Context: an optimization exercise on an open-source flow, tuned for small area. The choices shown serve that exercise and are no tape-out recipe. Function was checked by simulation only, so behaviour that the tests miss may differ from the original. Not every run is shown, and edits may drop behaviour that the tests do not exercise. Power is estimated from default activity; no workload was simulated.

==> design.v <==
module gen_input (
    input clk,
    input reset,
    input [7:0] r_st,
    input [7:0] g_st,
    input [7:0] b_st,
    output r_sp,
    output g_sp,
    output b_sp
);
reg [7:0] lfsr_r, lfsr_g, lfsr_b;
function [7:0] lfsr_next;
    input [7:0] s;
    begin
        lfsr_next = {1'b0, s[7:1]} ^ (s[0] ? 8'hB8 : 8'h00);
    end
endfunction
always @(posedge clk) begin
    if (reset) begin
        lfsr_r <= 8'h01;
        lfsr_g <= 8'h5A;
        lfsr_b <= 8'hC3;
    end else begin
        lfsr_r <= lfsr_next(lfsr_r);
        lfsr_g <= lfsr_next(lfsr_g);
        lfsr_b <= lfsr_next(lfsr_b);
    end
end
assign r_sp = (lfsr_r < r_st);
assign g_sp = (lfsr_g < g_st);
assign b_sp = (lfsr_b < b_st);
endmodule
module neuron (input[31:0] w_0 ,w_1, w_2, w_3, w_4, w_5, w_6, bias, v_th,
   input clk,
   input reset,
   input sp_0,
   input sp_1,
   input sp_2,
   input sp_3,
   input sp_4,
   input sp_5,
   input sp_6,
   input neuron_reset,
   output reg spike_out);
reg [31:0] tmp_sum_0;
reg [31:0] tmp_sum_1;
reg [31:0] tmp_sum_2;
reg [31:0] tmp_sum_3;
reg [31:0] tmp_sum_4;
reg [31:0] tmp_sum_5;
reg [31:0] tmp_sum_6;
reg [31:0] tmp_sum_b_0;
reg [31:0] tmp_sum_1_2;
reg [31:0] tmp_sum_3_4;
reg [31:0] tmp_sum_5_6;
reg [31:0] tmp_sum_b_0_1_2;
reg [31:0] tmp_sum_3_4_5_6;
reg [31:0] sum;
reg [31:0] voltage;
always @(posedge clk) begin
  if (reset) begin
    tmp_sum_0 <= 0;
    tmp_sum_1 <= 0;
    tmp_sum_2 <= 0;
    tmp_sum_3 <= 0;
    tmp_sum_4 <= 0;
    tmp_sum_5 <= 0;
    tmp_sum_6 <= 0;
    tmp_sum_b_0 <= 0;
    tmp_sum_1_2 <= 0;
    tmp_sum_3_4 <= 0;
    tmp_sum_5_6 <= 0;
    tmp_sum_b_0_1_2 <= 0;
    tmp_sum_3_4_5_6 <= 0;
    sum <= 0;
    voltage <= 0;
    spike_out <= 1'b0;
  end else begin
    tmp_sum_0 <= (sp_0) ? w_0 : 0;
    tmp_sum_1 <= (sp_1) ? w_1 : 0;
    tmp_sum_2 <= (sp_2) ? w_2 : 0;
    tmp_sum_3 <= (sp_3) ? w_3 : 0;
    tmp_sum_4 <= (sp_4) ? w_4 : 0;
    tmp_sum_5 <= (sp_5) ? w_5 : 0;
    tmp_sum_6 <= (sp_6) ? w_6 : 0;
    tmp_sum_b_0 <= bias + tmp_sum_0;
    tmp_sum_1_2 <= tmp_sum_1 + tmp_sum_2;
    tmp_sum_3_4 <= tmp_sum_3 + tmp_sum_4;
    tmp_sum_5_6 <= tmp_sum_5 + tmp_sum_6;
    tmp_sum_b_0_1_2 <= tmp_sum_b_0 + tmp_sum_1_2;
    tmp_sum_3_4_5_6 <= tmp_sum_3_4 + tmp_sum_5_6;
    sum <= tmp_sum_b_0_1_2 + tmp_sum_3_4_5_6;
    voltage <= voltage + sum; 
    if ($signed(voltage) > $signed(v_th)) begin
      voltage <= voltage - v_th;
      spike_out <= 1'b1;
    end else begin
      spike_out <= 1'b0;
    end
    if (neuron_reset) begin
      voltage <= 0;
    end
  end
end
endmodule
module snn_rgb (
    input clk,                      
    input reset_n,                    
    input [2:0] enable_in,            
    input [7:0] r_in,                 
    input [7:0] g_in,                 
    input [7:0] b_in,                 
    output reg [7:0] r_out,
    output reg [7:0] g_out,
    output reg [7:0] b_out
);
reg reset;                            
reg [7:0] r_0, g_0, b_0;              
reg r_out_1, g_out_1, b_out_1;   
wire h_0, h_1, h_2, h_3, h_4, h_5, h_6, out_0, out_1;   
wire r_sp, g_sp, b_sp;                                  
wire res_ly_1;              
wire res_ly_2;              
reg [7:0] step;              
reg [7:0] num_out0_sp;   
reg [7:0] num_out1_sp;
parameter v_th = 500;         
parameter n_sp_to_activate = 60;   
parameter w_0_n0 = 8;
parameter w_1_n0 = 37;
parameter w_2_n0 = 141;
parameter bias_n0 = 69;
parameter w_0_n1 = 44;
parameter w_1_n1 = 25;
parameter w_2_n1 = -73;
parameter bias_n1 = 124;
parameter w_0_n2 = 20;
parameter w_1_n2 = -39;
parameter w_2_n2 = -23;
parameter bias_n2 = 8;
parameter w_0_n3 = 137;
parameter w_1_n3 = 72;
parameter w_2_n3 = -113;
parameter bias_n3 = 20;
parameter w_0_n4 = 7;
parameter w_1_n4 = 45;
parameter w_2_n4 = -37;
parameter bias_n4 = -25;
parameter w_0_n5 = 81;
parameter w_1_n5 = 33;
parameter w_2_n5 = 55;
parameter bias_n5 = -57;
parameter w_0_n6 = -89;
parameter w_1_n6 = 0;
parameter w_2_n6 = 132;
parameter bias_n6 = 33;
parameter w_0_n7 = 196;
parameter w_1_n7 = 295;
parameter w_2_n7 = 74;
parameter w_3_n7 = -275;
parameter w_4_n7 =110;
parameter w_5_n7 = -178;
parameter w_6_n7 = 349;
parameter bias_n7 = 57;
parameter w_0_n8 = -255;
parameter w_1_n8 = 57;
parameter w_2_n8 = -171;
parameter w_3_n8 = 497;
parameter w_4_n8 = -108;
parameter w_5_n8 = 9;
parameter w_6_n8 = -386;
parameter bias_n8 = 92;
gen_input pseudo_random_inst (
    .clk(clk),
    .reset(reset),
    .r_st(r_in),
    .g_st(g_in),
    .b_st(b_in),
    .r_sp(r_sp),
    .g_sp(g_sp),
    .b_sp(b_sp)
);
neuron hidden0_inst (
    .w_0(w_0_n0),
    .w_1(w_1_n0),
    .w_2(w_2_n0),
    .w_3(32'd0),
    .w_4(32'd0),
    .w_5(32'd0),
    .w_6(32'd0),
    .bias(bias_n0),
    .v_th(v_th),
    .clk(clk),
    .reset(reset),
    .sp_0(r_sp),
    .sp_1(g_sp),
    .sp_2(b_sp),
    .sp_3(1'b0),
    .sp_4(1'b0),
    .sp_5(1'b0),
    .sp_6(1'b0),
    .neuron_reset(res_ly_1),
    .spike_out(h_0)
);
neuron hidden1_inst (
    .w_0(w_0_n1),
    .w_1(w_1_n1),
    .w_2(w_2_n1),
    .w_3(32'd0),
    .w_4(32'd0),
    .w_5(32'd0),
    .w_6(32'd0),
    .bias(bias_n1),
    .v_th(v_th),
    .clk(clk),
    .reset(reset),
    .sp_0(r_sp),
    .sp_1(g_sp),
    .sp_2(b_sp),
    .sp_3(1'b0),
    .sp_4(1'b0),
    .sp_5(1'b0),
    .sp_6(1'b0),
    .neuron_reset(res_ly_1),
    .spike_out(h_1)
);
neuron hidden2_inst (
    .w_0(w_0_n2),
    .w_1(w_1_n2),
    .w_2(w_2_n2),
    .w_3(32'd0),
    .w_4(32'd0),
    .w_5(32'd0),
    .w_6(32'd0),
    .bias(bias_n2),
    .v_th(v_th),
    .clk(clk),
    .reset(reset),
    .sp_0(r_sp),
    .sp_1(g_sp),
    .sp_2(b_sp),
    .sp_3(1'b0),
    .sp_4(1'b0),
    .sp_5(1'b0),
    .sp_6(1'b0),
    .neuron_reset(res_ly_1),
    .spike_out(h_2)
);
neuron hidden3_inst (
    .w_0(w_0_n3),
    .w_1(w_1_n3),
    .w_2(w_2_n3),
    .w_3(32'd0),
    .w_4(32'd0),
    .w_5(32'd0),
    .w_6(32'd0),
    .bias(bias_n3),
    .v_th(v_th),
    .clk(clk),
    .reset(reset),
    .sp_0(r_sp),
    .sp_1(g_sp),
    .sp_2(b_sp),
    .sp_3(1'b0),
    .sp_4(1'b0),
    .sp_5(1'b0),
    .sp_6(1'b0),
    .neuron_reset(res_ly_1),
    .spike_out(h_3)
);
neuron hidden4_inst (
    .w_0(w_0_n4),
    .w_1(w_1_n4),
    .w_2(w_2_n4),
    .w_3(32'd0),
    .w_4(32'd0),
    .w_5(32'd0),
    .w_6(32'd0),
    .bias(bias_n4),
    .v_th(v_th),
    .clk(clk),
    .reset(reset),
    .sp_0(r_sp),
    .sp_1(g_sp),
    .sp_2(b_sp),
    .sp_3(1'b0),
    .sp_4(1'b0),
    .sp_5(1'b0),
    .sp_6(1'b0),
    .neuron_reset(res_ly_1),
    .spike_out(h_4)
);
neuron hidden5_inst (
    .w_0(w_0_n5),
    .w_1(w_1_n5),
    .w_2(w_2_n5),
    .w_3(32'd0),
    .w_4(32'd0),
    .w_5(32'd0),
    .w_6(32'd0),
    .bias(bias_n5),
    .v_th(v_th),
    .clk(clk),
    .reset(reset),
    .sp_0(r_sp),
    .sp_1(g_sp),
    .sp_2(b_sp),
    .sp_3(1'b0),
    .sp_4(1'b0),
    .sp_5(1'b0),
    .sp_6(1'b0),
    .neuron_reset(res_ly_1),
    .spike_out(h_5)
);
neuron hidden6_inst (
    .w_0(w_0_n6),
    .w_1(w_1_n6),
    .w_2(w_2_n6),
    .w_3(32'd0),
    .w_4(32'd0),
    .w_5(32'd0),
    .w_6(32'd0),
    .bias(bias_n6),
    .v_th(v_th),
    .clk(clk),
    .reset(reset),
    .sp_0(r_sp),
    .sp_1(g_sp),
    .sp_2(b_sp),
    .sp_3(1'b0),
    .sp_4(1'b0),
    .sp_5(1'b0),
    .sp_6(1'b0),
    .neuron_reset(res_ly_1),
    .spike_out(h_6)
);
neuron output0 (
    .w_0(w_0_n7),
    .w_1(w_1_n7),
    .w_2(w_2_n7),
    .w_3(w_3_n7),
    .w_4(w_4_n7),
    .w_5(w_5_n7),
    .w_6(w_6_n7),
    .bias(bias_n7),
    .v_th(v_th),
    .clk(clk),
    .reset(reset),
    .sp_0(h_0),
    .sp_1(h_1),
    .sp_2(h_2),
    .sp_3(h_3),
    .sp_4(h_4),
    .sp_5(h_5),
    .sp_6(h_6),
    .neuron_reset(res_ly_2),
    .spike_out(out_0)
);
neuron output1 (
    .w_0(w_0_n8),
    .w_1(w_1_n8),
    .w_2(w_2_n8),
    .w_3(w_3_n8),
    .w_4(w_4_n8),
    .w_5(w_5_n8),
    .w_6(w_6_n8),
    .bias(bias_n8),
    .v_th(v_th),
    .clk(clk),
    .reset(reset),
    .sp_0(h_0),
    .sp_1(h_1),
    .sp_2(h_2),
    .sp_3(h_3),
    .sp_4(h_4),
    .sp_5(h_5),
    .sp_6(h_6),
    .neuron_reset(res_ly_2),
    .spike_out(out_1)
);
always @(posedge clk) begin
    reset <= ~reset_n;
end
always @(posedge clk) begin
    if (reset)
        step <= 8'd0;
    else
        step <= step + 1'b1;
end
assign res_ly_1 = (step == 8'd255);
assign res_ly_2 = (step == 8'd5);
always @(posedge clk) begin
  if (reset) begin
    num_out0_sp <= 8'd0;
    num_out1_sp <= 8'd0;
    r_out_1 <= 1'b0;
    g_out_1 <= 1'b0;
    b_out_1 <= 1'b0;
    r_out <= 8'd0;
    g_out <= 8'd0;
    b_out <= 8'd0;
  end else begin
    if (out_0) begin
        num_out0_sp <= num_out0_sp + 1'b1;
    end
    if (out_1) begin
        num_out1_sp <= num_out1_sp + 1'b1;
    end
    if (res_ly_2) begin
        if (num_out0_sp >= n_sp_to_activate) begin
            r_out_1 <= 1'b0;
            g_out_1 <= 1'b0;
            b_out_1 <= 1'b1;
        end else if (num_out1_sp >= n_sp_to_activate) begin
            r_out_1 <= 1'b1;
            g_out_1 <= 1'b1;
            b_out_1 <= 1'b0;
        end else begin
            r_out_1 <= 1'b0;
            g_out_1 <= 1'b0;
            b_out_1 <= 1'b0;
        end
        num_out0_sp <= 1'b0;
        num_out1_sp <= 1'b0;
    end
    r_out <= {r_out_1, r_out_1, r_out_1, r_out_1, r_out_1, r_out_1, r_out_1, r_out_1};
    g_out <= {g_out_1, g_out_1, g_out_1, g_out_1, g_out_1, g_out_1, g_out_1, g_out_1};
    b_out <= {b_out_1, b_out_1, b_out_1, b_out_1, b_out_1, b_out_1, b_out_1, b_out_1};
  end
end
endmodule
==> run.sh <==
#!/bin/bash
# synth_recipe.tcl (not shown) runs the flow's synth.tcl, then flattens the netlist and writes it again
# the make line also repeats each setting of config.mk as NAME=value (left out here)
make -C /OpenROAD-flow-scripts/flow DESIGN_CONFIG=/design/flow/config.mk WORK_HOME=/design/flow/orfs CLKGATE_MAP_FILE= SYNTH_SCRIPT=/design/flow/synth_recipe.tcl finish
==> config.mk <==
export PLATFORM = sky130hd
export DESIGN_NAME = snn_rgb
export DESIGN_NICKNAME = snn_rgb
export VERILOG_FILES = /design/flow/design.v
export SDC_FILE = /design/flow/constraint.sdc
export NUM_CORES = 4
export LEC_CHECK = 0
export CAP_MARGIN = 20
export CORE_MARGIN = 2
export CORE_UTILIZATION = 40
export SLEW_MARGIN = 20
==> constraint.sdc <==
create_clock -name core_clock -period 10.0 [get_ports {clk}]
set_input_delay 2.0000 -clock core_clock [delete_from_list [all_inputs] [get_ports {clk}]]
set_output_delay 2.0000 -clock core_clock [all_outputs]
set_load 0.01 [all_outputs]
Figure 1. Clock wires, drivers and flops (run 1).
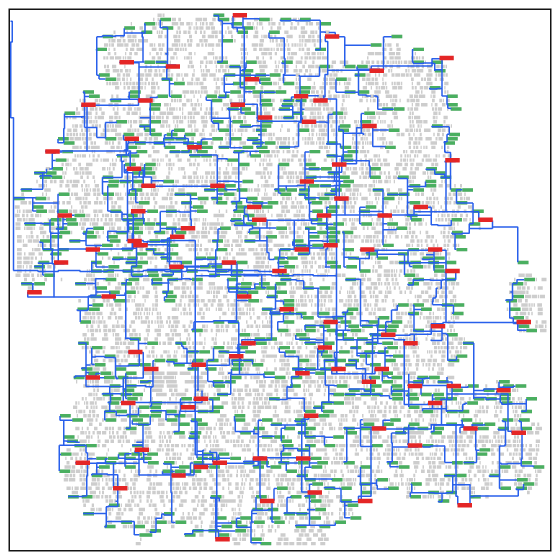
Key: red = cells driving clock nets [count 92]; green = flip-flops [count 816]; blue = clock wires [length 11200 um]
There are 93 routed clock nets.

Figure 2. Sequential cells coloured by instance or generate block (run 1).
Scale bar: 100 um. Other sequential cells in the stronger grey, the rest of the logic in the fainter grey.
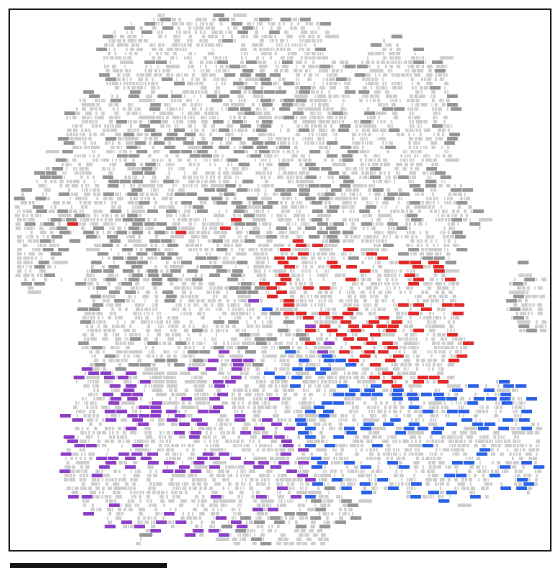
Key: red = `hidden4_inst` [sequential cells 100]; blue = `output0` [sequential cells 122]; purple = `output1` [sequential cells 141]
Another 453 sequential cells are not coloured.

Figure 3. Pin placement (run 1).
Scale bar: 100 um. Pins as bars across the die edge, other pins in grey.
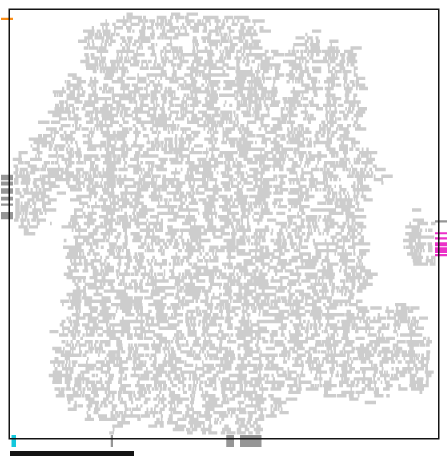
Key: orange = `clk` [pins 1, direction input, edge west]; cyan = `enable_in` [pins 3, direction input, edge south]; magenta = `b_in` [pins 8, direction input, edge east]
All pins by edge: 28 south, 16 west, 9 east.

==> results.txt, run 1 <==
post-synthesis sequential area ratio 35.2%; drt via density 5.24; post-CTS sizing 0; area grow syn2layout 10.6%; CP max FO 16; post-synth net total 5959; Max-Cap Viols 0; pin count of the biggest net entering global routing 193; CTS tree yes; hold buffers post-CTS 0; Critical Path RT 8000 ps; R2R Path End hidden6_inst.voltage[28]$_SDFF_PP0_; Final Max Slew Viols 0; Setup crit end kind primary output; Logic pwr share 36.8%; vias 36700; CP Class flip-flop to primary output; Non-Filler Instances 7015; r2r worst-path depth 11; count of cell types in the netlist 87; R2R Setup Slk 6190 ps; clock buffer depth 3; multi-input logic area 28600 um2; Cell Area, Synth 46400 um2; share of layout cells above drive strength 1 4.46%; sequential share of power 35.7%; worst relative slew slack 30.2%; # nets final 5927; drt wl/cell 14.7 um; biggest cell delay along the critical path 630 ps; Die ar. 119000 um2; Pwr per Cell Area 244 nW/um2; clock power share 27.4%; Worst Skew 24.5 ps; Die Wd 345 um; global-route wire length before repair 172000 um; Port Buf Inserts 49; Pint 7.85 mW; Starting Density 40.1%; setup TNS 0 ps; clock-pin slew of the registers on the worst-case setup and hold paths 60 ps; ys async rst share 0%; hold depth 1; RR Startpoint hidden6_inst.sum[8]$_SDFF_PP0_; H-Tree Depth 3; die height 345 um; most numerous cell in the Yosys netlist dfxtp_1; M3 GR Usage 2.13%; Seq cells post-synth 816; synth warn 3; # Post-CTS Setup Buffers 0; Max Clock Freq 258 MHz; Ports 53; CP delay by family, top buffers and inverters; global route hottest layer met2; outcome complete, no violations; router iterations before antenna repair 5
run 1: final cells by class:
class / count / share of cell area (%)
Multi-Input combinational cell: 4254 / 55.7
Sequential cell: 816 / 31.8
Clock buffer: 124 / 5.18
Tap cell: 1524 / 3.71
Timing Repair Buffer: 78 / 1.40
Inverter: 181 / 1.32
Clock inverter: 38 / 0.862
run 1: how the worst min path moves through the flow:
stage / from / end / slack, ps
after floorplan: hidden6_inst.tmp_sum_0[30]$_SDFF_PP0_ / hidden4_inst.tmp_sum_b_0[0]$_SDFF_PP0_ / 380
after global placement: hidden1_inst.spike_out$_SDFF_PP0_ / output1.tmp_sum_1[4]$_SDFF_PP0_ / 420
after detailed placement: hidden4_inst.tmp_sum_b_0_1_2[20]$_SDFF_PP0_ / hidden4_inst.sum[20]$_SDFF_PP0_ / 420
after CTS: hidden1_inst.spike_out$_SDFF_PP0_ / output1.tmp_sum_1[4]$_SDFF_PP0_ / 420
after global routing: hidden1_inst.spike_out$_SDFF_PP0_ / output1.tmp_sum_1[4]$_SDFF_PP0_ / 440
final: hidden1_inst.spike_out$_SDFF_PP0_ / output1.tmp_sum_1[4]$_SDFF_PP0_ / 430
run 1: per-layer routing:
layer / up-vias / wire, um
met5: - / 0
met1: 17100 / 52100
met4: 0 / 1940
met2: 487 / 45400
li1: 19000 / -
met3: 124 / 3460
run 1: stage by stage:
stage	area, um2	hold slack (ps)	util [%]	power [mW]	worst slack (ps)
after detailed placement	48300	420	41.7	9.14	5590
after floorplan	46400	379	-	8.11	6710
after global placement	48300	415	41.7	9.06	5540
final	51400	426	44.4	12.5	6130
after global routing	51400	436	44.4	13.5	5820
after CTS	51400	424	44.4	12.7	6040
run 1: kinds of logic (layout without fill, tap and decap cells):
logic type      count (synthesis)  count (layout)  synth area share (%)
buf+inv                       385             421                  3.30
mux                            11              11                 0.240
simple gates                 1890            1890                  19.7
flops                         816             816                  35.2
compound gates               1326            1326                  17.9
fa+ha+maj                     475             475                  13.3
xor+xnor                      552             552                  10.4
run 1: power by group through the flow:
stage	logic (mW)	clock network (mW)	registers, mW
2_1_floorplan	3.76	0	4.35
3_3_place_gp	4.52	0	4.54
3_5_place_dp	4.60	0	4.54
4_1_cts	4.63	3.54	4.48
5_1_grt	5.25	3.68	4.57
6_report	4.61	3.44	4.48
==> run 2: a larger rewrite; changed files in full <==
==> design.v <==
module gen_input (
    input clk,
    input reset,
    input [7:0] r_st,
    input [7:0] g_st,
    input [7:0] b_st,
    output r_sp,
    output g_sp,
    output b_sp
);
reg [7:0] s;
wire [7:0] lfsr_g, lfsr_b;
always @(posedge clk) begin
    if (reset)
        s <= 8'h01;
    else
        s <= {1'b0, s[7:1]} ^ (s[0] ? 8'hB8 : 8'h00);
end
assign lfsr_g[0] = s[2] ^ s[6] ^ s[7];
assign lfsr_g[1] = s[0] ^ s[3] ^ s[7];
assign lfsr_g[2] = s[1] ^ s[4];
assign lfsr_g[3] = s[0] ^ s[2] ^ s[5];
assign lfsr_g[4] = s[0] ^ s[1] ^ s[2] ^ s[3] ^ s[7];
assign lfsr_g[5] = s[1] ^ s[3] ^ s[4] ^ s[6] ^ s[7];
assign lfsr_g[6] = s[0] ^ s[4] ^ s[5] ^ s[6];
assign lfsr_g[7] = s[1] ^ s[5] ^ s[6] ^ s[7];
assign lfsr_b[0] = s[0] ^ s[1] ^ s[2] ^ s[3] ^ s[5] ^ s[7];
assign lfsr_b[1] = s[0] ^ s[1] ^ s[2] ^ s[3] ^ s[4] ^ s[6];
assign lfsr_b[2] = s[1] ^ s[2] ^ s[3] ^ s[4] ^ s[5] ^ s[7];
assign lfsr_b[3] = s[2] ^ s[3] ^ s[4] ^ s[5] ^ s[6];
assign lfsr_b[4] = s[1] ^ s[2] ^ s[4] ^ s[6];
assign lfsr_b[5] = s[1];
assign lfsr_b[6] = s[0] ^ s[1] ^ s[3] ^ s[5] ^ s[7];
assign lfsr_b[7] = s[0] ^ s[1] ^ s[2] ^ s[4] ^ s[6];
function less;
    input [7:0] a;
    input [7:0] b;
    integer i;
    reg c;
    begin
        c = 1'b0;
        for (i = 0; i < 8; i = i + 1)
            c = (~a[i] & b[i]) | (~(a[i] ^ b[i]) & c);
        less = c;
    end
endfunction
assign r_sp = less(s, r_st);
assign g_sp = less(lfsr_g, g_st);
assign b_sp = less(lfsr_b, b_st);
endmodule
module neuron #(
    parameter WIDTH = 16,
    parameter FIRE_LSB = 10,
    parameter signed [31:0] W0 = 0,
    parameter signed [31:0] W1 = 0,
    parameter signed [31:0] W2 = 0,
    parameter signed [31:0] BIAS = 0,
    parameter signed [31:0] INIT = 0       
) (
    input clk,
    input reset,
    input clear,
    input sp_0,
    input sp_1,
    input sp_2,
    output fire
);
localparam signed [31:0] V_TH = 500;
localparam signed [31:0] THRESH = (1 << WIDTH) - (1 << FIRE_LSB);
localparam [WIDTH-1:0] X_CLEAR = THRESH - V_TH - 1;
localparam [WIDTH-1:0] X_INIT = INIT + THRESH - V_TH - 1;
reg [WIDTH-1:0] x;
reg [WIDTH-1:0] k;
assign fire = &x[WIDTH-1:FIRE_LSB];
function [WIDTH-1:0] wsum;
    input [2:0] s;
    begin
        wsum = BIAS + (s[0] ? W0 : 0) + (s[1] ? W1 : 0) + (s[2] ? W2 : 0);
    end
endfunction
function [WIDTH-1:0] add_rc;
    input [WIDTH-1:0] a;
    input [WIDTH-1:0] b;
    integer i;
    reg c;
    begin
        c = 1'b0;
        for (i = 0; i < WIDTH; i = i + 1) begin
            add_rc[i] = a[i] ^ b[i] ^ c;
            c = (a[i] & b[i]) | (a[i] & c) | (b[i] & c);
        end
    end
endfunction
always @(*) begin
    if (fire)
        k = -V_TH;
    else
        case ({sp_2, sp_1, sp_0})
            3'd0: k = wsum(3'd0);
            3'd1: k = wsum(3'd1);
            3'd2: k = wsum(3'd2);
            3'd3: k = wsum(3'd3);
            3'd4: k = wsum(3'd4);
            3'd5: k = wsum(3'd5);
            3'd6: k = wsum(3'd6);
            default: k = wsum(3'd7);
        endcase
end
always @(posedge clk) begin
    if (reset)
        x <= X_INIT;
    else if (clear)
        x <= X_CLEAR;
    else
        x <= add_rc(x, k);
end
endmodule
module neuron_out #(
    parameter WIDTH = 18,
    parameter FIRE_LSB = 10,
    parameter signed [31:0] W0 = 0,
    parameter signed [31:0] W1 = 0,
    parameter signed [31:0] W2 = 0,
    parameter signed [31:0] W3 = 0,
    parameter signed [31:0] W4 = 0,
    parameter signed [31:0] W5 = 0,
    parameter signed [31:0] W6 = 0,
    parameter signed [31:0] BIAS = 0,
    parameter signed [31:0] INIT = 0
) (
    input clk,
    input reset,
    input clear,
    input [6:0] sp,
    output fire
);
localparam signed [31:0] V_TH = 500;
localparam signed [31:0] THRESH = (1 << WIDTH) - (1 << FIRE_LSB);
localparam [WIDTH-1:0] X_CLEAR = THRESH - V_TH - 1;
localparam [WIDTH-1:0] X_INIT = INIT + THRESH - V_TH - 1;
reg [WIDTH-1:0] x;
reg [WIDTH-1:0] ka, kb;
wire [WIDTH-1:0] cs_s, cs_c;
assign fire = &x[WIDTH-1:FIRE_LSB];
function [WIDTH-1:0] wsum_a;
    input [3:0] s;
    begin
        wsum_a = BIAS + (s[0] ? W0 : 0) + (s[1] ? W1 : 0) + (s[2] ? W2 : 0) + (s[3] ? W3 : 0);
    end
endfunction
function [WIDTH-1:0] wsum_b;
    input [2:0] s;
    begin
        wsum_b = (s[0] ? W4 : 0) + (s[1] ? W5 : 0) + (s[2] ? W6 : 0);
    end
endfunction
function [WIDTH-1:0] add_rc;
    input [WIDTH-1:0] a;
    input [WIDTH-1:0] b;
    integer i;
    reg c;
    begin
        c = 1'b0;
        for (i = 0; i < WIDTH; i = i + 1) begin
            add_rc[i] = a[i] ^ b[i] ^ c;
            c = (a[i] & b[i]) | (a[i] & c) | (b[i] & c);
        end
    end
endfunction
always @(*) begin
    if (fire)
        ka = -V_TH;
    else
        case (sp[3:0])
            4'd0: ka = wsum_a(4'd0);
            4'd1: ka = wsum_a(4'd1);
            4'd2: ka = wsum_a(4'd2);
            4'd3: ka = wsum_a(4'd3);
            4'd4: ka = wsum_a(4'd4);
            4'd5: ka = wsum_a(4'd5);
            4'd6: ka = wsum_a(4'd6);
            4'd7: ka = wsum_a(4'd7);
            4'd8: ka = wsum_a(4'd8);
            4'd9: ka = wsum_a(4'd9);
            4'd10: ka = wsum_a(4'd10);
            4'd11: ka = wsum_a(4'd11);
            4'd12: ka = wsum_a(4'd12);
            4'd13: ka = wsum_a(4'd13);
            4'd14: ka = wsum_a(4'd14);
            default: ka = wsum_a(4'd15);
        endcase
    if (fire)
        kb = 0;
    else
        case (sp[6:4])
            3'd0: kb = wsum_b(3'd0);
            3'd1: kb = wsum_b(3'd1);
            3'd2: kb = wsum_b(3'd2);
            3'd3: kb = wsum_b(3'd3);
            3'd4: kb = wsum_b(3'd4);
            3'd5: kb = wsum_b(3'd5);
            3'd6: kb = wsum_b(3'd6);
            default: kb = wsum_b(3'd7);
        endcase
end
assign cs_s = x ^ ka ^ kb;
assign cs_c = {(x[WIDTH-2:0] & ka[WIDTH-2:0]) | (x[WIDTH-2:0] & kb[WIDTH-2:0]) | (ka[WIDTH-2:0] & kb[WIDTH-2:0]), 1'b0};
always @(posedge clk) begin
    if (reset)
        x <= X_INIT;
    else if (clear)
        x <= X_CLEAR;
    else
        x <= add_rc(cs_s, cs_c);
end
endmodule
module snn_rgb (
    input clk,
    input reset_n,                    
    input [2:0] enable_in,            
    input [7:0] r_in,                 
    input [7:0] g_in,                 
    input [7:0] b_in,                 
    output [7:0] r_out,
    output [7:0] g_out,
    output [7:0] b_out
);
parameter n_sp_to_activate = 60;   
parameter w_0_n0 = 8;
parameter w_1_n0 = 37;
parameter w_2_n0 = 141;
parameter bias_n0 = 69;
parameter w_0_n1 = 44;
parameter w_1_n1 = 25;
parameter w_2_n1 = -73;
parameter bias_n1 = 124;
parameter w_0_n2 = 20;
parameter w_1_n2 = -39;
parameter w_2_n2 = -23;
parameter bias_n2 = 8;
parameter w_0_n3 = 137;
parameter w_1_n3 = 72;
parameter w_2_n3 = -113;
parameter bias_n3 = 20;
parameter w_0_n4 = 7;
parameter w_1_n4 = 45;
parameter w_2_n4 = -37;
parameter bias_n4 = -25;
parameter w_0_n5 = 81;
parameter w_1_n5 = 33;
parameter w_2_n5 = 55;
parameter bias_n5 = -57;
parameter w_0_n6 = -89;
parameter w_1_n6 = 0;
parameter w_2_n6 = 132;
parameter bias_n6 = 33;
parameter w_0_n7 = 196;
parameter w_1_n7 = 295;
parameter w_2_n7 = 74;
parameter w_3_n7 = -275;
parameter w_4_n7 = 110;
parameter w_5_n7 = -178;
parameter w_6_n7 = 349;
parameter bias_n7 = 57;
parameter w_0_n8 = -255;
parameter w_1_n8 = 57;
parameter w_2_n8 = -171;
parameter w_3_n8 = 497;
parameter w_4_n8 = -108;
parameter w_5_n8 = 9;
parameter w_6_n8 = -386;
parameter bias_n8 = 92;
reg reset;
reg [7:0] step;
wire r_sp, g_sp, b_sp;
wire [6:0] h;
wire out_0, out_1;
always @(posedge clk) begin
    reset <= ~reset_n;
end
function [7:0] inc8;
    input [7:0] a;
    integer i;
    reg c;
    begin
        c = 1'b1;
        for (i = 0; i < 8; i = i + 1) begin
            inc8[i] = a[i] ^ c;
            c = a[i] & c;
        end
    end
endfunction
always @(posedge clk) begin
    if (reset)
        step <= 8'd0;
    else
        step <= inc8(step);
end
wire clear_hidden = (step == 8'd251);
wire clear_output = (step == 8'd252);
wire classify     = (step == 8'd251);
wire show         = (step == 8'd6);
gen_input pseudo_random_inst (
    .clk(clk), .reset(reset),
    .r_st(r_in), .g_st(g_in), .b_st(b_in),
    .r_sp(r_sp), .g_sp(g_sp), .b_sp(b_sp)
);
neuron #(.WIDTH(10), .FIRE_LSB(9), .W0(w_0_n0), .W1(w_1_n0), .W2(w_2_n0), .BIAS(bias_n0), .INIT(bias_n0)) hidden0_inst (
    .clk(clk), .reset(reset), .clear(clear_hidden), .sp_0(r_sp), .sp_1(g_sp), .sp_2(b_sp), .fire(h[0]));
neuron #(.WIDTH(10), .FIRE_LSB(9), .W0(w_0_n1), .W1(w_1_n1), .W2(w_2_n1), .BIAS(bias_n1), .INIT(bias_n1)) hidden1_inst (
    .clk(clk), .reset(reset), .clear(clear_hidden), .sp_0(r_sp), .sp_1(g_sp), .sp_2(b_sp), .fire(h[1]));
neuron #(.WIDTH(14), .FIRE_LSB(11), .W0(w_0_n2), .W1(w_1_n2), .W2(w_2_n2), .BIAS(bias_n2), .INIT(bias_n2)) hidden2_inst (
    .clk(clk), .reset(reset), .clear(clear_hidden), .sp_0(r_sp), .sp_1(g_sp), .sp_2(b_sp), .fire(h[2]));
neuron #(.WIDTH(15), .FIRE_LSB(13), .W0(w_0_n3), .W1(w_1_n3), .W2(w_2_n3), .BIAS(bias_n3), .INIT(bias_n3)) hidden3_inst (
    .clk(clk), .reset(reset), .clear(clear_hidden), .sp_0(r_sp), .sp_1(g_sp), .sp_2(b_sp), .fire(h[3]));
neuron #(.WIDTH(14), .FIRE_LSB(6), .W0(w_0_n4), .W1(w_1_n4), .W2(w_2_n4), .BIAS(bias_n4), .INIT(bias_n4)) hidden4_inst (
    .clk(clk), .reset(reset), .clear(clear_hidden), .sp_0(r_sp), .sp_1(g_sp), .sp_2(b_sp), .fire(h[4]));
neuron #(.WIDTH(14), .FIRE_LSB(10), .W0(w_0_n5), .W1(w_1_n5), .W2(w_2_n5), .BIAS(bias_n5), .INIT(bias_n5)) hidden5_inst (
    .clk(clk), .reset(reset), .clear(clear_hidden), .sp_0(r_sp), .sp_1(g_sp), .sp_2(b_sp), .fire(h[5]));
neuron #(.WIDTH(14), .FIRE_LSB(10), .W0(w_0_n6), .W1(w_1_n6), .W2(w_2_n6), .BIAS(bias_n6), .INIT(bias_n6)) hidden6_inst (
    .clk(clk), .reset(reset), .clear(clear_hidden), .sp_0(r_sp), .sp_1(g_sp), .sp_2(b_sp), .fire(h[6]));
neuron_out #(.WIDTH(15), .FIRE_LSB(11), .W0(w_0_n7), .W1(w_1_n7), .W2(w_2_n7), .W3(w_3_n7), .W4(w_4_n7),
             .W5(w_5_n7), .W6(w_6_n7), .BIAS(bias_n7), .INIT(3 * bias_n7)) output0 (
    .clk(clk), .reset(reset), .clear(clear_output), .sp(h), .fire(out_0));
neuron_out #(.WIDTH(16), .FIRE_LSB(13), .W0(w_0_n8), .W1(w_1_n8), .W2(w_2_n8), .W3(w_3_n8), .W4(w_4_n8),
             .W5(w_5_n8), .W6(w_6_n8), .BIAS(bias_n8), .INIT(3 * bias_n8)) output1 (
    .clk(clk), .reset(reset), .clear(clear_output), .sp(h), .fire(out_1));
reg [5:0] num_out0_sp, num_out1_sp;
wire full0 = (num_out0_sp == n_sp_to_activate);
wire full1 = (num_out1_sp == n_sp_to_activate);
always @(posedge clk) begin
    if (reset || classify) begin
        num_out0_sp <= 6'd0;
        num_out1_sp <= 6'd0;
    end else begin
        if (out_0 && !full0)
            num_out0_sp <= inc8({2'b00, num_out0_sp});
        if (out_1 && !full1)
            num_out1_sp <= inc8({2'b00, num_out1_sp});
    end
end
reg blue_1, yellow_1, blue_q, yellow_q;
always @(posedge clk) begin
    if (reset) begin
        blue_1 <= 1'b0;
        yellow_1 <= 1'b0;
        blue_q <= 1'b0;
        yellow_q <= 1'b0;
    end else begin
        if (classify) begin
            blue_1 <= full0;
            yellow_1 <= !full0 && full1;
        end
        if (show) begin
            blue_q <= blue_1;
            yellow_q <= yellow_1;
        end
    end
end
assign r_out = {8{yellow_q}};
assign g_out = {8{yellow_q}};
assign b_out = {8{blue_q}};
endmodule
==> config.mk <==
export PLATFORM = sky130hd
export DESIGN_NAME = snn_rgb
export DESIGN_NICKNAME = snn_rgb
export VERILOG_FILES = /design/flow/design.v
export SDC_FILE = /design/flow/constraint.sdc
export NUM_CORES = 4
export LEC_CHECK = 0
export CAP_MARGIN = 20
export CORE_MARGIN = 2
export CORE_UTILIZATION = 40
export CTS_BUF_LIST = sky130_fd_sc_hd__clkbuf_2 sky130_fd_sc_hd__clkbuf_4 sky130_fd_sc_hd__clkbuf_8
export SLEW_MARGIN = 20
Figure 4. Sequential cells coloured by instance or generate block (run 2).
Scale bar: 50 um. Other sequential cells in the stronger grey, the rest of the logic in the fainter grey.
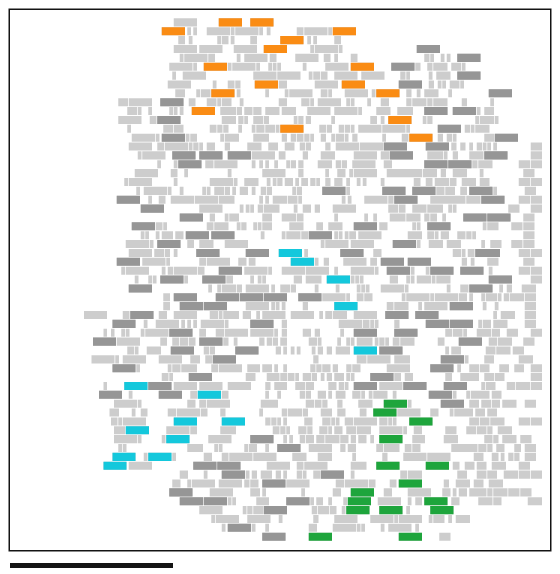
Key: orange = `output1` [sequential cells 16, where north]; cyan = `hidden2_inst` [sequential cells 14]; green = `hidden3_inst` [sequential cells 15]

Figure 5. Clock wires, drivers and flops (run 2).
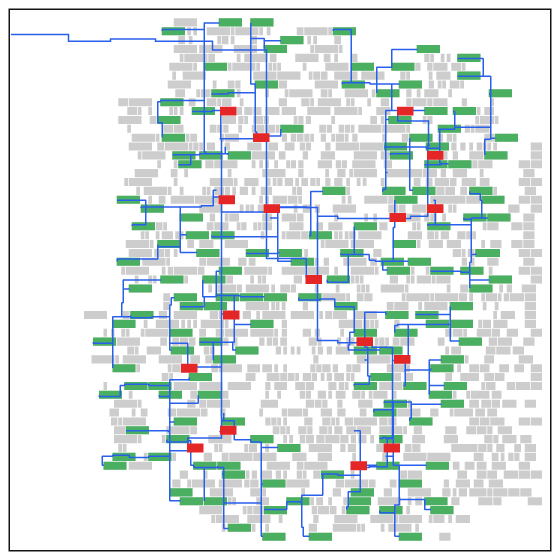
Key: red = cells driving clock nets [count 17]; blue = clock wires [length 2140 um]; green = flip-flops [count 155]
There are 18 routed clock nets.

Figure 6. The metal 2 layer (run 2).
Cells faint in the background.
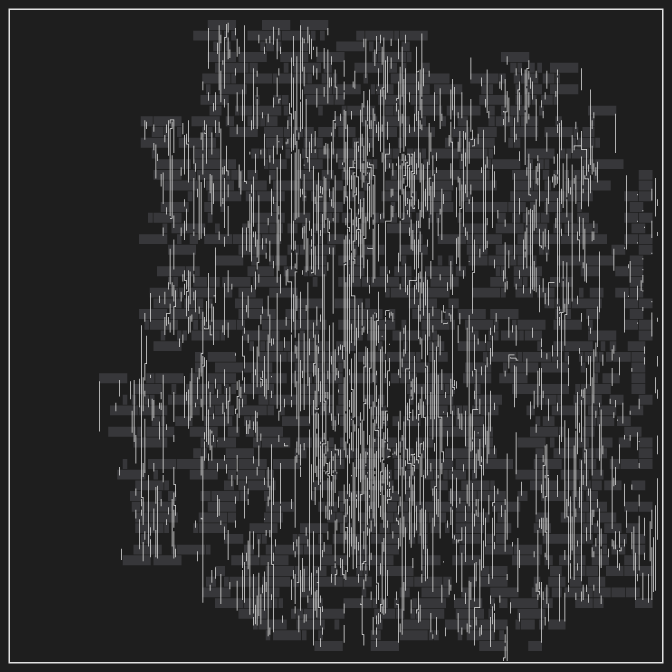
The wires run mostly vertical. 1076 nets have wire on it.

==> results.txt, run 2 <==
clock-pin slew of the registers on the worst-case setup and hold paths 80 ps (+20 ps); area grow syn2layout 11.4%; CP max FO 4 (-12); CTS Sinks 155; worst relative slew slack 41.6% (+11 points); Seq cells post-synth 155 (-81%); global-route wire length before repair 36800 um (-79%); Max Clock Freq 105 MHz (-59%); Final Max Slew Viols 0 (unchanged); H-Tree Depth 4 (+1); router iterations before antenna repair 5 (unchanged); Die ar. 27400 um2 (-77%); CP Class input port to flip-flop; Cell Area, Synth 10500 um2 (-77%); outcome complete, no violations; Pwr per Cell Area 378 nW/um2 (+55%); hold buffers post-CTS 0 (unchanged); die height 166 um (-52%); CTS tree yes; Power Total 4.40 mW (-65%); biggest cell delay along the critical path 460 ps (-170 ps); Antenna Nets Post-Route 0; Setup crit end kind flip-flop; drt via density 4.83 (-7.8%); synth warn 11 (+8); # Post-CTS Setup Buffers 0 (unchanged); register area 3100 um2; drt wl/cell 14.4 um (-1.8%); post-synthesis sequential area ratio 29.7% (-5.5 points); multi-input logic area 6390 um2 (-78%); Fillers 2490; Port Buf Inserts 49 (unchanged); Die Wd 166 um (-52%); Max-Cap Viols 0 (unchanged); pin count of the biggest net entering global routing 55 (-72%); most numerous cell in the Yosys netlist inv_1; count of cell types in the netlist 64 (-26%); vias 7086 (-81%); post-synth net total 1317 (-78%); post-CTS sizing 0 (unchanged); Ports 53 (unchanged); DP Worst Slack -30.9 ps (-5620 ps); Critical Path RT 10330 ps (+2330 ps); ys async rst share 0% (unchanged); total CTS buffers 17; R2R Setup Slk 1250 ps (-4940 ps); # nets final 1346 (-77%); clock buffer depth 2 (-1); Worst Skew 14.7 ps (-9.81 ps); setup TNS 0 ps (unchanged); share of layout cells above drive strength 1 8.03% (+3.6 points)
## run 2: cell count changes in the layout (fill, tap and decap cells not counted), sizes merged, moves of 237 or more
cell,previous run,this run
a21oi,462,42
xnor2,309,41
nor2,678,101
dfxtp,816,155
ha,442,69
xor2,243,6
nand2,342,70
nor2b,277,7
## run 2: where the power goes
part	internal, mW	leakage, nW	switching [mW]
clock	0.225	0.200	0.246
sequential	0.871	1.29	0.104
combinational	1.34	3.82	1.61
## run 2: cell type report
class | instances | area share [%]
clock buffer | 18 | 2.07
clock inverter | 14 | 1.25
inverter | 158 | 5.10
multi-input combinational | 705 | 54.9
sequential | 155 | 26.7
tap | 335 | 3.60
timing repair buffer | 83 | 6.40
## run 2: kinds of logic (layout without fill, tap and decap cells)
family	Yosys count	count (layout)	share of synthesized area [%]
and+or+nand+nor	318	318	14.6
buffers and inverters	231	273	9.30
adders and majority gates	197	197	32.8
DFF	155	155	29.7
AOI/OAI and AO/OA	139	139	8.93
xor gates and xnor gates	48	48	4.37
muxes	3	3	0.287
## run 2: final timing paths
check	startpoint	to	depth (start not counted)
setup reg to reg	pseudo_random_inst.s[4]$_SDFF_PP0_	hidden5_inst.x[13]$_SDFF_PP1_	31
setup / recovery	b_in[4]	hidden5_inst.x[13]$_SDFF_PP1_	29
hold / removal	step[0]$_SDFF_PP0_	step[0]$_SDFF_PP0_	1
hold reg to reg	step[0]$_SDFF_PP0_	step[0]$_SDFF_PP0_	1
## run 2: per-stage QoR
stage | instance area (um2) | hold slack, ps | util [%] | instances
after floorplan | 10500 | 402 | - | 1091
after global placement | 11300 | 416 | 43.6 | 1436
after detailed placement | 11300 | 425 | 43.6 | 1436
after CTS | 11600 | 442 | 45.1 | 1468
after global routing | 11600 | 475 | 45.1 | 1468
final | 11600 | 440 | 45.1 | 1468
## run 2: layer usage
layer  wire length [um]  share of wire, %  up-vias  global-route usage, %
li1                   -                 -     3482                      -
met1               9970                47     3410                   22.7
met2               9810                46      170                   26.7
met3               1050               5.0       24                   3.23
met4                333               1.6        0                   5.03
met5                  0                 0        -                      0
## run 2: critical path: cells and delay by family
family	cells	cell delay, ps
buffers and inverters	6	860
AOI/OAI and AO/OA	5	930
adders and majority gates	15	5510
xor gates and xnor gates	1	190
and+or+nand+nor	2	320
==> run 3: changes to the inputs <==
--- a/config.mk
+++ b/config.mk
@@ -10,3 +10,2 @@
 export CORE_UTILIZATION = 40
-export CTS_BUF_LIST = sky130_fd_sc_hd__clkbuf_2 sky130_fd_sc_hd__clkbuf_4 sky130_fd_sc_hd__clkbuf_8
 export SLEW_MARGIN = 20
Figure 7. Clock wires, drivers and flops (run 3).
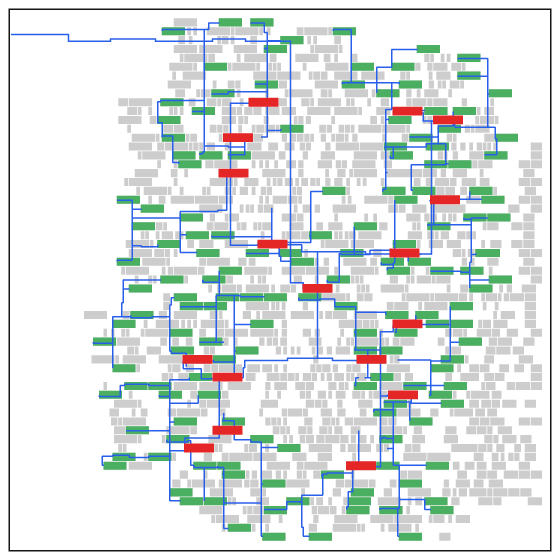
Key: red = cells driving clock nets [count 17]; blue = clock wires [length 2150 um]; green = flip-flops [count 155]
There are 18 routed clock nets.

Figure 8. Sequential cells coloured by instance or generate block (run 3).
Scale bar: 50 um. Other sequential cells in the stronger grey, the rest of the logic in the fainter grey.
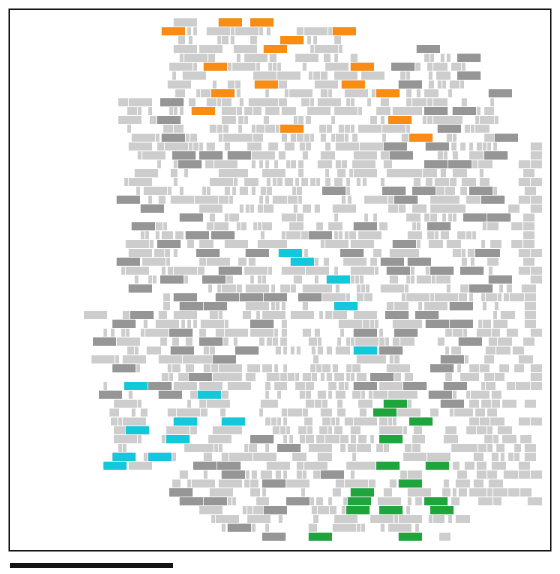
Key: cyan = `hidden2_inst` [sequential cells 14]; green = `hidden3_inst` [sequential cells 15]; orange = `output1` [sequential cells 16, where north]
Another 110 sequential cells are not coloured.

Figure 9. The metal 2 layer (run 3).
Cells faint in the background.
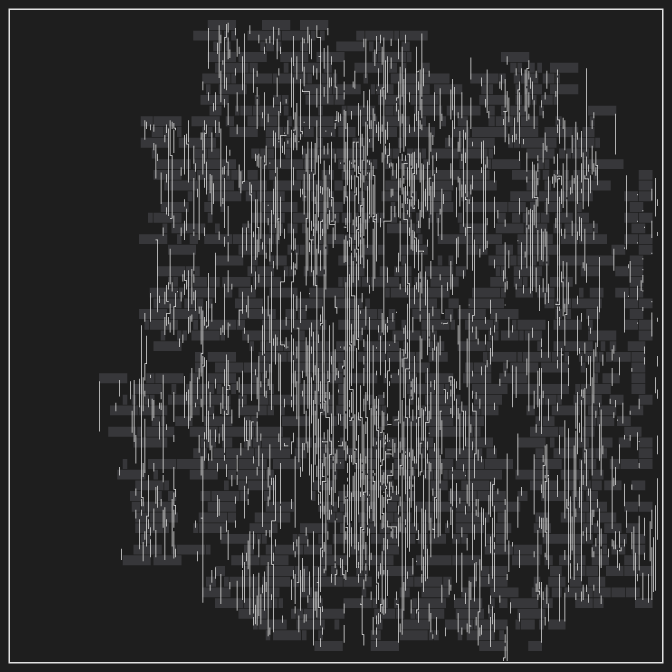
1070 nets have wire on it. The wires run mostly vertical. The longest straight run is 50.7 um. The layer carries 9880 um of wire.

==> results.txt, run 3 <==
synth warn 11 (unchanged); DP Worst Slack -30.9 ps (unchanged); count of cell types in the netlist 64 (unchanged); # Post-CTS Setup Buffers 0 (unchanged); pin count of the biggest net entering global routing 55 (unchanged); Fillers 2454 (-1.4%); area grow syn2layout 13.2%; vias 7135 (+0.69%); post-synthesis sequential area ratio 29.7% (unchanged); Non-Filler Instances 1468 (unchanged); drt via density 4.86 (+0.69%); outcome complete, no violations; worst relative slew slack 42.0% (+0.40 points); # nets final 1346 (unchanged); Setup crit end kind flip-flop; biggest cell delay along the critical path 460 ps (about the same); Cell Area, Synth 10500 um2 (unchanged); hold buffers post-CTS 0 (unchanged); Port Buf Inserts 49 (unchanged); Max-Cap Viols 0 (unchanged); clk root buf clkbuf_16; die height 166 um (unchanged); CTS tree yes; CP max FO 4 (unchanged); post-synth net total 1317 (unchanged); post-CTS sizing 0 (unchanged); gr usage total 16.7%; Pwr per Cell Area 386 nW/um2 (+2.1%); clock-pin slew of the registers on the worst-case setup and hold paths 60 ps (-20 ps); Final Max Slew Viols 0 (unchanged); drt wl/cell 14.5 um (+0.51%); Seq cells post-synth 155 (unchanged); router iterations before antenna repair 5 (unchanged); most numerous cell in the Yosys netlist inv_1; H-Tree Depth 4 (unchanged); Worst Skew 10.2 ps (-4.45 ps); Antenna Nets Post-Route 0 (unchanged); Die ar. 27400 um2 (unchanged); Power Total 4.56 mW (+3.8%); ys async rst share 0% (unchanged); utilization of the core after routing 45.8% (+0.73 points); Critical Path RT 10290 ps (-40 ps); DR iter-0 viols 424; clock buffer depth 2 (unchanged); setup TNS 0 ps (unchanged); Design Area, Final 11800 um2 (+1.6%); CP Class input port to flip-flop; placed instance area 11300 um2 (unchanged); Ports 53 (unchanged); final hold slack 436 ps (-4.26 ps); placed insts 1436 (unchanged); share of layout cells above drive strength 1 7.94% (-0.088 points)
run 3: per-layer routing:
layer  wire length (um)  up-vias  track usage [%]
met5                  0        -                0
met3                906       24             3.13
met4                352        0             5.14
met1              10100     3462             22.8
met2               9880      163             26.9
li1                   -     3486                -
run 3: where the power goes:
group	switching, mW	internal, mW
Clock	0.266	0.368
Sequential	0.104	0.872
Combinational	1.61	1.34
run 3: worst max-delay path, delay by kind of cell:
family	cells	cell delay, ps
AOI/OAI and AO/OA	5	930
xor gates and xnor gates	1	190
adders and majority gates	15	5510
buffers and inverters	6	860
and+or+nand+nor	2	320
run 3: worst paths after layout:
path                                           start                             to  slack (ps)  depth (start not counted)
setup / recovery                             b_in[4]  hidden5_inst.x[13]$_SDFF_PP1_         460                         29
hold / removal                    step[0]$_SDFF_PP0_             step[0]$_SDFF_PP0_         440                          1
setup reg to reg  pseudo_random_inst.s[4]$_SDFF_PP0_  hidden5_inst.x[13]$_SDFF_PP1_        1250                         31
hold reg to reg                   step[0]$_SDFF_PP0_             step[0]$_SDFF_PP0_         440                          1
run 3: area by class of cell:
cell class	count	area (um2)	area share [%]
well taps	335	419	3.54
clock inverters	14	145	1.23
inverters	158	594	5.02
repair buffers	83	746	6.30
flip-flops and latches	155	3100	26.2
clock buffers	18	429	3.63
multi-input cells	705	6390	54.0
run 3: kinds of logic (layout without fill, tap and decap cells):
family | Yosys count | in the layout | synth area share (%)
fa+ha+maj | 197 | 197 | 32.8
compound gates | 139 | 139 | 8.93
buf+inv | 231 | 273 | 9.30
mux | 3 | 3 | 0.287
flops | 155 | 155 | 29.7
xor+xnor | 48 | 48 | 4.37
simple gates | 318 | 318 | 14.6
==> run 4: changes to the inputs <==
--- a/config.mk
+++ b/config.mk
@@ -10,2 +10,6 @@
 export CORE_UTILIZATION = 40
+export CTS_BUF_LIST = sky130_fd_sc_hd__clkbuf_8
+export CTS_CLUSTER_DIAMETER = 100
+export CTS_CLUSTER_SIZE = 30
+export GPL_TIMING_DRIVEN = 0
 export SLEW_MARGIN = 20
Figure 10. Clock tree after CTS (run 4).
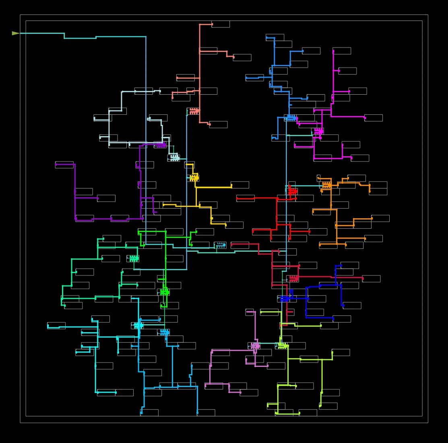
H-Tree Depth: 4
clk root buf: clkbuf_8
total CTS buffers: 17
sequential cells: 155

Figure 11. Register map, names as in the netlist (run 4).
Scale bar: 50 um. Other sequential cells in the stronger grey, the rest of the logic in the fainter grey.
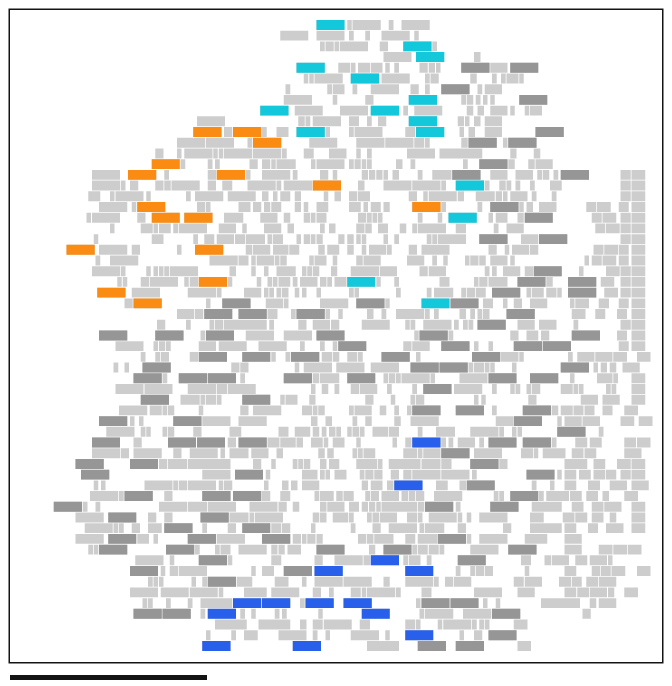
Key: cyan = `output0.x` [sequential cells 15]; blue = `hidden5_inst.x` [sequential cells 14, where south]; orange = `output1.x` [sequential cells 16]
Another 110 sequential cells are not coloured.

Figure 12. Sequential cells coloured by instance or generate block (run 4).
Scale bar: 50 um. Other sequential cells in the stronger grey, the rest of the logic in the fainter grey.
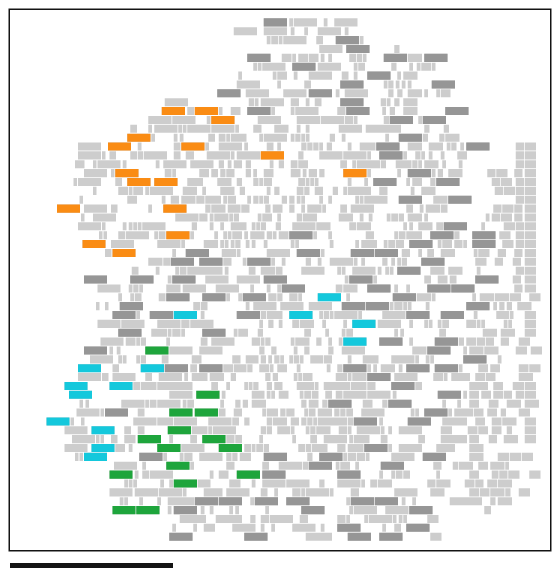
Key: green = `hidden3_inst` [sequential cells 15]; orange = `output1` [sequential cells 16]; cyan = `hidden2_inst` [sequential cells 14]

==> results.txt, run 4 <==
outcome complete, no violations; Final Max Slew Viols 0 (unchanged); Ports 53 (unchanged); drt via density 4.88 (+0.42%); biggest cell delay along the critical path 560 ps (+100 ps); DP Worst Slack -756 ps (-725 ps); setup TNS 0 ps (unchanged); R2R Setup Slk 1020 ps (-230 ps); Fillers 2470 (+0.65%); clock buffer depth 2 (unchanged); pin count of the biggest net entering global routing 18 (-67%); RR Startpoint pseudo_random_inst.s[4]$_SDFF_PP0_; M3 GR Usage 2.96% (-0.17 points); met1 usage 25.2% (+2.4 points); Cell Area, Synth 10500 um2 (unchanged); router iterations before antenna repair 7 (+2); hold depth 1 (unchanged); global route hottest layer met2; Power Total 4.48 mW (-1.8%); worst relative slew slack 39.8% (-2.2 points); ys async rst share 0% (unchanged); DR iter-0 viols 423 (-0.24%); r2r worst-path depth 32 (+3.2%); row count 59; routing usage on met2 29.0% (+2.1 points); vias 7365 (+3.2%); synth warn 11 (unchanged); R2R Path End hidden5_inst.x[13]$_SDFF_PP1_; CP Class input port to flip-flop; post-synthesis sequential area ratio 29.7% (unchanged); Hold EP step[0]$_SDFF_PP0_; count of cell types in the netlist 64 (unchanged); gr usage total 18.3% (+1.7 points); placed instance area 11400 um2 (+1.0%); clock-pin slew of the registers on the worst-case setup and hold paths 90 ps (+30 ps); Worst Skew 12.8 ps (+2.55 ps); Design Area, Final 11900 um2 (+0.57%); Antenna Nets Post-Route 0 (unchanged); most numerous cell in the Yosys netlist inv_1; drt wl/cell 15.9 um (+10%); utilization of the core after routing 46.1% (+0.26 points); CP max FO 10 (+6); worst hold start step[0]$_SDFF_PP0_; Port Buf Inserts 49 (unchanged); Critical Path RT 10330 ps (+40 ps); # nets final 1387 (+3.0%); area grow syn2layout 13.9%; Setup crit end kind flip-flop; Max-Cap Viols 0 (unchanged); share of layout cells above drive strength 1 8.26% (+0.32 points); Pwr per Cell Area 377 nW/um2 (-2.3%)
[run 4: cell counts after synthesis]
Identical to the previous run, type by type.
[run 4: worst max-delay path: cells and delay by family]
family / cells / cell delay (ps)
adder cells (fa/ha/maj): 15 / 5380
AO/OA/AOI/OAI: 5 / 1260
buffers and inverters: 6 / 820
AND/OR/NAND/NOR: 2 / 320
XOR/XNOR: 1 / 160
[run 4: layer usage]
| layer | share of wire [%] | wire (um) |
|---|---|---|
| met1 | 46 | 11100 |
| met5 | 0 | 0 |
| met4 | 2.9 | 696 |
| met2 | 46 | 11100 |
| met3 | 5.0 | 1190 |
[run 4: worst max-delay path by stage]
stage	from	to	slack [ps]
final	b_in[4]	hidden5_inst.x[13]$_SDFF_PP1_	380
after floorplan	b_in[4]	hidden5_inst.x[13]$_SDFF_PP1_	340
after CTS	r_in[1]	hidden5_inst.x[13]$_SDFF_PP1_	10
after detailed placement	b_in[4]	hidden5_inst.x[13]$_SDFF_PP1_	-760
after global placement	g_in[1]	hidden5_inst.x[13]$_SDFF_PP1_	-730
after global routing	r_in[1]	hidden4_inst.x[13]$_SDFF_PP1_	-3
[run 4: timing repair]
| action | 4_1_cts | 5_1_grt |
|---|---|---|
| gates resized for setup | 6 | 13 |
| cloned | 0 | 0 |
| buffers inserted | 3 | 0 |
| pin swaps | 4 | 2 |
| endpoints found under the hold margin | 0 | 0 |
| endpoints found under the setup margin | 1 | 4 |
[run 4: area by class of cell]
class	instances	area, um2	area share, %
clock buffer	19	262	2.20
clock inverter	13	168	1.41
inverter	158	594	4.99
tap	335	419	3.52
sequential	155	3100	26.1
multi-input combinational	705	6460	54.3
buffer	72	377	3.16
timing repair buffer	52	513	4.31
[run 4: cell families (layout without fill, tap and decap cells)]
kind of cell    count (synthesis)  after routing  synth area share (%)
simple gates                  318            318                  14.6
mux                             3              3                 0.287
buf+inv                       231            314                  9.30
fa+ha+maj                     197            197                  32.8
compound gates                139            139                  8.93
flops                         155            155                  29.7
xor+xnor                       48             48                  4.37
[run 4: per-stage QoR]
step	cells	hold WS, ps
2_1_floorplan	1091	402
3_3_place_gp	1475	422
3_5_place_dp	1475	429
4_1_cts	1509	450
5_1_grt	1509	470
6_report	1509	446
[run 4: report_power, final]
group | internal [mW] | switching [mW]
clock network | 0.263 | 0.255
registers | 0.871 | 0.0942
logic | 1.32 | 1.68
total | 2.46 | 2.02
==> run 5: changes to the inputs <==
--- a/config.mk
+++ b/config.mk
@@ -13,3 +13,2 @@
 export CTS_CLUSTER_SIZE = 30
-export GPL_TIMING_DRIVEN = 0
 export SLEW_MARGIN = 20
Figure 13. Clock tree after CTS (run 5).
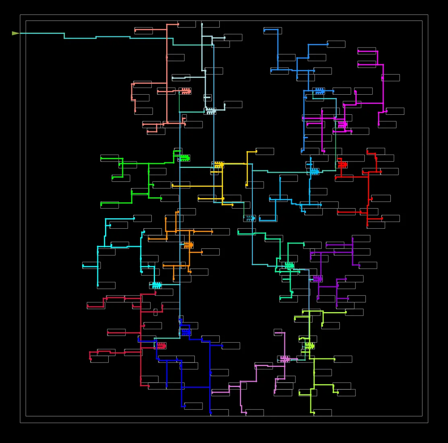
CTS Sinks: 155

Figure 14. Register map, names as in the netlist (run 5).
Scale bar: 50 um. Other sequential cells in the stronger grey, the rest of the logic in the fainter grey.
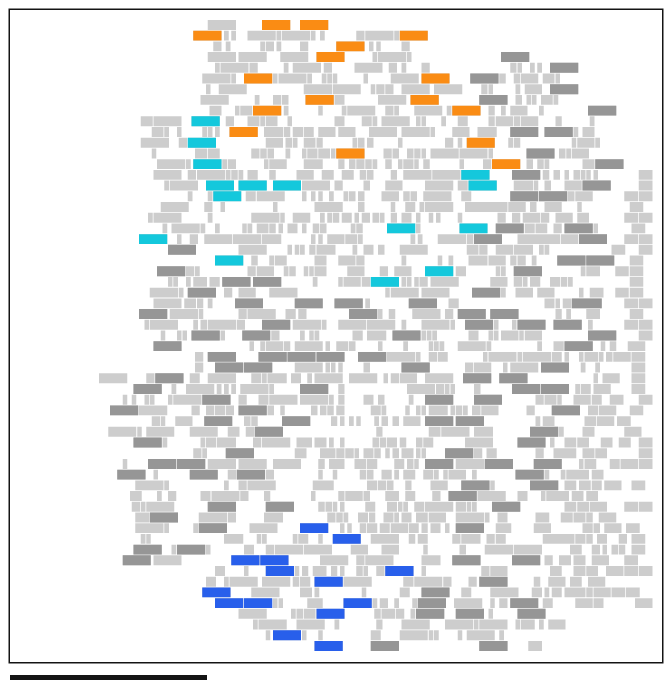
Key: orange = `output1.x` [sequential cells 16, where north]; cyan = `output0.x` [sequential cells 15]; blue = `hidden5_inst.x` [sequential cells 14, where south]

Figure 15. Sequential cells coloured by instance or generate block (run 5).
Scale bar: 50 um. Other sequential cells in the stronger grey, the rest of the logic in the fainter grey.
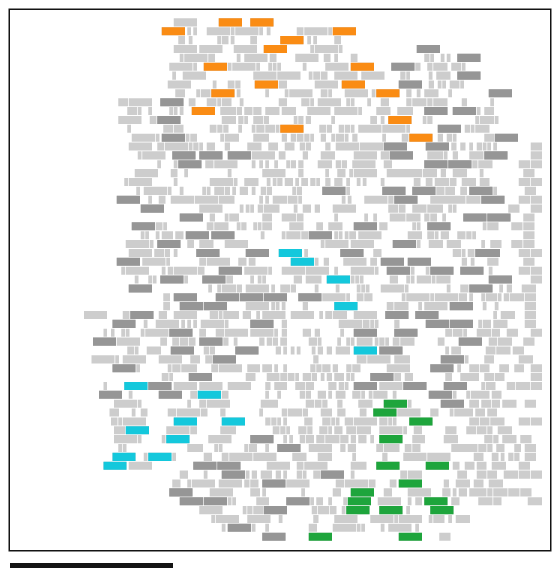
Key: green = `hidden3_inst` [sequential cells 15]; cyan = `hidden2_inst` [sequential cells 14]; orange = `output1` [sequential cells 16, where north]

==> results.txt, run 5 <==
register area 3100 um2 (about the same); max layer used met4; area grow syn2layout 11.4%; met1 WL 9970 um (-10%); routed wl met3 1040 um (-12%); Port Buf Inserts 49 (unchanged); combinational family with the most area after synthesis adder cells; gr usage total 16.6% (-1.8 points); Buf/Inv on CP 6 (unchanged); Ports 53 (unchanged); vias 7068 (-4.0%); switching part of the total 44.6% (-0.57 points); row count 59 (unchanged); Met2 Wirelength 9790 um (-12%); Non-Filler Instances 1468 (-2.7%); Pint 2.43 mW (-0.97%); synth warn 11 (unchanged); router iterations before antenna repair 5 (-2); XOR/XNOR Fraction of Synth Area 4.37% (unchanged); multi-input logic area 6390 um2 (-1.1%); CP max FO 4 (-6); R2R Setup Slk 1250 ps (+230 ps); drt via density 4.81 (-1.4%); Max-Cap Viols 0 (unchanged); post-CTS sizing 0 (-6); Cell Area, Synth 10500 um2 (unchanged); Critical Path RT 10330 ps (about the same); CP Class input port to flip-flop; worst relative slew slack 41.7% (+1.9 points); Fillers 2490 (+0.81%); clk root buf clkbuf_8; DR iter-0 viols 431 (+1.9%); clock power share 10.6% (-0.9 points); count of cell types in the netlist 64 (unchanged); drt wl/cell 14.4 um (-9.6%); total CTS buffers 17 (unchanged); outcome complete, no violations; mux cell area share after synthesis 0.287% (unchanged)
==> run 5: metal layers <==
metal | track usage [%] | vias up
met4 | 5.03 | 0
li1 | - | 3478
met1 | 22.7 | 3401
met2 | 26.7 | 165
met5 | 0 | -
met3 | 3.23 | 24
==> run 5: kinds of logic after synthesis <==
family	count (synthesis)
buf+inv	231
xor+xnor	48
flops	155
simple gates	318
mux	3
compound gates	139
fa+ha+maj	197
==> run 5: final cells by class <==
type                            count  area share, %
Multi-Input combinational cell    705           54.9
Sequential cell                   155           26.7
Clock buffer                       17           2.01
Timing Repair Buffer               83           6.41
Tap cell                          335           3.60
Inverter                          158           5.11
Clock inverter                     15           1.28
==> run 5: power groups by stage <==
stage,logic (mW),registers [mW],clock network [mW]
detailed placement,2.99,0.990,0
global route,3.56,1.00,0.512
floorplan,2.30,0.957,0
global placement,2.88,0.985,0
finish,2.95,0.975,0.467
CTS,3.03,0.978,0.487
==> run 5: final timing paths <==
kind | from | end | cells after the start
setup / recovery | b_in[4] | hidden5_inst.x[13]$_SDFF_PP1_ | 29
hold / removal | step[0]$_SDFF_PP0_ | step[0]$_SDFF_PP0_ | 1
setup reg to reg | pseudo_random_inst.s[4]$_SDFF_PP0_ | hidden5_inst.x[13]$_SDFF_PP1_ | 31
hold reg to reg | step[0]$_SDFF_PP0_ | step[0]$_SDFF_PP0_ | 1
==> run 5: through the flow <==
stage | power, mW | area (um2) | hold WS [ps] | utilization, % | setup WS [ps]
finish | 4.39 | 11600 | 440 | 45.1 | 498
global route | 5.07 | 11600 | 475 | 45.1 | 60.5
CTS | 4.50 | 11600 | 442 | 45.0 | 442
detailed placement | 3.98 | 11300 | 425 | 43.6 | -30.9
global placement | 3.87 | 11300 | 416 | 43.6 | -20.9
floorplan | 3.26 | 10500 | 402 | - | 339
--- run 6 (changed files replaced; the others as in run 5) ---
==> design.v <==
module gen_input (
    input clk,
    input reset,
    input [7:0] r_st,
    input [7:0] g_st,
    input [7:0] b_st,
    output r_sp,
    output g_sp,
    output b_sp
);
reg [7:0] s;
wire [7:0] lfsr_r, lfsr_g, lfsr_b;
always @(posedge clk) begin
    if (reset)
        s <= 8'hF7;
    else
        s <= {1'b0, s[7:1]} ^ (s[0] ? 8'hB8 : 8'h00);
end
assign lfsr_r[0] = s[5];
assign lfsr_r[1] = s[0] ^ s[6];
assign lfsr_r[2] = s[1] ^ s[7];
assign lfsr_r[3] = s[0] ^ s[2];
assign lfsr_r[4] = s[1] ^ s[3] ^ s[5];
assign lfsr_r[5] = s[2] ^ s[4] ^ s[5] ^ s[6];
assign lfsr_r[6] = s[3] ^ s[6] ^ s[7];
assign lfsr_r[7] = s[4] ^ s[7];
assign lfsr_g[0] = s[1] ^ s[3] ^ s[4] ^ s[6] ^ s[7];
assign lfsr_g[1] = s[0] ^ s[2] ^ s[4] ^ s[5] ^ s[7];
assign lfsr_g[2] = s[0] ^ s[1] ^ s[3] ^ s[5] ^ s[6];
assign lfsr_g[3] = s[1] ^ s[2] ^ s[4] ^ s[6] ^ s[7];
assign lfsr_g[4] = s[1] ^ s[2] ^ s[4] ^ s[5] ^ s[6];
assign lfsr_g[5] = s[1] ^ s[2] ^ s[4] ^ s[5];
assign lfsr_g[6] = s[1] ^ s[2] ^ s[4] ^ s[5] ^ s[7];
assign lfsr_g[7] = s[0] ^ s[2] ^ s[3] ^ s[5] ^ s[6];
assign lfsr_b[0] = s[1];
assign lfsr_b[1] = s[2];
assign lfsr_b[2] = s[3];
assign lfsr_b[3] = s[0] ^ s[4];
assign lfsr_b[4] = s[0] ^ s[5];
assign lfsr_b[5] = s[0] ^ s[6];
assign lfsr_b[6] = s[7];
assign lfsr_b[7] = s[0];
function less;
    input [7:0] a;
    input [7:0] b;
    integer i;
    reg c;
    begin
        c = 1'b0;
        for (i = 0; i < 8; i = i + 1)
            c = (~a[i] & b[i]) | (~(a[i] ^ b[i]) & c);
        less = c;
    end
endfunction
assign r_sp = less(lfsr_r, r_st);
assign g_sp = less(lfsr_g, g_st);
assign b_sp = less(lfsr_b, b_st);
endmodule
module neuron #(
    parameter WIDTH = 16,
    parameter FIRE_LSB = 10,
    parameter signed [31:0] W0 = 0,
    parameter signed [31:0] W1 = 0,
    parameter signed [31:0] W2 = 0,
    parameter signed [31:0] BIAS = 0
) (
    input clk,
    input clear,                           
    input sp_0,
    input sp_1,
    input sp_2,
    output fire
);
localparam signed [31:0] V_TH = 500;
localparam signed [31:0] THRESH = (1 << WIDTH) - (1 << FIRE_LSB);
localparam [WIDTH-1:0] X_CLEAR = THRESH - V_TH - 1;
reg [WIDTH-1:0] x;
reg [WIDTH-1:0] k;
assign fire = &x[WIDTH-1:FIRE_LSB];
function [WIDTH-1:0] wsum;
    input [2:0] s;
    begin
        wsum = BIAS + (s[0] ? W0 : 0) + (s[1] ? W1 : 0) + (s[2] ? W2 : 0);
    end
endfunction
function [WIDTH-1:0] add_rc;
    input [WIDTH-1:0] a;
    input [WIDTH-1:0] b;
    integer i;
    reg c;
    begin
        c = 1'b0;
        for (i = 0; i < WIDTH; i = i + 1) begin
            add_rc[i] = a[i] ^ b[i] ^ c;
            c = (a[i] & b[i]) | (a[i] & c) | (b[i] & c);
        end
    end
endfunction
always @(*) begin
    if (fire)
        k = -V_TH;
    else
        case ({sp_2, sp_1, sp_0})
            3'd0: k = wsum(3'd0);
            3'd1: k = wsum(3'd1);
            3'd2: k = wsum(3'd2);
            3'd3: k = wsum(3'd3);
            3'd4: k = wsum(3'd4);
            3'd5: k = wsum(3'd5);
            3'd6: k = wsum(3'd6);
            default: k = wsum(3'd7);
        endcase
end
always @(posedge clk) begin
    if (clear)
        x <= X_CLEAR;
    else
        x <= add_rc(x, k);
end
endmodule
module neuron_out #(
    parameter WIDTH = 18,
    parameter FIRE_LSB = 10,
    parameter signed [31:0] W0 = 0,
    parameter signed [31:0] W1 = 0,
    parameter signed [31:0] W2 = 0,
    parameter signed [31:0] W3 = 0,
    parameter signed [31:0] W4 = 0,
    parameter signed [31:0] W5 = 0,
    parameter signed [31:0] W6 = 0,
    parameter signed [31:0] BIAS = 0,
    parameter signed [31:0] INIT = 0
) (
    input clk,
    input reset,
    input clear,
    input [6:0] sp,
    output fire
);
localparam signed [31:0] V_TH = 500;
localparam signed [31:0] THRESH = (1 << WIDTH) - (1 << FIRE_LSB);
localparam [WIDTH-1:0] X_CLEAR = THRESH - V_TH - 1;
localparam [WIDTH-1:0] X_INIT = INIT + THRESH - V_TH - 1;
reg [WIDTH-1:0] x;
reg [WIDTH-1:0] ka, kb;
wire [WIDTH-1:0] cs_s, cs_c;
assign fire = &x[WIDTH-1:FIRE_LSB];
function [WIDTH-1:0] wsum_a;
    input [3:0] s;
    begin
        wsum_a = BIAS + (s[0] ? W0 : 0) + (s[1] ? W1 : 0) + (s[2] ? W2 : 0) + (s[3] ? W3 : 0);
    end
endfunction
function [WIDTH-1:0] wsum_b;
    input [2:0] s;
    begin
        wsum_b = (s[0] ? W4 : 0) + (s[1] ? W5 : 0) + (s[2] ? W6 : 0);
    end
endfunction
function [WIDTH-1:0] add_rc;
    input [WIDTH-1:0] a;
    input [WIDTH-1:0] b;
    integer i;
    reg c;
    begin
        c = 1'b0;
        for (i = 0; i < WIDTH; i = i + 1) begin
            add_rc[i] = a[i] ^ b[i] ^ c;
            c = (a[i] & b[i]) | (a[i] & c) | (b[i] & c);
        end
    end
endfunction
always @(*) begin
    if (fire)
        ka = -V_TH;
    else
        case (sp[3:0])
            4'd0: ka = wsum_a(4'd0);
            4'd1: ka = wsum_a(4'd1);
            4'd2: ka = wsum_a(4'd2);
            4'd3: ka = wsum_a(4'd3);
            4'd4: ka = wsum_a(4'd4);
            4'd5: ka = wsum_a(4'd5);
            4'd6: ka = wsum_a(4'd6);
            4'd7: ka = wsum_a(4'd7);
            4'd8: ka = wsum_a(4'd8);
            4'd9: ka = wsum_a(4'd9);
            4'd10: ka = wsum_a(4'd10);
            4'd11: ka = wsum_a(4'd11);
            4'd12: ka = wsum_a(4'd12);
            4'd13: ka = wsum_a(4'd13);
            4'd14: ka = wsum_a(4'd14);
            default: ka = wsum_a(4'd15);
        endcase
    if (fire)
        kb = 0;
    else
        case (sp[6:4])
            3'd0: kb = wsum_b(3'd0);
            3'd1: kb = wsum_b(3'd1);
            3'd2: kb = wsum_b(3'd2);
            3'd3: kb = wsum_b(3'd3);
            3'd4: kb = wsum_b(3'd4);
            3'd5: kb = wsum_b(3'd5);
            3'd6: kb = wsum_b(3'd6);
            default: kb = wsum_b(3'd7);
        endcase
end
assign cs_s = x ^ ka ^ kb;
assign cs_c = {(x[WIDTH-2:0] & ka[WIDTH-2:0]) | (x[WIDTH-2:0] & kb[WIDTH-2:0]) | (ka[WIDTH-2:0] & kb[WIDTH-2:0]), 1'b0};
always @(posedge clk) begin
    if (reset)
        x <= X_INIT;
    else if (clear)
        x <= X_CLEAR;
    else
        x <= add_rc(cs_s, cs_c);
end
endmodule
module snn_rgb (
    input clk,
    input reset_n,                    
    input [2:0] enable_in,            
    input [7:0] r_in,                 
    input [7:0] g_in,                 
    input [7:0] b_in,                 
    output [7:0] r_out,
    output [7:0] g_out,
    output [7:0] b_out
);
parameter n_sp_to_activate = 60;   
parameter w_0_n0 = 8;
parameter w_1_n0 = 37;
parameter w_2_n0 = 141;
parameter bias_n0 = 69;
parameter w_0_n1 = 44;
parameter w_1_n1 = 25;
parameter w_2_n1 = -73;
parameter bias_n1 = 124;
parameter w_0_n2 = 20;
parameter w_1_n2 = -39;
parameter w_2_n2 = -23;
parameter bias_n2 = 8;
parameter w_0_n3 = 137;
parameter w_1_n3 = 72;
parameter w_2_n3 = -113;
parameter bias_n3 = 20;
parameter w_0_n4 = 7;
parameter w_1_n4 = 45;
parameter w_2_n4 = -37;
parameter bias_n4 = -25;
parameter w_0_n5 = 81;
parameter w_1_n5 = 33;
parameter w_2_n5 = 55;
parameter bias_n5 = -57;
parameter w_0_n6 = -89;
parameter w_1_n6 = 0;
parameter w_2_n6 = 132;
parameter bias_n6 = 33;
parameter w_0_n7 = 196;
parameter w_1_n7 = 295;
parameter w_2_n7 = 74;
parameter w_3_n7 = -275;
parameter w_4_n7 = 110;
parameter w_5_n7 = -178;
parameter w_6_n7 = 349;
parameter bias_n7 = 57;
parameter w_0_n8 = -255;
parameter w_1_n8 = 57;
parameter w_2_n8 = -171;
parameter w_3_n8 = 497;
parameter w_4_n8 = -108;
parameter w_5_n8 = 9;
parameter w_6_n8 = -386;
parameter bias_n8 = 92;
reg reset;
reg [7:0] step;
wire r_sp, g_sp, b_sp;
reg [2:0] sp;                           
wire [6:0] h;
wire out_0, out_1;
always @(posedge clk) begin
    reset <= ~reset_n;
end
function [7:0] inc8;
    input [7:0] a;
    integer i;
    reg c;
    begin
        c = 1'b1;
        for (i = 0; i < 8; i = i + 1) begin
            inc8[i] = a[i] ^ c;
            c = a[i] & c;
        end
    end
endfunction
always @(posedge clk) begin
    if (reset)
        step <= 8'd0;
    else
        step <= inc8(step);
end
wire classify     = (step == 8'd252);
wire clear_hidden = reset || classify;
wire clear_output = (step == 8'd253);
wire show         = (step == 8'd6);
gen_input pseudo_random_inst (
    .clk(clk), .reset(reset),
    .r_st(r_in), .g_st(g_in), .b_st(b_in),
    .r_sp(r_sp), .g_sp(g_sp), .b_sp(b_sp)
);
always @(posedge clk) begin
    if (reset)
        sp <= 3'd0;
    else
        sp <= {b_sp, g_sp, r_sp};
end
neuron #(.WIDTH(10), .FIRE_LSB(9), .W0(w_0_n0), .W1(w_1_n0), .W2(w_2_n0), .BIAS(bias_n0)) hidden0_inst (
    .clk(clk), .clear(clear_hidden), .sp_0(sp[0]), .sp_1(sp[1]), .sp_2(sp[2]), .fire(h[0]));
neuron #(.WIDTH(10), .FIRE_LSB(9), .W0(w_0_n1), .W1(w_1_n1), .W2(w_2_n1), .BIAS(bias_n1)) hidden1_inst (
    .clk(clk), .clear(clear_hidden), .sp_0(sp[0]), .sp_1(sp[1]), .sp_2(sp[2]), .fire(h[1]));
neuron #(.WIDTH(14), .FIRE_LSB(11), .W0(w_0_n2), .W1(w_1_n2), .W2(w_2_n2), .BIAS(bias_n2)) hidden2_inst (
    .clk(clk), .clear(clear_hidden), .sp_0(sp[0]), .sp_1(sp[1]), .sp_2(sp[2]), .fire(h[2]));
neuron #(.WIDTH(15), .FIRE_LSB(13), .W0(w_0_n3), .W1(w_1_n3), .W2(w_2_n3), .BIAS(bias_n3)) hidden3_inst (
    .clk(clk), .clear(clear_hidden), .sp_0(sp[0]), .sp_1(sp[1]), .sp_2(sp[2]), .fire(h[3]));
neuron #(.WIDTH(14), .FIRE_LSB(6), .W0(w_0_n4), .W1(w_1_n4), .W2(w_2_n4), .BIAS(bias_n4)) hidden4_inst (
    .clk(clk), .clear(clear_hidden), .sp_0(sp[0]), .sp_1(sp[1]), .sp_2(sp[2]), .fire(h[4]));
neuron #(.WIDTH(14), .FIRE_LSB(10), .W0(w_0_n5), .W1(w_1_n5), .W2(w_2_n5), .BIAS(bias_n5)) hidden5_inst (
    .clk(clk), .clear(clear_hidden), .sp_0(sp[0]), .sp_1(sp[1]), .sp_2(sp[2]), .fire(h[5]));
neuron #(.WIDTH(14), .FIRE_LSB(10), .W0(w_0_n6), .W1(w_1_n6), .W2(w_2_n6), .BIAS(bias_n6)) hidden6_inst (
    .clk(clk), .clear(clear_hidden), .sp_0(sp[0]), .sp_1(sp[1]), .sp_2(sp[2]), .fire(h[6]));
neuron_out #(.WIDTH(15), .FIRE_LSB(11), .W0(w_0_n7), .W1(w_1_n7), .W2(w_2_n7), .W3(w_3_n7), .W4(w_4_n7),
             .W5(w_5_n7), .W6(w_6_n7), .BIAS(bias_n7), .INIT(2 * bias_n7)) output0 (
    .clk(clk), .reset(reset), .clear(clear_output), .sp(h), .fire(out_0));
neuron_out #(.WIDTH(16), .FIRE_LSB(13), .W0(w_0_n8), .W1(w_1_n8), .W2(w_2_n8), .W3(w_3_n8), .W4(w_4_n8),
             .W5(w_5_n8), .W6(w_6_n8), .BIAS(bias_n8), .INIT(2 * bias_n8)) output1 (
    .clk(clk), .reset(reset), .clear(clear_output), .sp(h), .fire(out_1));
reg [5:0] num_out0_sp, num_out1_sp;
wire full0 = (num_out0_sp == n_sp_to_activate);
wire full1 = (num_out1_sp == n_sp_to_activate);
always @(posedge clk) begin
    if (clear_hidden) begin
        num_out0_sp <= 6'd0;
        num_out1_sp <= 6'd0;
    end else begin
        if (out_0 && !full0)
            num_out0_sp <= inc8({2'b00, num_out0_sp});
        if (out_1 && !full1)
            num_out1_sp <= inc8({2'b00, num_out1_sp});
    end
end
reg blue_1, yellow_1, blue_q, yellow_q;
always @(posedge clk) begin
    if (reset) begin
        blue_1 <= 1'b0;
        yellow_1 <= 1'b0;
        blue_q <= 1'b0;
        yellow_q <= 1'b0;
    end else begin
        if (classify) begin
            blue_1 <= full0;
            yellow_1 <= !full0 && full1;
        end
        if (show) begin
            blue_q <= blue_1;
            yellow_q <= yellow_1;
        end
    end
end
assign r_out = {8{yellow_q}};
assign g_out = {8{yellow_q}};
assign b_out = {8{blue_q}};
endmodule
==> config.mk <==
export PLATFORM = sky130hd
export DESIGN_NAME = snn_rgb
export DESIGN_NICKNAME = snn_rgb
export VERILOG_FILES = /design/flow/design.v
export SDC_FILE = /design/flow/constraint.sdc
export NUM_CORES = 4
export LEC_CHECK = 0
export CAP_MARGIN = 20
export CORE_MARGIN = 2
export CORE_UTILIZATION = 40
export CTS_BUF_LIST = sky130_fd_sc_hd__clkbuf_8
export SLEW_MARGIN = 20
Figure 16. Clock tree after CTS (run 6).
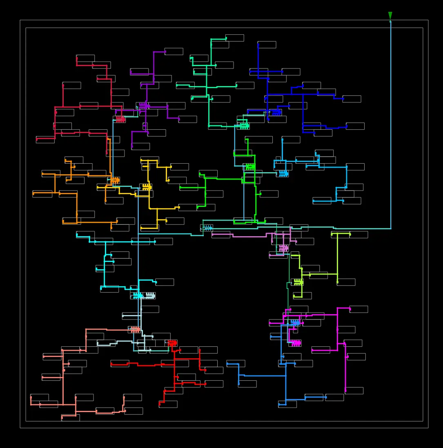
sequential cells: 158
CTS Sinks: 158

Figure 17. Clock wires, drivers and flops (run 6).
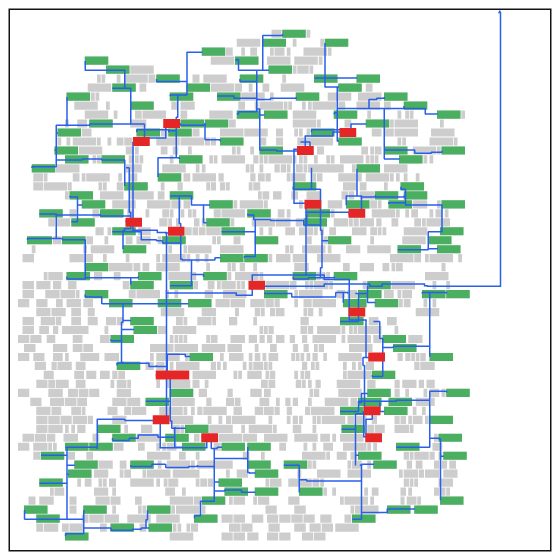
Key: green = flip-flops [count 158]; red = cells driving clock nets [count 17]; blue = clock wires [length 2170 um]
There are 18 routed clock nets. Position of the flops: widely spread.

Figure 18. Sequential cells coloured by instance or generate block (run 6).
Scale bar: 50 um. Other sequential cells in the stronger grey, the rest of the logic in the fainter grey.
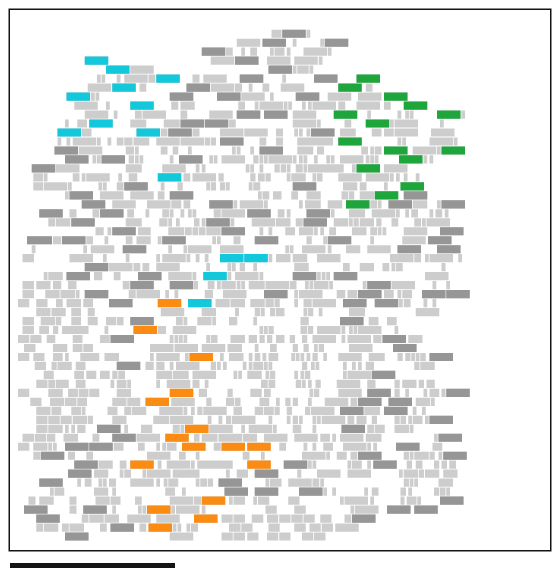
Key: green = `hidden3_inst` [sequential cells 15]; cyan = `hidden2_inst` [sequential cells 14, where north-west]; orange = `output1` [sequential cells 16]
Another 113 sequential cells are not coloured.

==> results.txt, run 6 <==
outcome complete, no violations; vias in the first global route 6818; register area 3160 um2 (+1.9%); leakage power figure 5.16 nW; Max-Cap Viols 0 (unchanged); Max stage delay cell, worst path nor3_2; Compound-Gate Fraction of Synth Area 5.24%; combinational family with the most area after synthesis adder cells; vias 6519 (-7.8%); row count 58 (-1.7%); area grow syn2layout 10.0%; Final Cycle Share 80.6%; drt via density 4.68 (-2.9%); startpoint class of the critical path flip-flop; mux cell area share after synthesis 0.491% (+0.20 points); clk root buf clkbuf_8; Critical Path RT 10310 ps (-20 ps); Fillers 2449 (-1.6%); DR iter-0 viols 232 (-46%); wirelength, routed 19100 um; Port Buf Inserts 49 (unchanged); Final setup viols 0; Max Clock Freq 124 MHz; post-synth net total 1272; CP Class flip-flop to flip-flop; drt wl/cell 13.7 um (-4.9%); post-CTS sizing 0 (unchanged); total CTS buffers 17 (unchanged); XOR/XNOR Fraction of Synth Area 4.38% (+0.014 points); Ports 53 (unchanged); CP max FO 9 (+5); count of cell types in the netlist 49 (-23%); multi-input logic area 6110 um2 (-4.5%); synth warn 11 (unchanged); worst relative slew slack 44.1% (+2.4 points); Cell Area, Synth 10200 um2 (-2.5%); router iterations before antenna repair 4 (-1); gr usage total 16.0% (-0.60 points); CTS tree yes; # nets final 1281; Non-Filler Instances 1394 (-5.0%); synthesized instance count 1043; gr ovfl total 0
## run 6: cell families (layout without fill, tap and decap cells)
| group | after synthesis | count (layout) |
|---|---|---|
| multiplexers | 5 | 5 |
| AND/OR/NAND/NOR | 333 | 333 |
| AO/OA/AOI/OAI | 84 | 84 |
| flip-flops | 158 | 158 |
| adder cells (fa/ha/maj) | 200 | 200 |
| XOR/XNOR | 47 | 47 |
| buffers and inverters | 216 | 237 |
## run 6: final cells by class
class / count / area share (%)
clock inverters: 12 / 1.39
repair buffers: 57 / 4.91
multi-input cells: 669 / 54.5
well taps: 330 / 3.68
flip-flops and latches: 158 / 28.2
clock buffers: 19 / 2.33
inverters: 149 / 4.99
## run 6: final timing paths
check | startpoint | slack, ps | cells past startpoint | to
worst max-delay path | hidden5_inst.x[13]$_SDFF_PP1_ | 1940 | 30 | output1.x[15]$_SDFF_PP1_
worst min register to register | step[0]$_SDFF_PP0_ | 480 | 1 | step[0]$_SDFF_PP0_
worst min-delay path | step[0]$_SDFF_PP0_ | 480 | 1 | step[0]$_SDFF_PP0_
worst max register to register | hidden5_inst.x[13]$_SDFF_PP1_ | 1940 | 30 | output1.x[15]$_SDFF_PP1_
## run 6: worst max-delay path, delay by kind of cell (launching register included)
family	cells	cell delay, ps
fa+ha+maj	16	5250
simple gates	5	1130
xor+xnor	3	550
buf+inv	5	490
flops	1	360
compound gates	1	130
## run 6: report_power, final
part	switching (mW)	internal, mW	total [mW]
combinational	1.22	1.03	2.25
sequential	0.0987	0.871	0.970
clock	0.252	0.261	0.513
total	1.57	2.16	3.73
## run 6: stage by stage
step / instance area, um2 / hold slack, ps / power, mW / setup WS [ps] / utilization [%]
final: 11200 / 479 / 3.73 / 1940 / 44.7
after floorplan: 10200 / 433 / 2.76 / 2600 / -
after global placement: 10800 / 453 / 3.17 / 1970 / 43.0
after CTS: 11200 / 487 / 3.81 / 1840 / 44.7
after detailed placement: 10800 / 463 / 3.27 / 1850 / 43.0
after global routing: 11200 / 541 / 4.28 / 1410 / 44.7
## run 6: per-layer routing
metal	track usage, %	share of wire [%]
met2	25.2	47
met3	2.54	3.0
met4	5.70	1.8
met1	22.2	49
met5	0	0
==> run 7: changes to the inputs <==
--- a/design.v
+++ b/design.v
@@ -122,2 +122,3 @@
     parameter WIDTH = 18,
+    parameter KW = 12,
     parameter FIRE_LSB = 10,
@@ -144,6 +145,7 @@
 reg [WIDTH-1:0] x;
-reg [WIDTH-1:0] ka, kb;
+reg [KW-1:0] ka, kb;
+wire [KW-1:0] k;
 wire [WIDTH-1:0] cs_s, cs_c;
 assign fire = &x[WIDTH-1:FIRE_LSB];
-function [WIDTH-1:0] wsum_a;
+function [KW-1:0] wsum_a;
     input [3:0] s;
@@ -153,3 +155,3 @@
 endfunction
-function [WIDTH-1:0] wsum_b;
+function [KW-1:0] wsum_b;
     input [2:0] s;
@@ -162,2 +164,3 @@
     input [WIDTH-1:0] b;
+    input integer n;
     integer i;
@@ -166,3 +169,4 @@
         c = 1'b0;
-        for (i = 0; i < WIDTH; i = i + 1) begin
+        add_rc = 0;
+        for (i = 0; i < n; i = i + 1) begin
             add_rc[i] = a[i] ^ b[i] ^ c;
@@ -208,4 +212,5 @@
 end
-assign cs_s = x ^ ka ^ kb;
-assign cs_c = {(x[WIDTH-2:0] & ka[WIDTH-2:0]) | (x[WIDTH-2:0] & kb[WIDTH-2:0]) | (ka[WIDTH-2:0] & kb[WIDTH-2:0]), 1'b0};
+assign k = add_rc(ka, kb, KW);
+assign cs_s = x;
+assign cs_c = {{(WIDTH-KW){k[KW-1]}}, k};
 always @(posedge clk) begin
@@ -216,3 +221,3 @@
     else
-        x <= add_rc(cs_s, cs_c);
+        x <= add_rc(cs_s, cs_c, WIDTH);
 end
@@ -331,6 +336,6 @@
     .clk(clk), .clear(clear_hidden), .sp_0(sp[0]), .sp_1(sp[1]), .sp_2(sp[2]), .fire(h[6]));
-neuron_out #(.WIDTH(15), .FIRE_LSB(11), .W0(w_0_n7), .W1(w_1_n7), .W2(w_2_n7), .W3(w_3_n7), .W4(w_4_n7),
+neuron_out #(.WIDTH(15), .FIRE_LSB(11), .KW(12), .W0(w_0_n7), .W1(w_1_n7), .W2(w_2_n7), .W3(w_3_n7), .W4(w_4_n7),
              .W5(w_5_n7), .W6(w_6_n7), .BIAS(bias_n7), .INIT(2 * bias_n7)) output0 (
     .clk(clk), .reset(reset), .clear(clear_output), .sp(h), .fire(out_0));
-neuron_out #(.WIDTH(16), .FIRE_LSB(13), .W0(w_0_n8), .W1(w_1_n8), .W2(w_2_n8), .W3(w_3_n8), .W4(w_4_n8),
+neuron_out #(.WIDTH(16), .FIRE_LSB(13), .KW(11), .W0(w_0_n8), .W1(w_1_n8), .W2(w_2_n8), .W3(w_3_n8), .W4(w_4_n8),
              .W5(w_5_n8), .W6(w_6_n8), .BIAS(bias_n8), .INIT(2 * bias_n8)) output1 (
Figure 19. Clock tree after CTS (run 7).
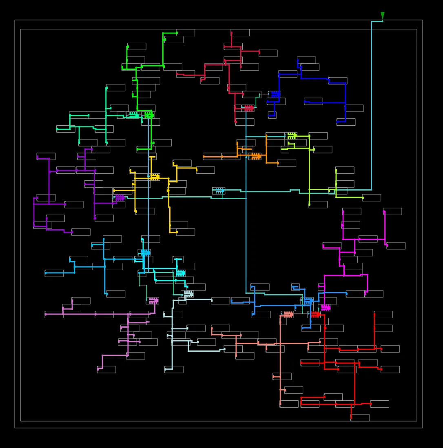

Figure 20. Sequential cells coloured by instance or generate block (run 7).
Scale bar: 50 um. Other sequential cells in the stronger grey, the rest of the logic in the fainter grey.
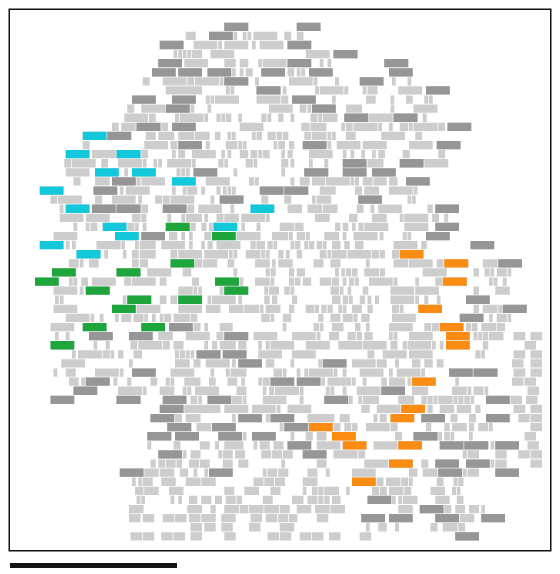
Key: green = `hidden3_inst` [sequential cells 15, where west]; cyan = `hidden2_inst` [sequential cells 14]; orange = `output1` [sequential cells 16]

Figure 21. Register map, names as in the netlist (run 7).
Scale bar: 50 um. Other sequential cells in the stronger grey, the rest of the logic in the fainter grey.
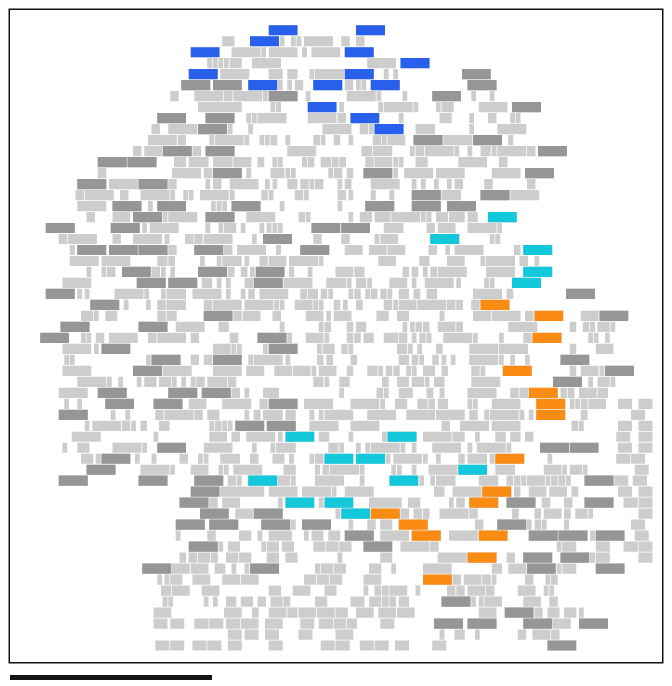
Key: cyan = `output0.x` [sequential cells 15]; orange = `output1.x` [sequential cells 16]; blue = `hidden5_inst.x` [sequential cells 14, where north]
Another 113 sequential cells are not coloured.

==> results.txt, run 7 <==
outcome complete, no violations; area grow syn2layout 11.0%; routed wl met3 617 um (+8.2%); Ports 53 (unchanged); utilization of the core after routing 45.2% (+0.59 points); worst relative slew slack 45.6% (+1.5 points); Max Clock Freq 113 MHz (-9.1%); Power Total 3.67 mW (-1.6%); Non-Filler Instances 1372 (-1.6%); count of cell types in the netlist 53 (+8.2%); post-CTS sizing 0 (unchanged); Met2 Wirelength 8550 um (-3.8%); clk root buf clkbuf_8; drt wl/cell 13.5 um (-1.4%); startpoint class of the critical path flip-flop; r2r worst-path depth 27 (-10%); placed instance area 10600 um2 (-1.9%); synthesized instance count 1018 (-2.4%); total CTS buffers 17 (unchanged); vias 6522 (+0.046%); Cell Area, Synth 9910 um2 (-2.7%); vias in the first global route 6690 (-1.9%); RR Startpoint hidden4_inst.x[8]$_SDFF_PP1_; CP Class flip-flop to flip-flop; post-synth net total 1240 (-2.5%); drt via density 4.75 (+1.7%); Final setup viols 0 (unchanged); crit path from hidden4_inst.x[8]$_SDFF_PP1_; Final Cycle Share 88.7% (+8.1 points); met1 WL 8930 um (-4.0%); synth warn 11 (unchanged); DR iter-0 viols 325 (+40%); row count 57 (-1.7%); R2R Path End output1.x[15]$_SDFF_PP1_; Net Switching 1.55 mW (-1.6%)
## run 7: worst min path at each step
stage                                   from                  to  slack [ps]  cells past startpoint
after floorplan           step[0]$_SDFF_PP0_  step[0]$_SDFF_PP0_         420                      1
after global placement    step[0]$_SDFF_PP0_  step[0]$_SDFF_PP0_         440                      1
after detailed placement  step[0]$_SDFF_PP0_  step[0]$_SDFF_PP0_         440                      1
after CTS                 step[0]$_SDFF_PP0_  step[0]$_SDFF_PP0_         470                      1
after global routing      step[0]$_SDFF_PP0_  step[0]$_SDFF_PP0_         510                      1
final                     step[0]$_SDFF_PP0_  step[0]$_SDFF_PP0_         460                      1
## run 7: kinds of logic (layout without fill, tap and decap cells)
kind of cell | count (synthesis) | in the layout | synth area share (%)
AO/OA/AOI/OAI | 87 | 87 | 5.49
XOR/XNOR | 46 | 46 | 4.28
adder cells (fa/ha/maj) | 193 | 193 | 33.5
buffers and inverters | 186 | 216 | 8.02
flip-flops | 158 | 158 | 31.9
multiplexers | 5 | 5 | 0.505
AND/OR/NAND/NOR | 343 | 343 | 16.3
## run 7: layer usage
layer,global-route usage (%),up-vias
li1,-,3206
met5,0,-
met1,20.7,3189
met3,2.82,25
met4,4.87,0
met2,25.2,102
## run 7: area by class of cell
type | count | area [um2]
clock buffers | 18 | 248
clock inverters | 14 | 166
fillers | 2306 | 13300
inverters | 119 | 447
multi-input cells | 674 | 5960
flip-flops and latches | 158 | 3160
well taps | 324 | 405
repair buffers | 65 | 611
## run 7: power by group through the flow
stage          sequential (mW)  clock [mW]  combinational [mW]
2_1_floorplan            0.963           0                1.79
5_1_grt                   1.01       0.539                2.66
3_5_place_dp             0.997           0                2.24
6_report                 0.983       0.497                2.19
4_1_cts                  0.986       0.516                2.26
3_3_place_gp             0.992           0                2.16
## run 7: worst max-delay path: cells and delay by family, from the launching register on
family	cells	cell delay, ps
adders and majority gates	17	6920
buffers and inverters	2	270
and+or+nand+nor	5	630
xor gates and xnor gates	2	390
DFF	1	360
AOI/OAI and AO/OA	1	170
==> run 8: changes to the inputs <==
==> flow/run.sh (new file) <==
#!/bin/bash
set -euo pipefail
bash standard.sh BUFFER_PORTS_ARGS="-buffer_cell sky130_fd_sc_hd__buf_1" CTS_ARGS="-sink_clustering_enable -repair_clock_nets -dont_use_dummy_load -sink_clustering_size 30 -sink_clustering_max_diameter 150 -buf_list sky130_fd_sc_hd__clkbuf_8"  finish > flow.log 2>&1
==> standard.sh (new file) <==
#!/bin/bash
# synth_recipe.tcl (not shown) runs the flow's synth.tcl, then flattens the netlist and writes it again
# the make line also repeats each setting of config.mk as NAME=value (left out here)
make -C /OpenROAD-flow-scripts/flow DESIGN_CONFIG=/design/flow/config.mk WORK_HOME=/design/flow/orfs CLKGATE_MAP_FILE= SYNTH_SCRIPT=/design/flow/synth_recipe.tcl "${@:-finish}"
--- a/config.mk
+++ b/config.mk
@@ -10,3 +10,2 @@
 export CORE_UTILIZATION = 40
-export CTS_BUF_LIST = sky130_fd_sc_hd__clkbuf_8
 export SLEW_MARGIN = 20
removed: run.sh
Figure 22. Clock tree after CTS (run 8).
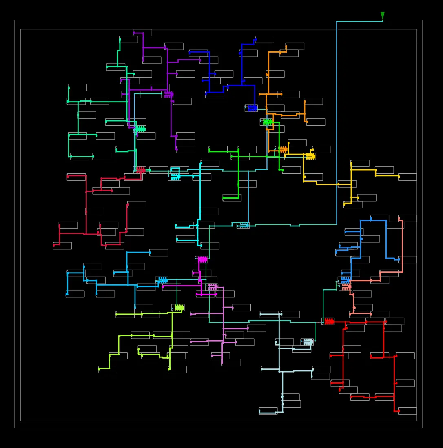

Figure 23. Register map, names as in the netlist (run 8).
Scale bar: 50 um. Other sequential cells in the stronger grey, the rest of the logic in the fainter grey.
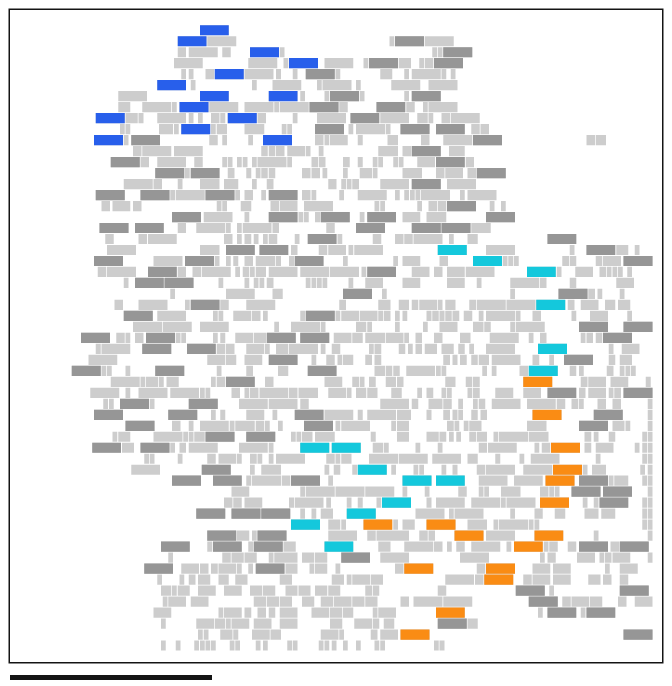
Key: cyan = `output0.x` [sequential cells 15]; orange = `output1.x` [sequential cells 16, where south-east]; blue = `hidden5_inst.x` [sequential cells 14]

Figure 24. Sequential cells coloured by instance or generate block (run 8).
Scale bar: 50 um. Other sequential cells in the stronger grey, the rest of the logic in the fainter grey.
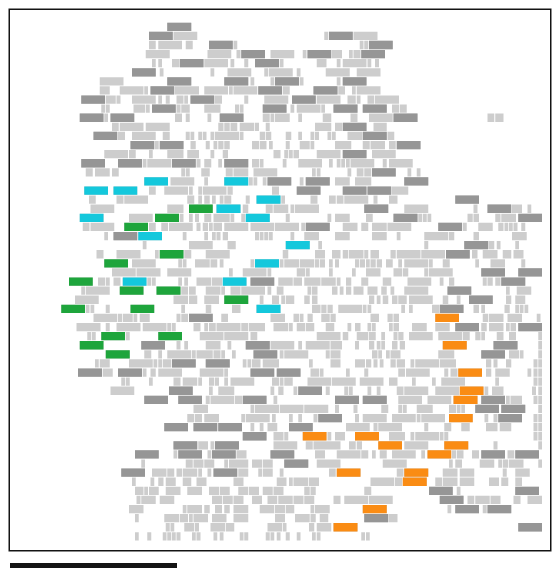
Key: green = `hidden3_inst` [sequential cells 15, where west]; orange = `output1` [sequential cells 16, where south-east]; cyan = `hidden2_inst` [sequential cells 14]

==> results.txt, run 8 <==
outcome complete, no violations; mux cell area share after synthesis 0.505% (unchanged); vias 6386 (-2.1%); Final min period 8850 ps; Ports 53 (unchanged); Final Cycle Share 88.5% (-0.20 points); synthesized instance count 1018 (unchanged); Fillers 2348 (+1.8%); CP delay by family, top adder cells; post-synth net total 1240 (unchanged); synth warn 11 (unchanged); XOR/XNOR Fraction of Synth Area 4.28% (unchanged); Final setup viols 0 (unchanged); Max Clock Freq 113 MHz (+0.23%); combinational family with the most area after synthesis adder cells; CP Class flip-flop to flip-flop; clk root buf clkbuf_8; top post-synthesis cells by count 158 x dfxtp_1, 120 x fa_1, 117 x inv_1; Worst Skew 41.4 ps; drt via density 4.71 (-1.0%); hold buffers post-CTS 0; worst relative slew slack 49.3% (+3.7 points); count of cell types in the netlist 53 (unchanged); Post-Synth Simple-Gate Area 16.3% (unchanged); Compound-Gate Fraction of Synth Area 5.49% (unchanged); CTS tree yes; total CTS buffers 17 (unchanged); drt wl/cell 13.3 um (-1.9%); Mean Syn Cell Area 9.74 um2; Post-Synth Adder-Cell Area 33.5% (unchanged); post-synthesis sequential area ratio 31.9%; Buf/Inv on CP 2 (unchanged); row count 57 (unchanged); vias in the first global route 6373 (-4.7%); post-CTS sizing 0 (unchanged); Cell Area, Synth 9910 um2 (unchanged); area grow syn2layout 6.08%; startpoint class of the critical path flip-flop; maximum VDD drop 0.138 mV; Power Total 3.52 mW (-4.2%); DR iter-0 viols 368 (+13%)
run 8: cell counts after synthesis:
Identical to the previous run, type by type.
run 8: power by group:
group | internal [mW] | total (mW) | switching, mW
clock network | 0.150 | 0.357 | 0.207
logic | 1.00 | 2.18 | 1.17
registers | 0.876 | 0.982 | 0.105
run 8: area by class of cell:
type / instances / area [um2] / area share [%]
multi-input cells: 674 / 5960 / 56.7
flip-flops and latches: 158 / 3160 / 30.1
inverters: 119 / 447 / 4.25
well taps: 324 / 405 / 3.86
repair buffers: 65 / 304 / 2.89
clock buffers: 17 / 234 / 2.23
run 8: metrics by stage:
| step | util (%) | area [um2] | std cells | hold WS [ps] | setup slack [ps] |
|---|---|---|---|---|---|
| floorplan | - | 9910 | 1018 | 418 | 1270 |
| global placement | 42.3 | 10300 | 1340 | 438 | 1130 |
| detailed placement | 42.3 | 10300 | 1340 | 446 | 1100 |
| CTS | 43.2 | 10500 | 1357 | 465 | 1070 |
| global route | 43.2 | 10500 | 1357 | 471 | 625 |
| finish | 43.2 | 10500 | 1357 | 462 | 1150 |
run 8: final timing paths:
check	startpoint	endpoint	slack (ps)	cells after the start
worst max-delay path	hidden5_inst.x[11]$_SDFF_PP1_	output1.x[15]$_SDFF_PP1_	1150	25
worst min-delay path	step[0]$_SDFF_PP0_	step[0]$_SDFF_PP0_	460	1
worst max register to register	hidden5_inst.x[11]$_SDFF_PP1_	output1.x[15]$_SDFF_PP1_	1150	25
worst min register to register	step[0]$_SDFF_PP0_	step[0]$_SDFF_PP0_	460	1
run 8: metal layers:
layer	up-vias	wire length (um)	track usage, %
met4	0	235	4.83
met3	17	475	2.82
met5	-	0	0
met2	88	8560	24.4
li1	3204	-	-
met1	3077	8710	20.2
run 8: cells by family (layout without fill, tap and decap cells):
kind of cell / after synthesis / after routing
DFF: 158 / 158
and+or+nand+nor: 343 / 343
buffers and inverters: 186 / 201
xor gates and xnor gates: 46 / 46
AOI/OAI and AO/OA: 87 / 87
adders and majority gates: 193 / 193
muxes: 5 / 5
==> run 9: changes to the inputs <==
==> flow/run.sh (replaced) <==
#!/bin/bash
set -euo pipefail
bash standard.sh BUFFER_PORTS_ARGS="-buffer_cell sky130_fd_sc_hd__buf_1" CTS_ARGS="-sink_clustering_enable -repair_clock_nets -dont_use_dummy_load -sink_clustering_size 40 -sink_clustering_max_diameter 200 -buf_list sky130_fd_sc_hd__clkbuf_16"  finish > flow.log 2>&1
Figure 25. The metal 2 layer (run 9).
Cells faint in the background.
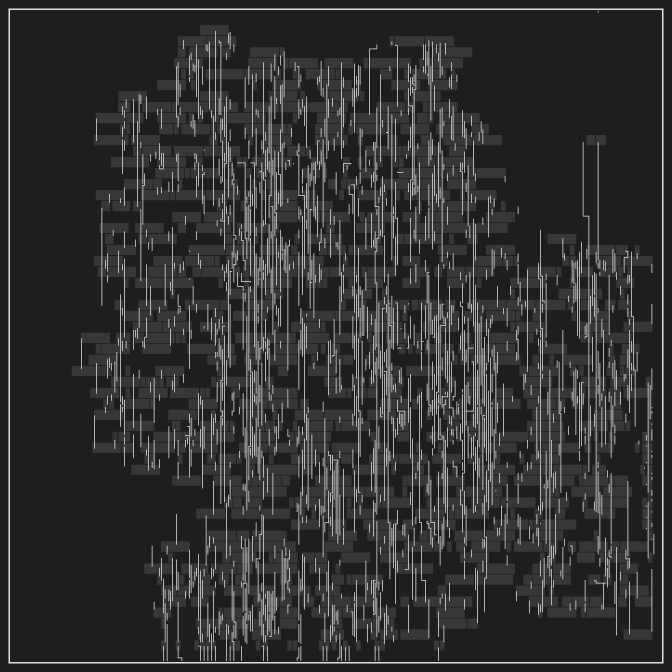
The layer carries 8550 um of wire. 983 nets have wire on it. The longest straight run is 63.3 um. The wires run mostly vertical.

Figure 26. Clock wires, drivers and flops (run 9).
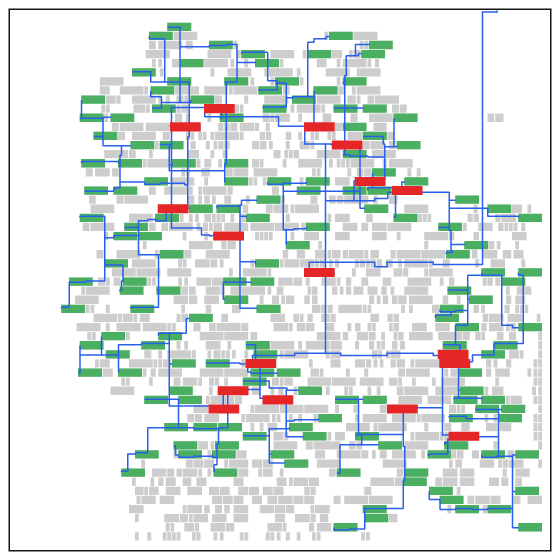
Key: green = flip-flops [count 158]; blue = clock wires [length 2120 um]; red = cells driving clock nets [count 17]
Position of the flops: widely spread. There are 18 routed clock nets.

Figure 27. Register map, names as in the netlist (run 9).
Scale bar: 50 um. Other sequential cells in the stronger grey, the rest of the logic in the fainter grey.
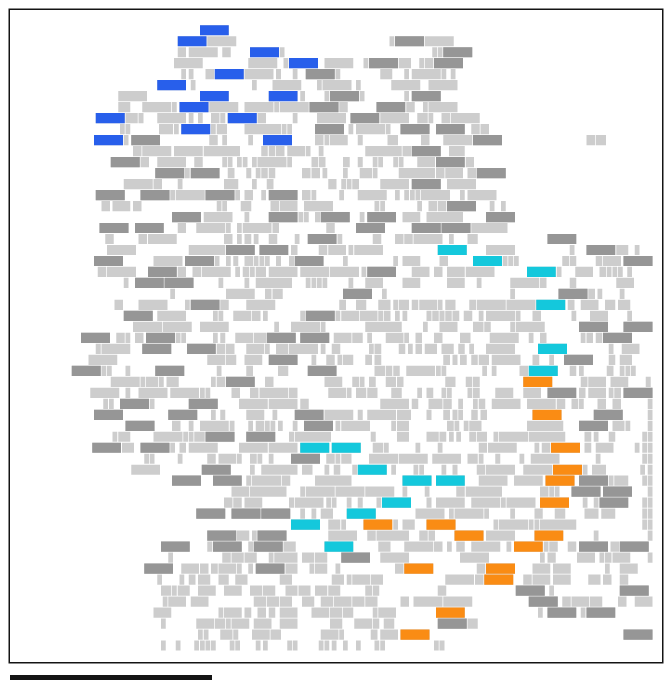
Key: orange = `output1.x` [sequential cells 16, where south-east]; blue = `hidden5_inst.x` [sequential cells 14]; cyan = `output0.x` [sequential cells 15]
Another 113 sequential cells are not coloured.

==> results.txt, run 9 <==
Mean Syn Cell Area 9.74 um2 (unchanged); top post-synthesis cells by count 158 x dfxtp_1, 120 x fa_1, 117 x inv_1; drt via density 4.70 (-0.16%); r2r worst-path depth 25 (unchanged); Final min period 8830 ps (-19.1 ps); Fillers 2335 (-0.55%); synth warn 11 (unchanged); clk root buf clkbuf_16; outcome complete, no violations; synthesized instance count 1018 (unchanged); vias in the first global route 6421 (+0.75%); drt wl/cell 13.3 um (+0.39%); worst hold start step[0]$_SDFF_PP0_; Final setup viols 0 (unchanged); crit path from hidden5_inst.x[11]$_SDFF_PP1_; area grow syn2layout 8.02%; post-synth net total 1240 (unchanged); multi-input logic area 5960 um2 (unchanged); Ports 53 (unchanged); startpoint class of the critical path flip-flop; hold buffers post-CTS 0 (unchanged); row count 57 (unchanged); maximum VDD drop 0.142 mV (+2.9%); CTS tree yes; RR Startpoint hidden5_inst.x[11]$_SDFF_PP1_; Worst Skew 31.7 ps (-9.71 ps); Final Cycle Share 88.3% (-0.19 points); count of cell types in the netlist 53 (unchanged)
run 9: cell counts after synthesis:
Identical to the previous run, type by type.
run 9: path summary, 6_finish.rpt:
kind | to | slack (ps)
min | step[0]$_SDFF_PP0_ | 460
min reg2reg | step[0]$_SDFF_PP0_ | 460
max | output1.x[15]$_SDFF_PP1_ | 1170
max reg2reg | output1.x[15]$_SDFF_PP1_ | 1170
run 9: cells by family (layout without fill, tap and decap cells):
family	after synthesis	after routing	synth area share (%)
fa+ha+maj	193	193	33.5
flops	158	158	31.9
simple gates	343	343	16.3
mux	5	5	0.505
xor+xnor	46	46	4.28
buf+inv	186	201	8.02
compound gates	87	87	5.49
run 9: final cells by class:
cell class / instances / share of cell area, %
Clock buffer: 17 / 3.97
Inverter: 119 / 4.17
Multi-Input combinational cell: 674 / 55.7
Sequential cell: 158 / 29.5
Tap cell: 324 / 3.79
Timing Repair Buffer: 65 / 2.84
run 9: where the power goes:
| part | switching [mW] | internal, mW | total, mW | leakage [nW] |
|---|---|---|---|---|
| Clock | 0.228 | 0.294 | 0.522 | 0.209 |
| Combinational | 1.17 | 1.01 | 2.18 | 3.32 |
| Sequential | 0.105 | 0.877 | 0.983 | 1.31 |
run 9: routing by layer:
layer / vias up / track usage [%] / wire, um
met5: - / 0 / 0
met4: 0 / 4.26 / 272
met3: 21 / 2.90 / 422
met2: 74 / 24.8 / 8550
met1: 3078 / 20.2 / 8810
li1: 3203 / - / -
run 9: worst max-delay path, stage by stage, from the launching register on:
cell	delay (ps)
dfxtp_1	310
inv_1	60
nor3_2	210
buf_4	210
ha_1	460
nor2_1	130
a21oi_1	200
nor2_1	100
fa_1	520
fa_1	460
fa_1	420
fa_1	420
fa_1	420
fa_1	430
fa_1	420
fa_1	420
fa_1	420
fa_1	420
fa_1	430
fa_1	420
fa_1	430
fa_1	420
fa_1	410
xnor2_1	160
xnor3_1	210
nand2b_1	140
run 9: stage by stage:
step                      hold WS (ps)  utilization, %  setup WS (ps)  total power, mW  cell area [um2]
after detailed placement           446            42.3           1100             3.21            10300
final                              457            44.0           1170             3.68            10700
after CTS                          462            44.0           1080             3.77            10700
after global routing               482            44.0            645             4.22            10700
after floorplan                    418               -           1270             2.75             9910
after global placement             438            42.3           1130             3.14            10300
==> run 10: changes to the inputs <==
==> flow/run.sh (replaced) <==
#!/bin/bash
# Own layout flow: the standard ORFS flow (standard.sh, unchanged
# synthesis, floorplan, power grid and routing), with two changes:
#  - the port buffers are the smallest buffer, buf_1, instead of the
#    cell buffer_ports picks by default;
#  - clock tree synthesis uses clkbuf_8 buffers and no dummy loads.
# Each tool's full output goes to ORFS's own logs (orfs/logs/...), and make's
# output to flow.log in this folder.
set -euo pipefail
bash standard.sh \
  BUFFER_PORTS_ARGS="-buffer_cell sky130_fd_sc_hd__buf_1" \
  CTS_ARGS="-sink_clustering_enable -repair_clock_nets -dont_use_dummy_load -buf_list sky130_fd_sc_hd__clkbuf_8" \
  finish > flow.log 2>&1
--- a/config.mk
+++ b/config.mk
@@ -10,2 +10,3 @@
 export CORE_UTILIZATION = 40
+export CTS_BUF_LIST = sky130_fd_sc_hd__clkbuf_8
 export SLEW_MARGIN = 20
Figure 28. The metal 2 layer (run 10).
Cells faint in the background.
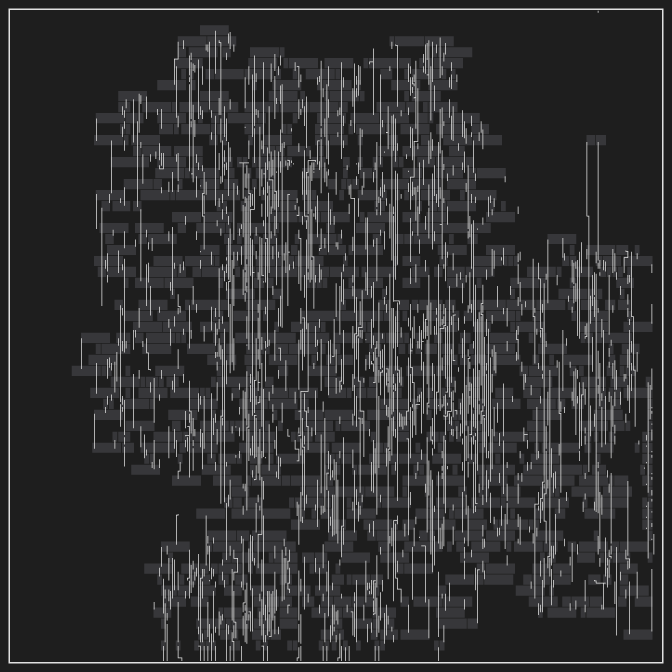
987 nets have wire on it. The longest straight run is 63.3 um. The wires run mostly vertical. The layer holds 48% of the routed length.

Figure 29. Clock wires, drivers and flops (run 10).
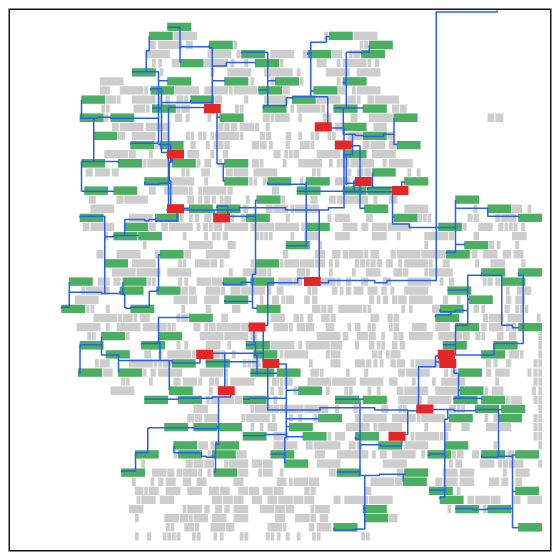
Key: blue = clock wires [length 2070 um]; green = flip-flops [count 158]; red = cells driving clock nets [count 17]
There are 18 routed clock nets.

==> results.txt, run 10 <==
maximum VDD drop 0.138 mV (-2.8%); Hold EP step[0]$_SDFF_PP0_; hold buffers post-CTS 0 (unchanged); XOR/XNOR Fraction of Synth Area 4.28% (unchanged); row count 57 (unchanged); synth warn 11 (unchanged); Post-Synth Simple-Gate Area 16.3% (unchanged); R2R Path End output1.x[15]$_SDFF_PP1_; worst hold start step[0]$_SDFF_PP0_; drt wl/cell 13.3 um (-0.39%); biggest cell delay along the critical path 520 ps (about the same); outcome complete, no violations; Final min period 8850 ps (+19.1 ps); mux cell area share after synthesis 0.505% (unchanged); R2R Setup Slk 1150 ps (-20 ps); Final Cycle Share 88.5% (+0.19 points); CTS tree yes; startpoint class of the critical path flip-flop; top post-synthesis cells by count 158 x dfxtp_1, 120 x fa_1, 117 x inv_1; Max stage delay cell, worst path fa_1; Worst Skew 41.4 ps (+9.71 ps); Final setup viols 0 (unchanged); combinational family with the most area after synthesis adder cells; post-synth net total 1240 (unchanged); CP delay by family, top adder cells
## run 10: cell counts after synthesis
Identical to the previous run, type by type.
## run 10: how the worst max path moves through the flow
stage               slack, ps                       end  depth (start not counted)                          start
finish                   1150  output1.x[15]$_SDFF_PP1_                         25  hidden5_inst.x[11]$_SDFF_PP1_
global route              630  output1.x[15]$_SDFF_PP1_                         25  hidden5_inst.x[10]$_SDFF_PP0_
CTS                      1070  output1.x[15]$_SDFF_PP1_                         27   hidden4_inst.x[7]$_SDFF_PP1_
detailed placement       1100  output1.x[15]$_SDFF_PP1_                         27   hidden4_inst.x[8]$_SDFF_PP1_
global placement         1130  output1.x[15]$_SDFF_PP1_                         27   hidden4_inst.x[6]$_SDFF_PP1_
floorplan                1270  output1.x[15]$_SDFF_PP1_                         25   hidden0_inst.x[9]$_SDFF_PP0_
## run 10: area by class of cell
class	count	area, um2
fill	2348	13800
clock buffer	17	234
multi-input combinational	674	5960
timing repair buffer	65	304
tap	324	405
sequential	158	3160
inverter	119	447
## run 10: cell families after synthesis
logic type	Yosys count
AND/OR/NAND/NOR	343
adder cells (fa/ha/maj)	193
buffers and inverters	186
flip-flops	158
AO/OA/AOI/OAI	87
XOR/XNOR	46
multiplexers	5
## run 10: stage by stage
stage / util (%) / power, mW / area [um2] / setup slack (ps) / cells
floorplan: - / 2.75 / 9910 / 1270 / 1018
global route: 43.2 / 4.05 / 10500 / 625 / 1357
finish: 43.2 / 3.52 / 10500 / 1150 / 1357
detailed placement: 42.3 / 3.21 / 10300 / 1100 / 1340
global placement: 42.3 / 3.14 / 10300 / 1130 / 1340
CTS: 43.2 / 3.60 / 10500 / 1070 / 1357
## run 10: routing by layer
layer / GRT usage [%] / share of wire (%) / up-vias / routed length, um
met2: 24.4 / 48 / 88 / 8560
li1: - / - / 3204 / -
met5: 0 / 0 / - / 0
met3: 2.82 / 2.6 / 17 / 475
met1: 20.2 / 48 / 3077 / 8710
met4: 4.83 / 1.3 / 0 / 235
## run 10: power breakdown
group | total, mW | internal [mW] | switching [mW] | leakage, nW
Clock | 0.357 | 0.150 | 0.207 | 0.122
Sequential | 0.982 | 0.876 | 0.105 | 1.31
Combinational | 2.18 | 1.00 | 1.17 | 3.32
Total | 3.52 | 2.03 | 1.49 | 4.75
==> run 11: changes to the inputs <==
--- a/design.v
+++ b/design.v
@@ -289,2 +289,23 @@
 end
+function [7:0] step_next;
+    input [7:0] s;
+    begin
+        step_next = {s[6:0], s[7] ^ s[5] ^ s[4] ^ s[3] ^ (s[6:0] == 7'd0)};
+    end
+endfunction
+function [7:0] STEP;
+    input integer n;
+    integer i;
+    begin
+        STEP = 8'd0;
+        for (i = 0; i < n; i = i + 1)
+            STEP = step_next(STEP);
+    end
+endfunction
+always @(posedge clk) begin
+    if (reset)
+        step <= 8'd0;
+    else
+        step <= step_next(step);
+end
 function [7:0] inc8;
@@ -301,12 +322,6 @@
 endfunction
-always @(posedge clk) begin
-    if (reset)
-        step <= 8'd0;
-    else
-        step <= inc8(step);
-end
-wire classify     = (step == 8'd252);
+wire classify     = (step == STEP(252));
 wire clear_hidden = reset || classify;
-wire clear_output = (step == 8'd253);
-wire show         = (step == 8'd6);
+wire clear_output = (step == STEP(253));
+wire show         = (step == STEP(6));
 gen_input pseudo_random_inst (
@@ -339,3 +354,3 @@
     .clk(clk), .reset(reset), .clear(clear_output), .sp(h), .fire(out_0));
-neuron_out #(.WIDTH(16), .FIRE_LSB(13), .KW(11), .W0(w_0_n8), .W1(w_1_n8), .W2(w_2_n8), .W3(w_3_n8), .W4(w_4_n8),
+neuron_out #(.WIDTH(15), .FIRE_LSB(11), .KW(11), .W0(w_0_n8), .W1(w_1_n8), .W2(w_2_n8), .W3(w_3_n8), .W4(w_4_n8),
              .W5(w_5_n8), .W6(w_6_n8), .BIAS(bias_n8), .INIT(2 * bias_n8)) output1 (
Figure 30. Clock tree after CTS (run 11).
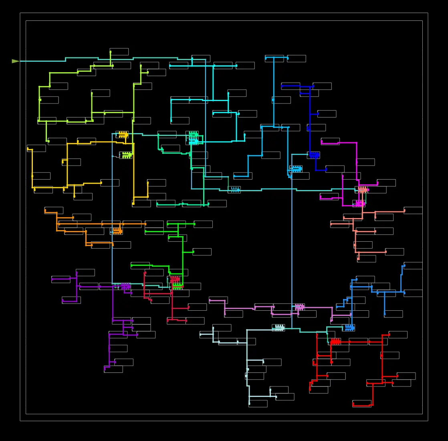
CTS Sinks: 157
sequential cells: 157

Figure 31. Cells coloured by class (run 11).
Scale bar: 50 um.
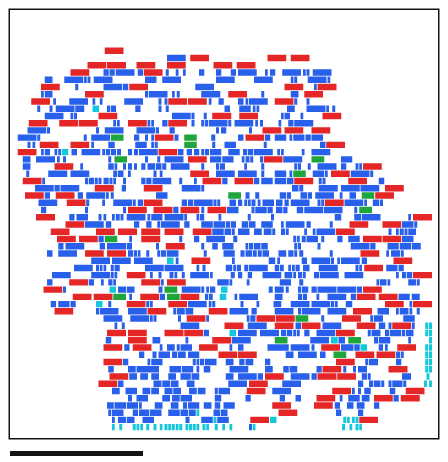
Key: blue = all other logic [cells 765, share of their area 64%]; red = flip-flops [cells 157, share of their area 31%]; cyan = other buffers and delay cells [cells 60, share of their area 2.7%]; green = cells driving clock nets [cells 17, share of their area 2.3%]

Figure 32. The metal 2 layer (run 11).
Cells faint in the background.
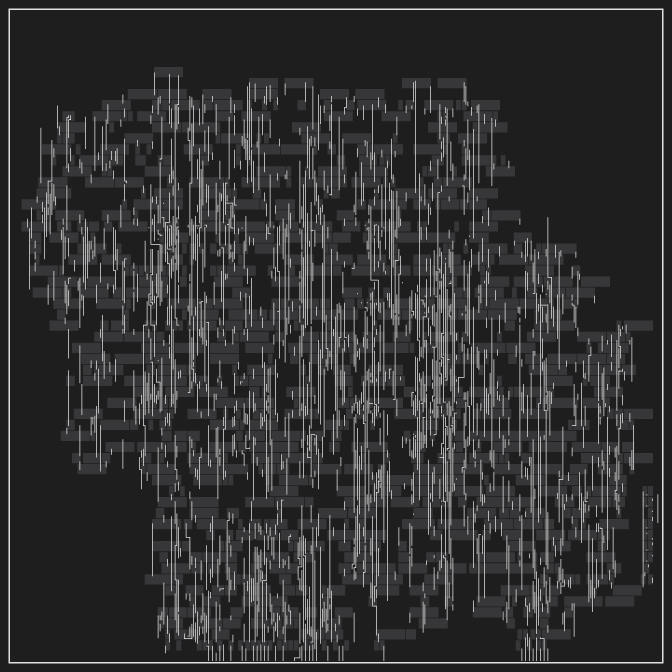
The longest straight run is 40.5 um. 987 nets have wire on it. The wires run mostly vertical. The layer holds 47% of the routed length.

==> results.txt, run 11 <==
CTS tree yes; Die Wd 161 um; Final Cycle Share 87.4% (-1.1 points); startpoint class of the critical path flip-flop; count of cell types in the netlist 54; biggest cell delay along the critical path 650 ps (+130 ps); R2R Setup Slk 1260 ps (+110 ps); Worst Skew 41.9 ps (+0.503 ps); crit path cell chain inv_1, ha_1, xnor2_1, xnor2_1, nor2_1, ha_1, fa_1, fa_1, fa_1, fa_1, fa_1, fa_1, fa_1, fa_1, fa_1, fa_1, fa_1, fa_1, fa_1, fa_1, xnor2_1, xnor3_1, nand2b_1; Final min period 8740 ps (-108 ps); DP Worst Slack 1210 ps (+107 ps); synth warn 11 (unchanged); sequential share of power 27.8% (about the same); Max stage delay cell, worst path dfxtp_1; most numerous cell in the Yosys netlist dfxtp_1; leading cell type in the layout, fill and taps excluded dfxtp_1; maximum VDD drop 0.150 mV (+8.8%); switching part of the total 41.7% (-0.50 points); synthesized instance count 986; outcome complete, no violations; Seq cells post-synth 157; drt wl/cell 13.5 um (+1.5%); hold buffers post-CTS 0 (unchanged); row count 57 (unchanged); top post-synthesis cells by count 157 x dfxtp_1, 120 x fa_1, 112 x inv_1; antenna violations before repair 0; # nets final 1216; Pint 2.01 mW (-0.80%); post-synth net total 1201 (-3.1%); Final setup viols 0 (unchanged); mux cell area share after synthesis 0.814% (+0.31 points); Synth area leader dfxtp_1; Port Buf Inserts 49; clock power share 10.2% (about the same); combinational family with the most area after synthesis adder cells; Starting Density 40.6%; Post-Synth Simple-Gate Area 15.8% (-0.54 points); Power Total 3.46 mW (-1.7%); CP delay by family, top adder cells; Net Switching 1.44 mW (-2.8%); XOR/XNOR Fraction of Synth Area 4.48% (+0.20 points); Logic pwr share 61.9% (about the same); GPL Wtd Cong 0.830; CP Class flip-flop to flip-flop; clk latency of the worst-skew pair 470 ps; fin worst setup slack 1260 ps (+108 ps)
## run 11: through the flow
step | instance area [um2] | instances | util, %
after floorplan | 9840 | 986 | -
after global placement | 10200 | 1306 | 41.9
after detailed placement | 10200 | 1306 | 41.9
after CTS | 10400 | 1323 | 42.9
after global routing | 10400 | 1323 | 42.9
final | 10400 | 1323 | 42.9
## run 11: worst paths after layout
path	startpoint	end	cells after the start
max	hidden1_inst.x[9]$_SDFF_PP0_	output1.x[14]$_SDFF_PP1_	23
min	yellow_1$_SDFFE_PP0P_	yellow_1$_SDFFE_PP0P_	2
max reg2reg	hidden1_inst.x[9]$_SDFF_PP0_	output1.x[14]$_SDFF_PP1_	23
min reg2reg	yellow_1$_SDFFE_PP0P_	yellow_1$_SDFFE_PP0P_	2
## run 11: kinds of logic after synthesis
| logic type | after synthesis |
|---|---|
| AO/OA/AOI/OAI | 97 |
| XOR/XNOR | 47 |
| adder cells (fa/ha/maj) | 186 |
| buffers and inverters | 176 |
| flip-flops | 157 |
| multiplexers | 8 |
| AND/OR/NAND/NOR | 315 |
## run 11: worst register-to-register path: cells and delay by family, from the launching register on
family,cells,cell delay (ps)
and+or+nand+nor,2,210
xor gates and xnor gates,4,740
buffers and inverters,1,310
adders and majority gates,16,6690
DFF,1,650
## run 11: cell type report
type	instances	area [um2]
Tap cell	324	405
Inverter	112	420
Sequential cell	157	3140
Multi-Input combinational cell	653	5930
Timing Repair Buffer	60	267
Fill cell	2389	13800
Clock buffer	17	234
## run 11: power by group through the flow
stage	clock (mW)	sequential, mW	combinational [mW]
detailed placement	0	0.976	2.18
global route	0.396	0.987	2.60
global placement	0	0.973	2.10
floorplan	0	0.950	1.76
finish	0.354	0.962	2.14
CTS	0.369	0.966	2.21
## run 11: routing by layer
layer  vias to the layer above  wire length [um]  global-route usage (%)
met5                         -                 0                       0
li1                       3097                 -                       -
met3                        17               458                    2.63
met2                        80              8420                    24.2
met4                         0               252                    4.38
met1                      3046              8660                    20.0

-- port drivers added, routing unchanged --
The results above use ideal ports. As a check the final layouts listed here were re-extracted and re-timed, cells and wires unchanged.
Step 1, drivers: a clkbuf_16 drives clk and a buf_2 each remaining input, both assumed.
Step 2 also shifts input and output timing later by t, the mid clock arrival at the registers, as if the neighbouring blocks saw the same clock.
Three values: ideal, step 1, step 2; two values: the first two.
| run | t (ns) | slack for setup (ns) | worst slew at a driven data input, ns |
|---|---|---|---|
| run 1 | 0.720 | 6.128 / 6.059 / 5.594 | 0.03 |
| run 2 | 0.502 | 0.498 / 0.509 / 0.007 | 0.05 |
| run 3 | 0.476 | 0.459 / 0.477 / 0.000 | 0.05 |
| run 4 | 0.500 | 0.382 / 0.398 / -0.103 | 0.04 |
| run 5 | 0.502 | 0.498 / 0.508 / 0.006 | 0.05 |
| run 6 | 0.495 | 1.941 / 1.941 / 1.941 | 0.05 |
| run 7 | 0.489 | 1.130 / 1.130 / 1.130 | 0.03 |
| run 8 | 0.477 | 1.151 / 1.151 / 1.151 | 0.03 |
| run 9 | 0.461 | 1.170 / 1.170 / 1.170 | 0.03 |
| run 10 | 0.477 | 1.151 / 1.151 / 1.151 | 0.03 |
| run 11 | 0.489 | 1.259 / 1.259 / 1.259 | 0.04 |
With both steps, setup timing fails in run 4, where it was met with ideal ports. The setup slack of run 1, which loses most, moves by -0.069 ns with the drivers and by -0.534 ns with both steps.
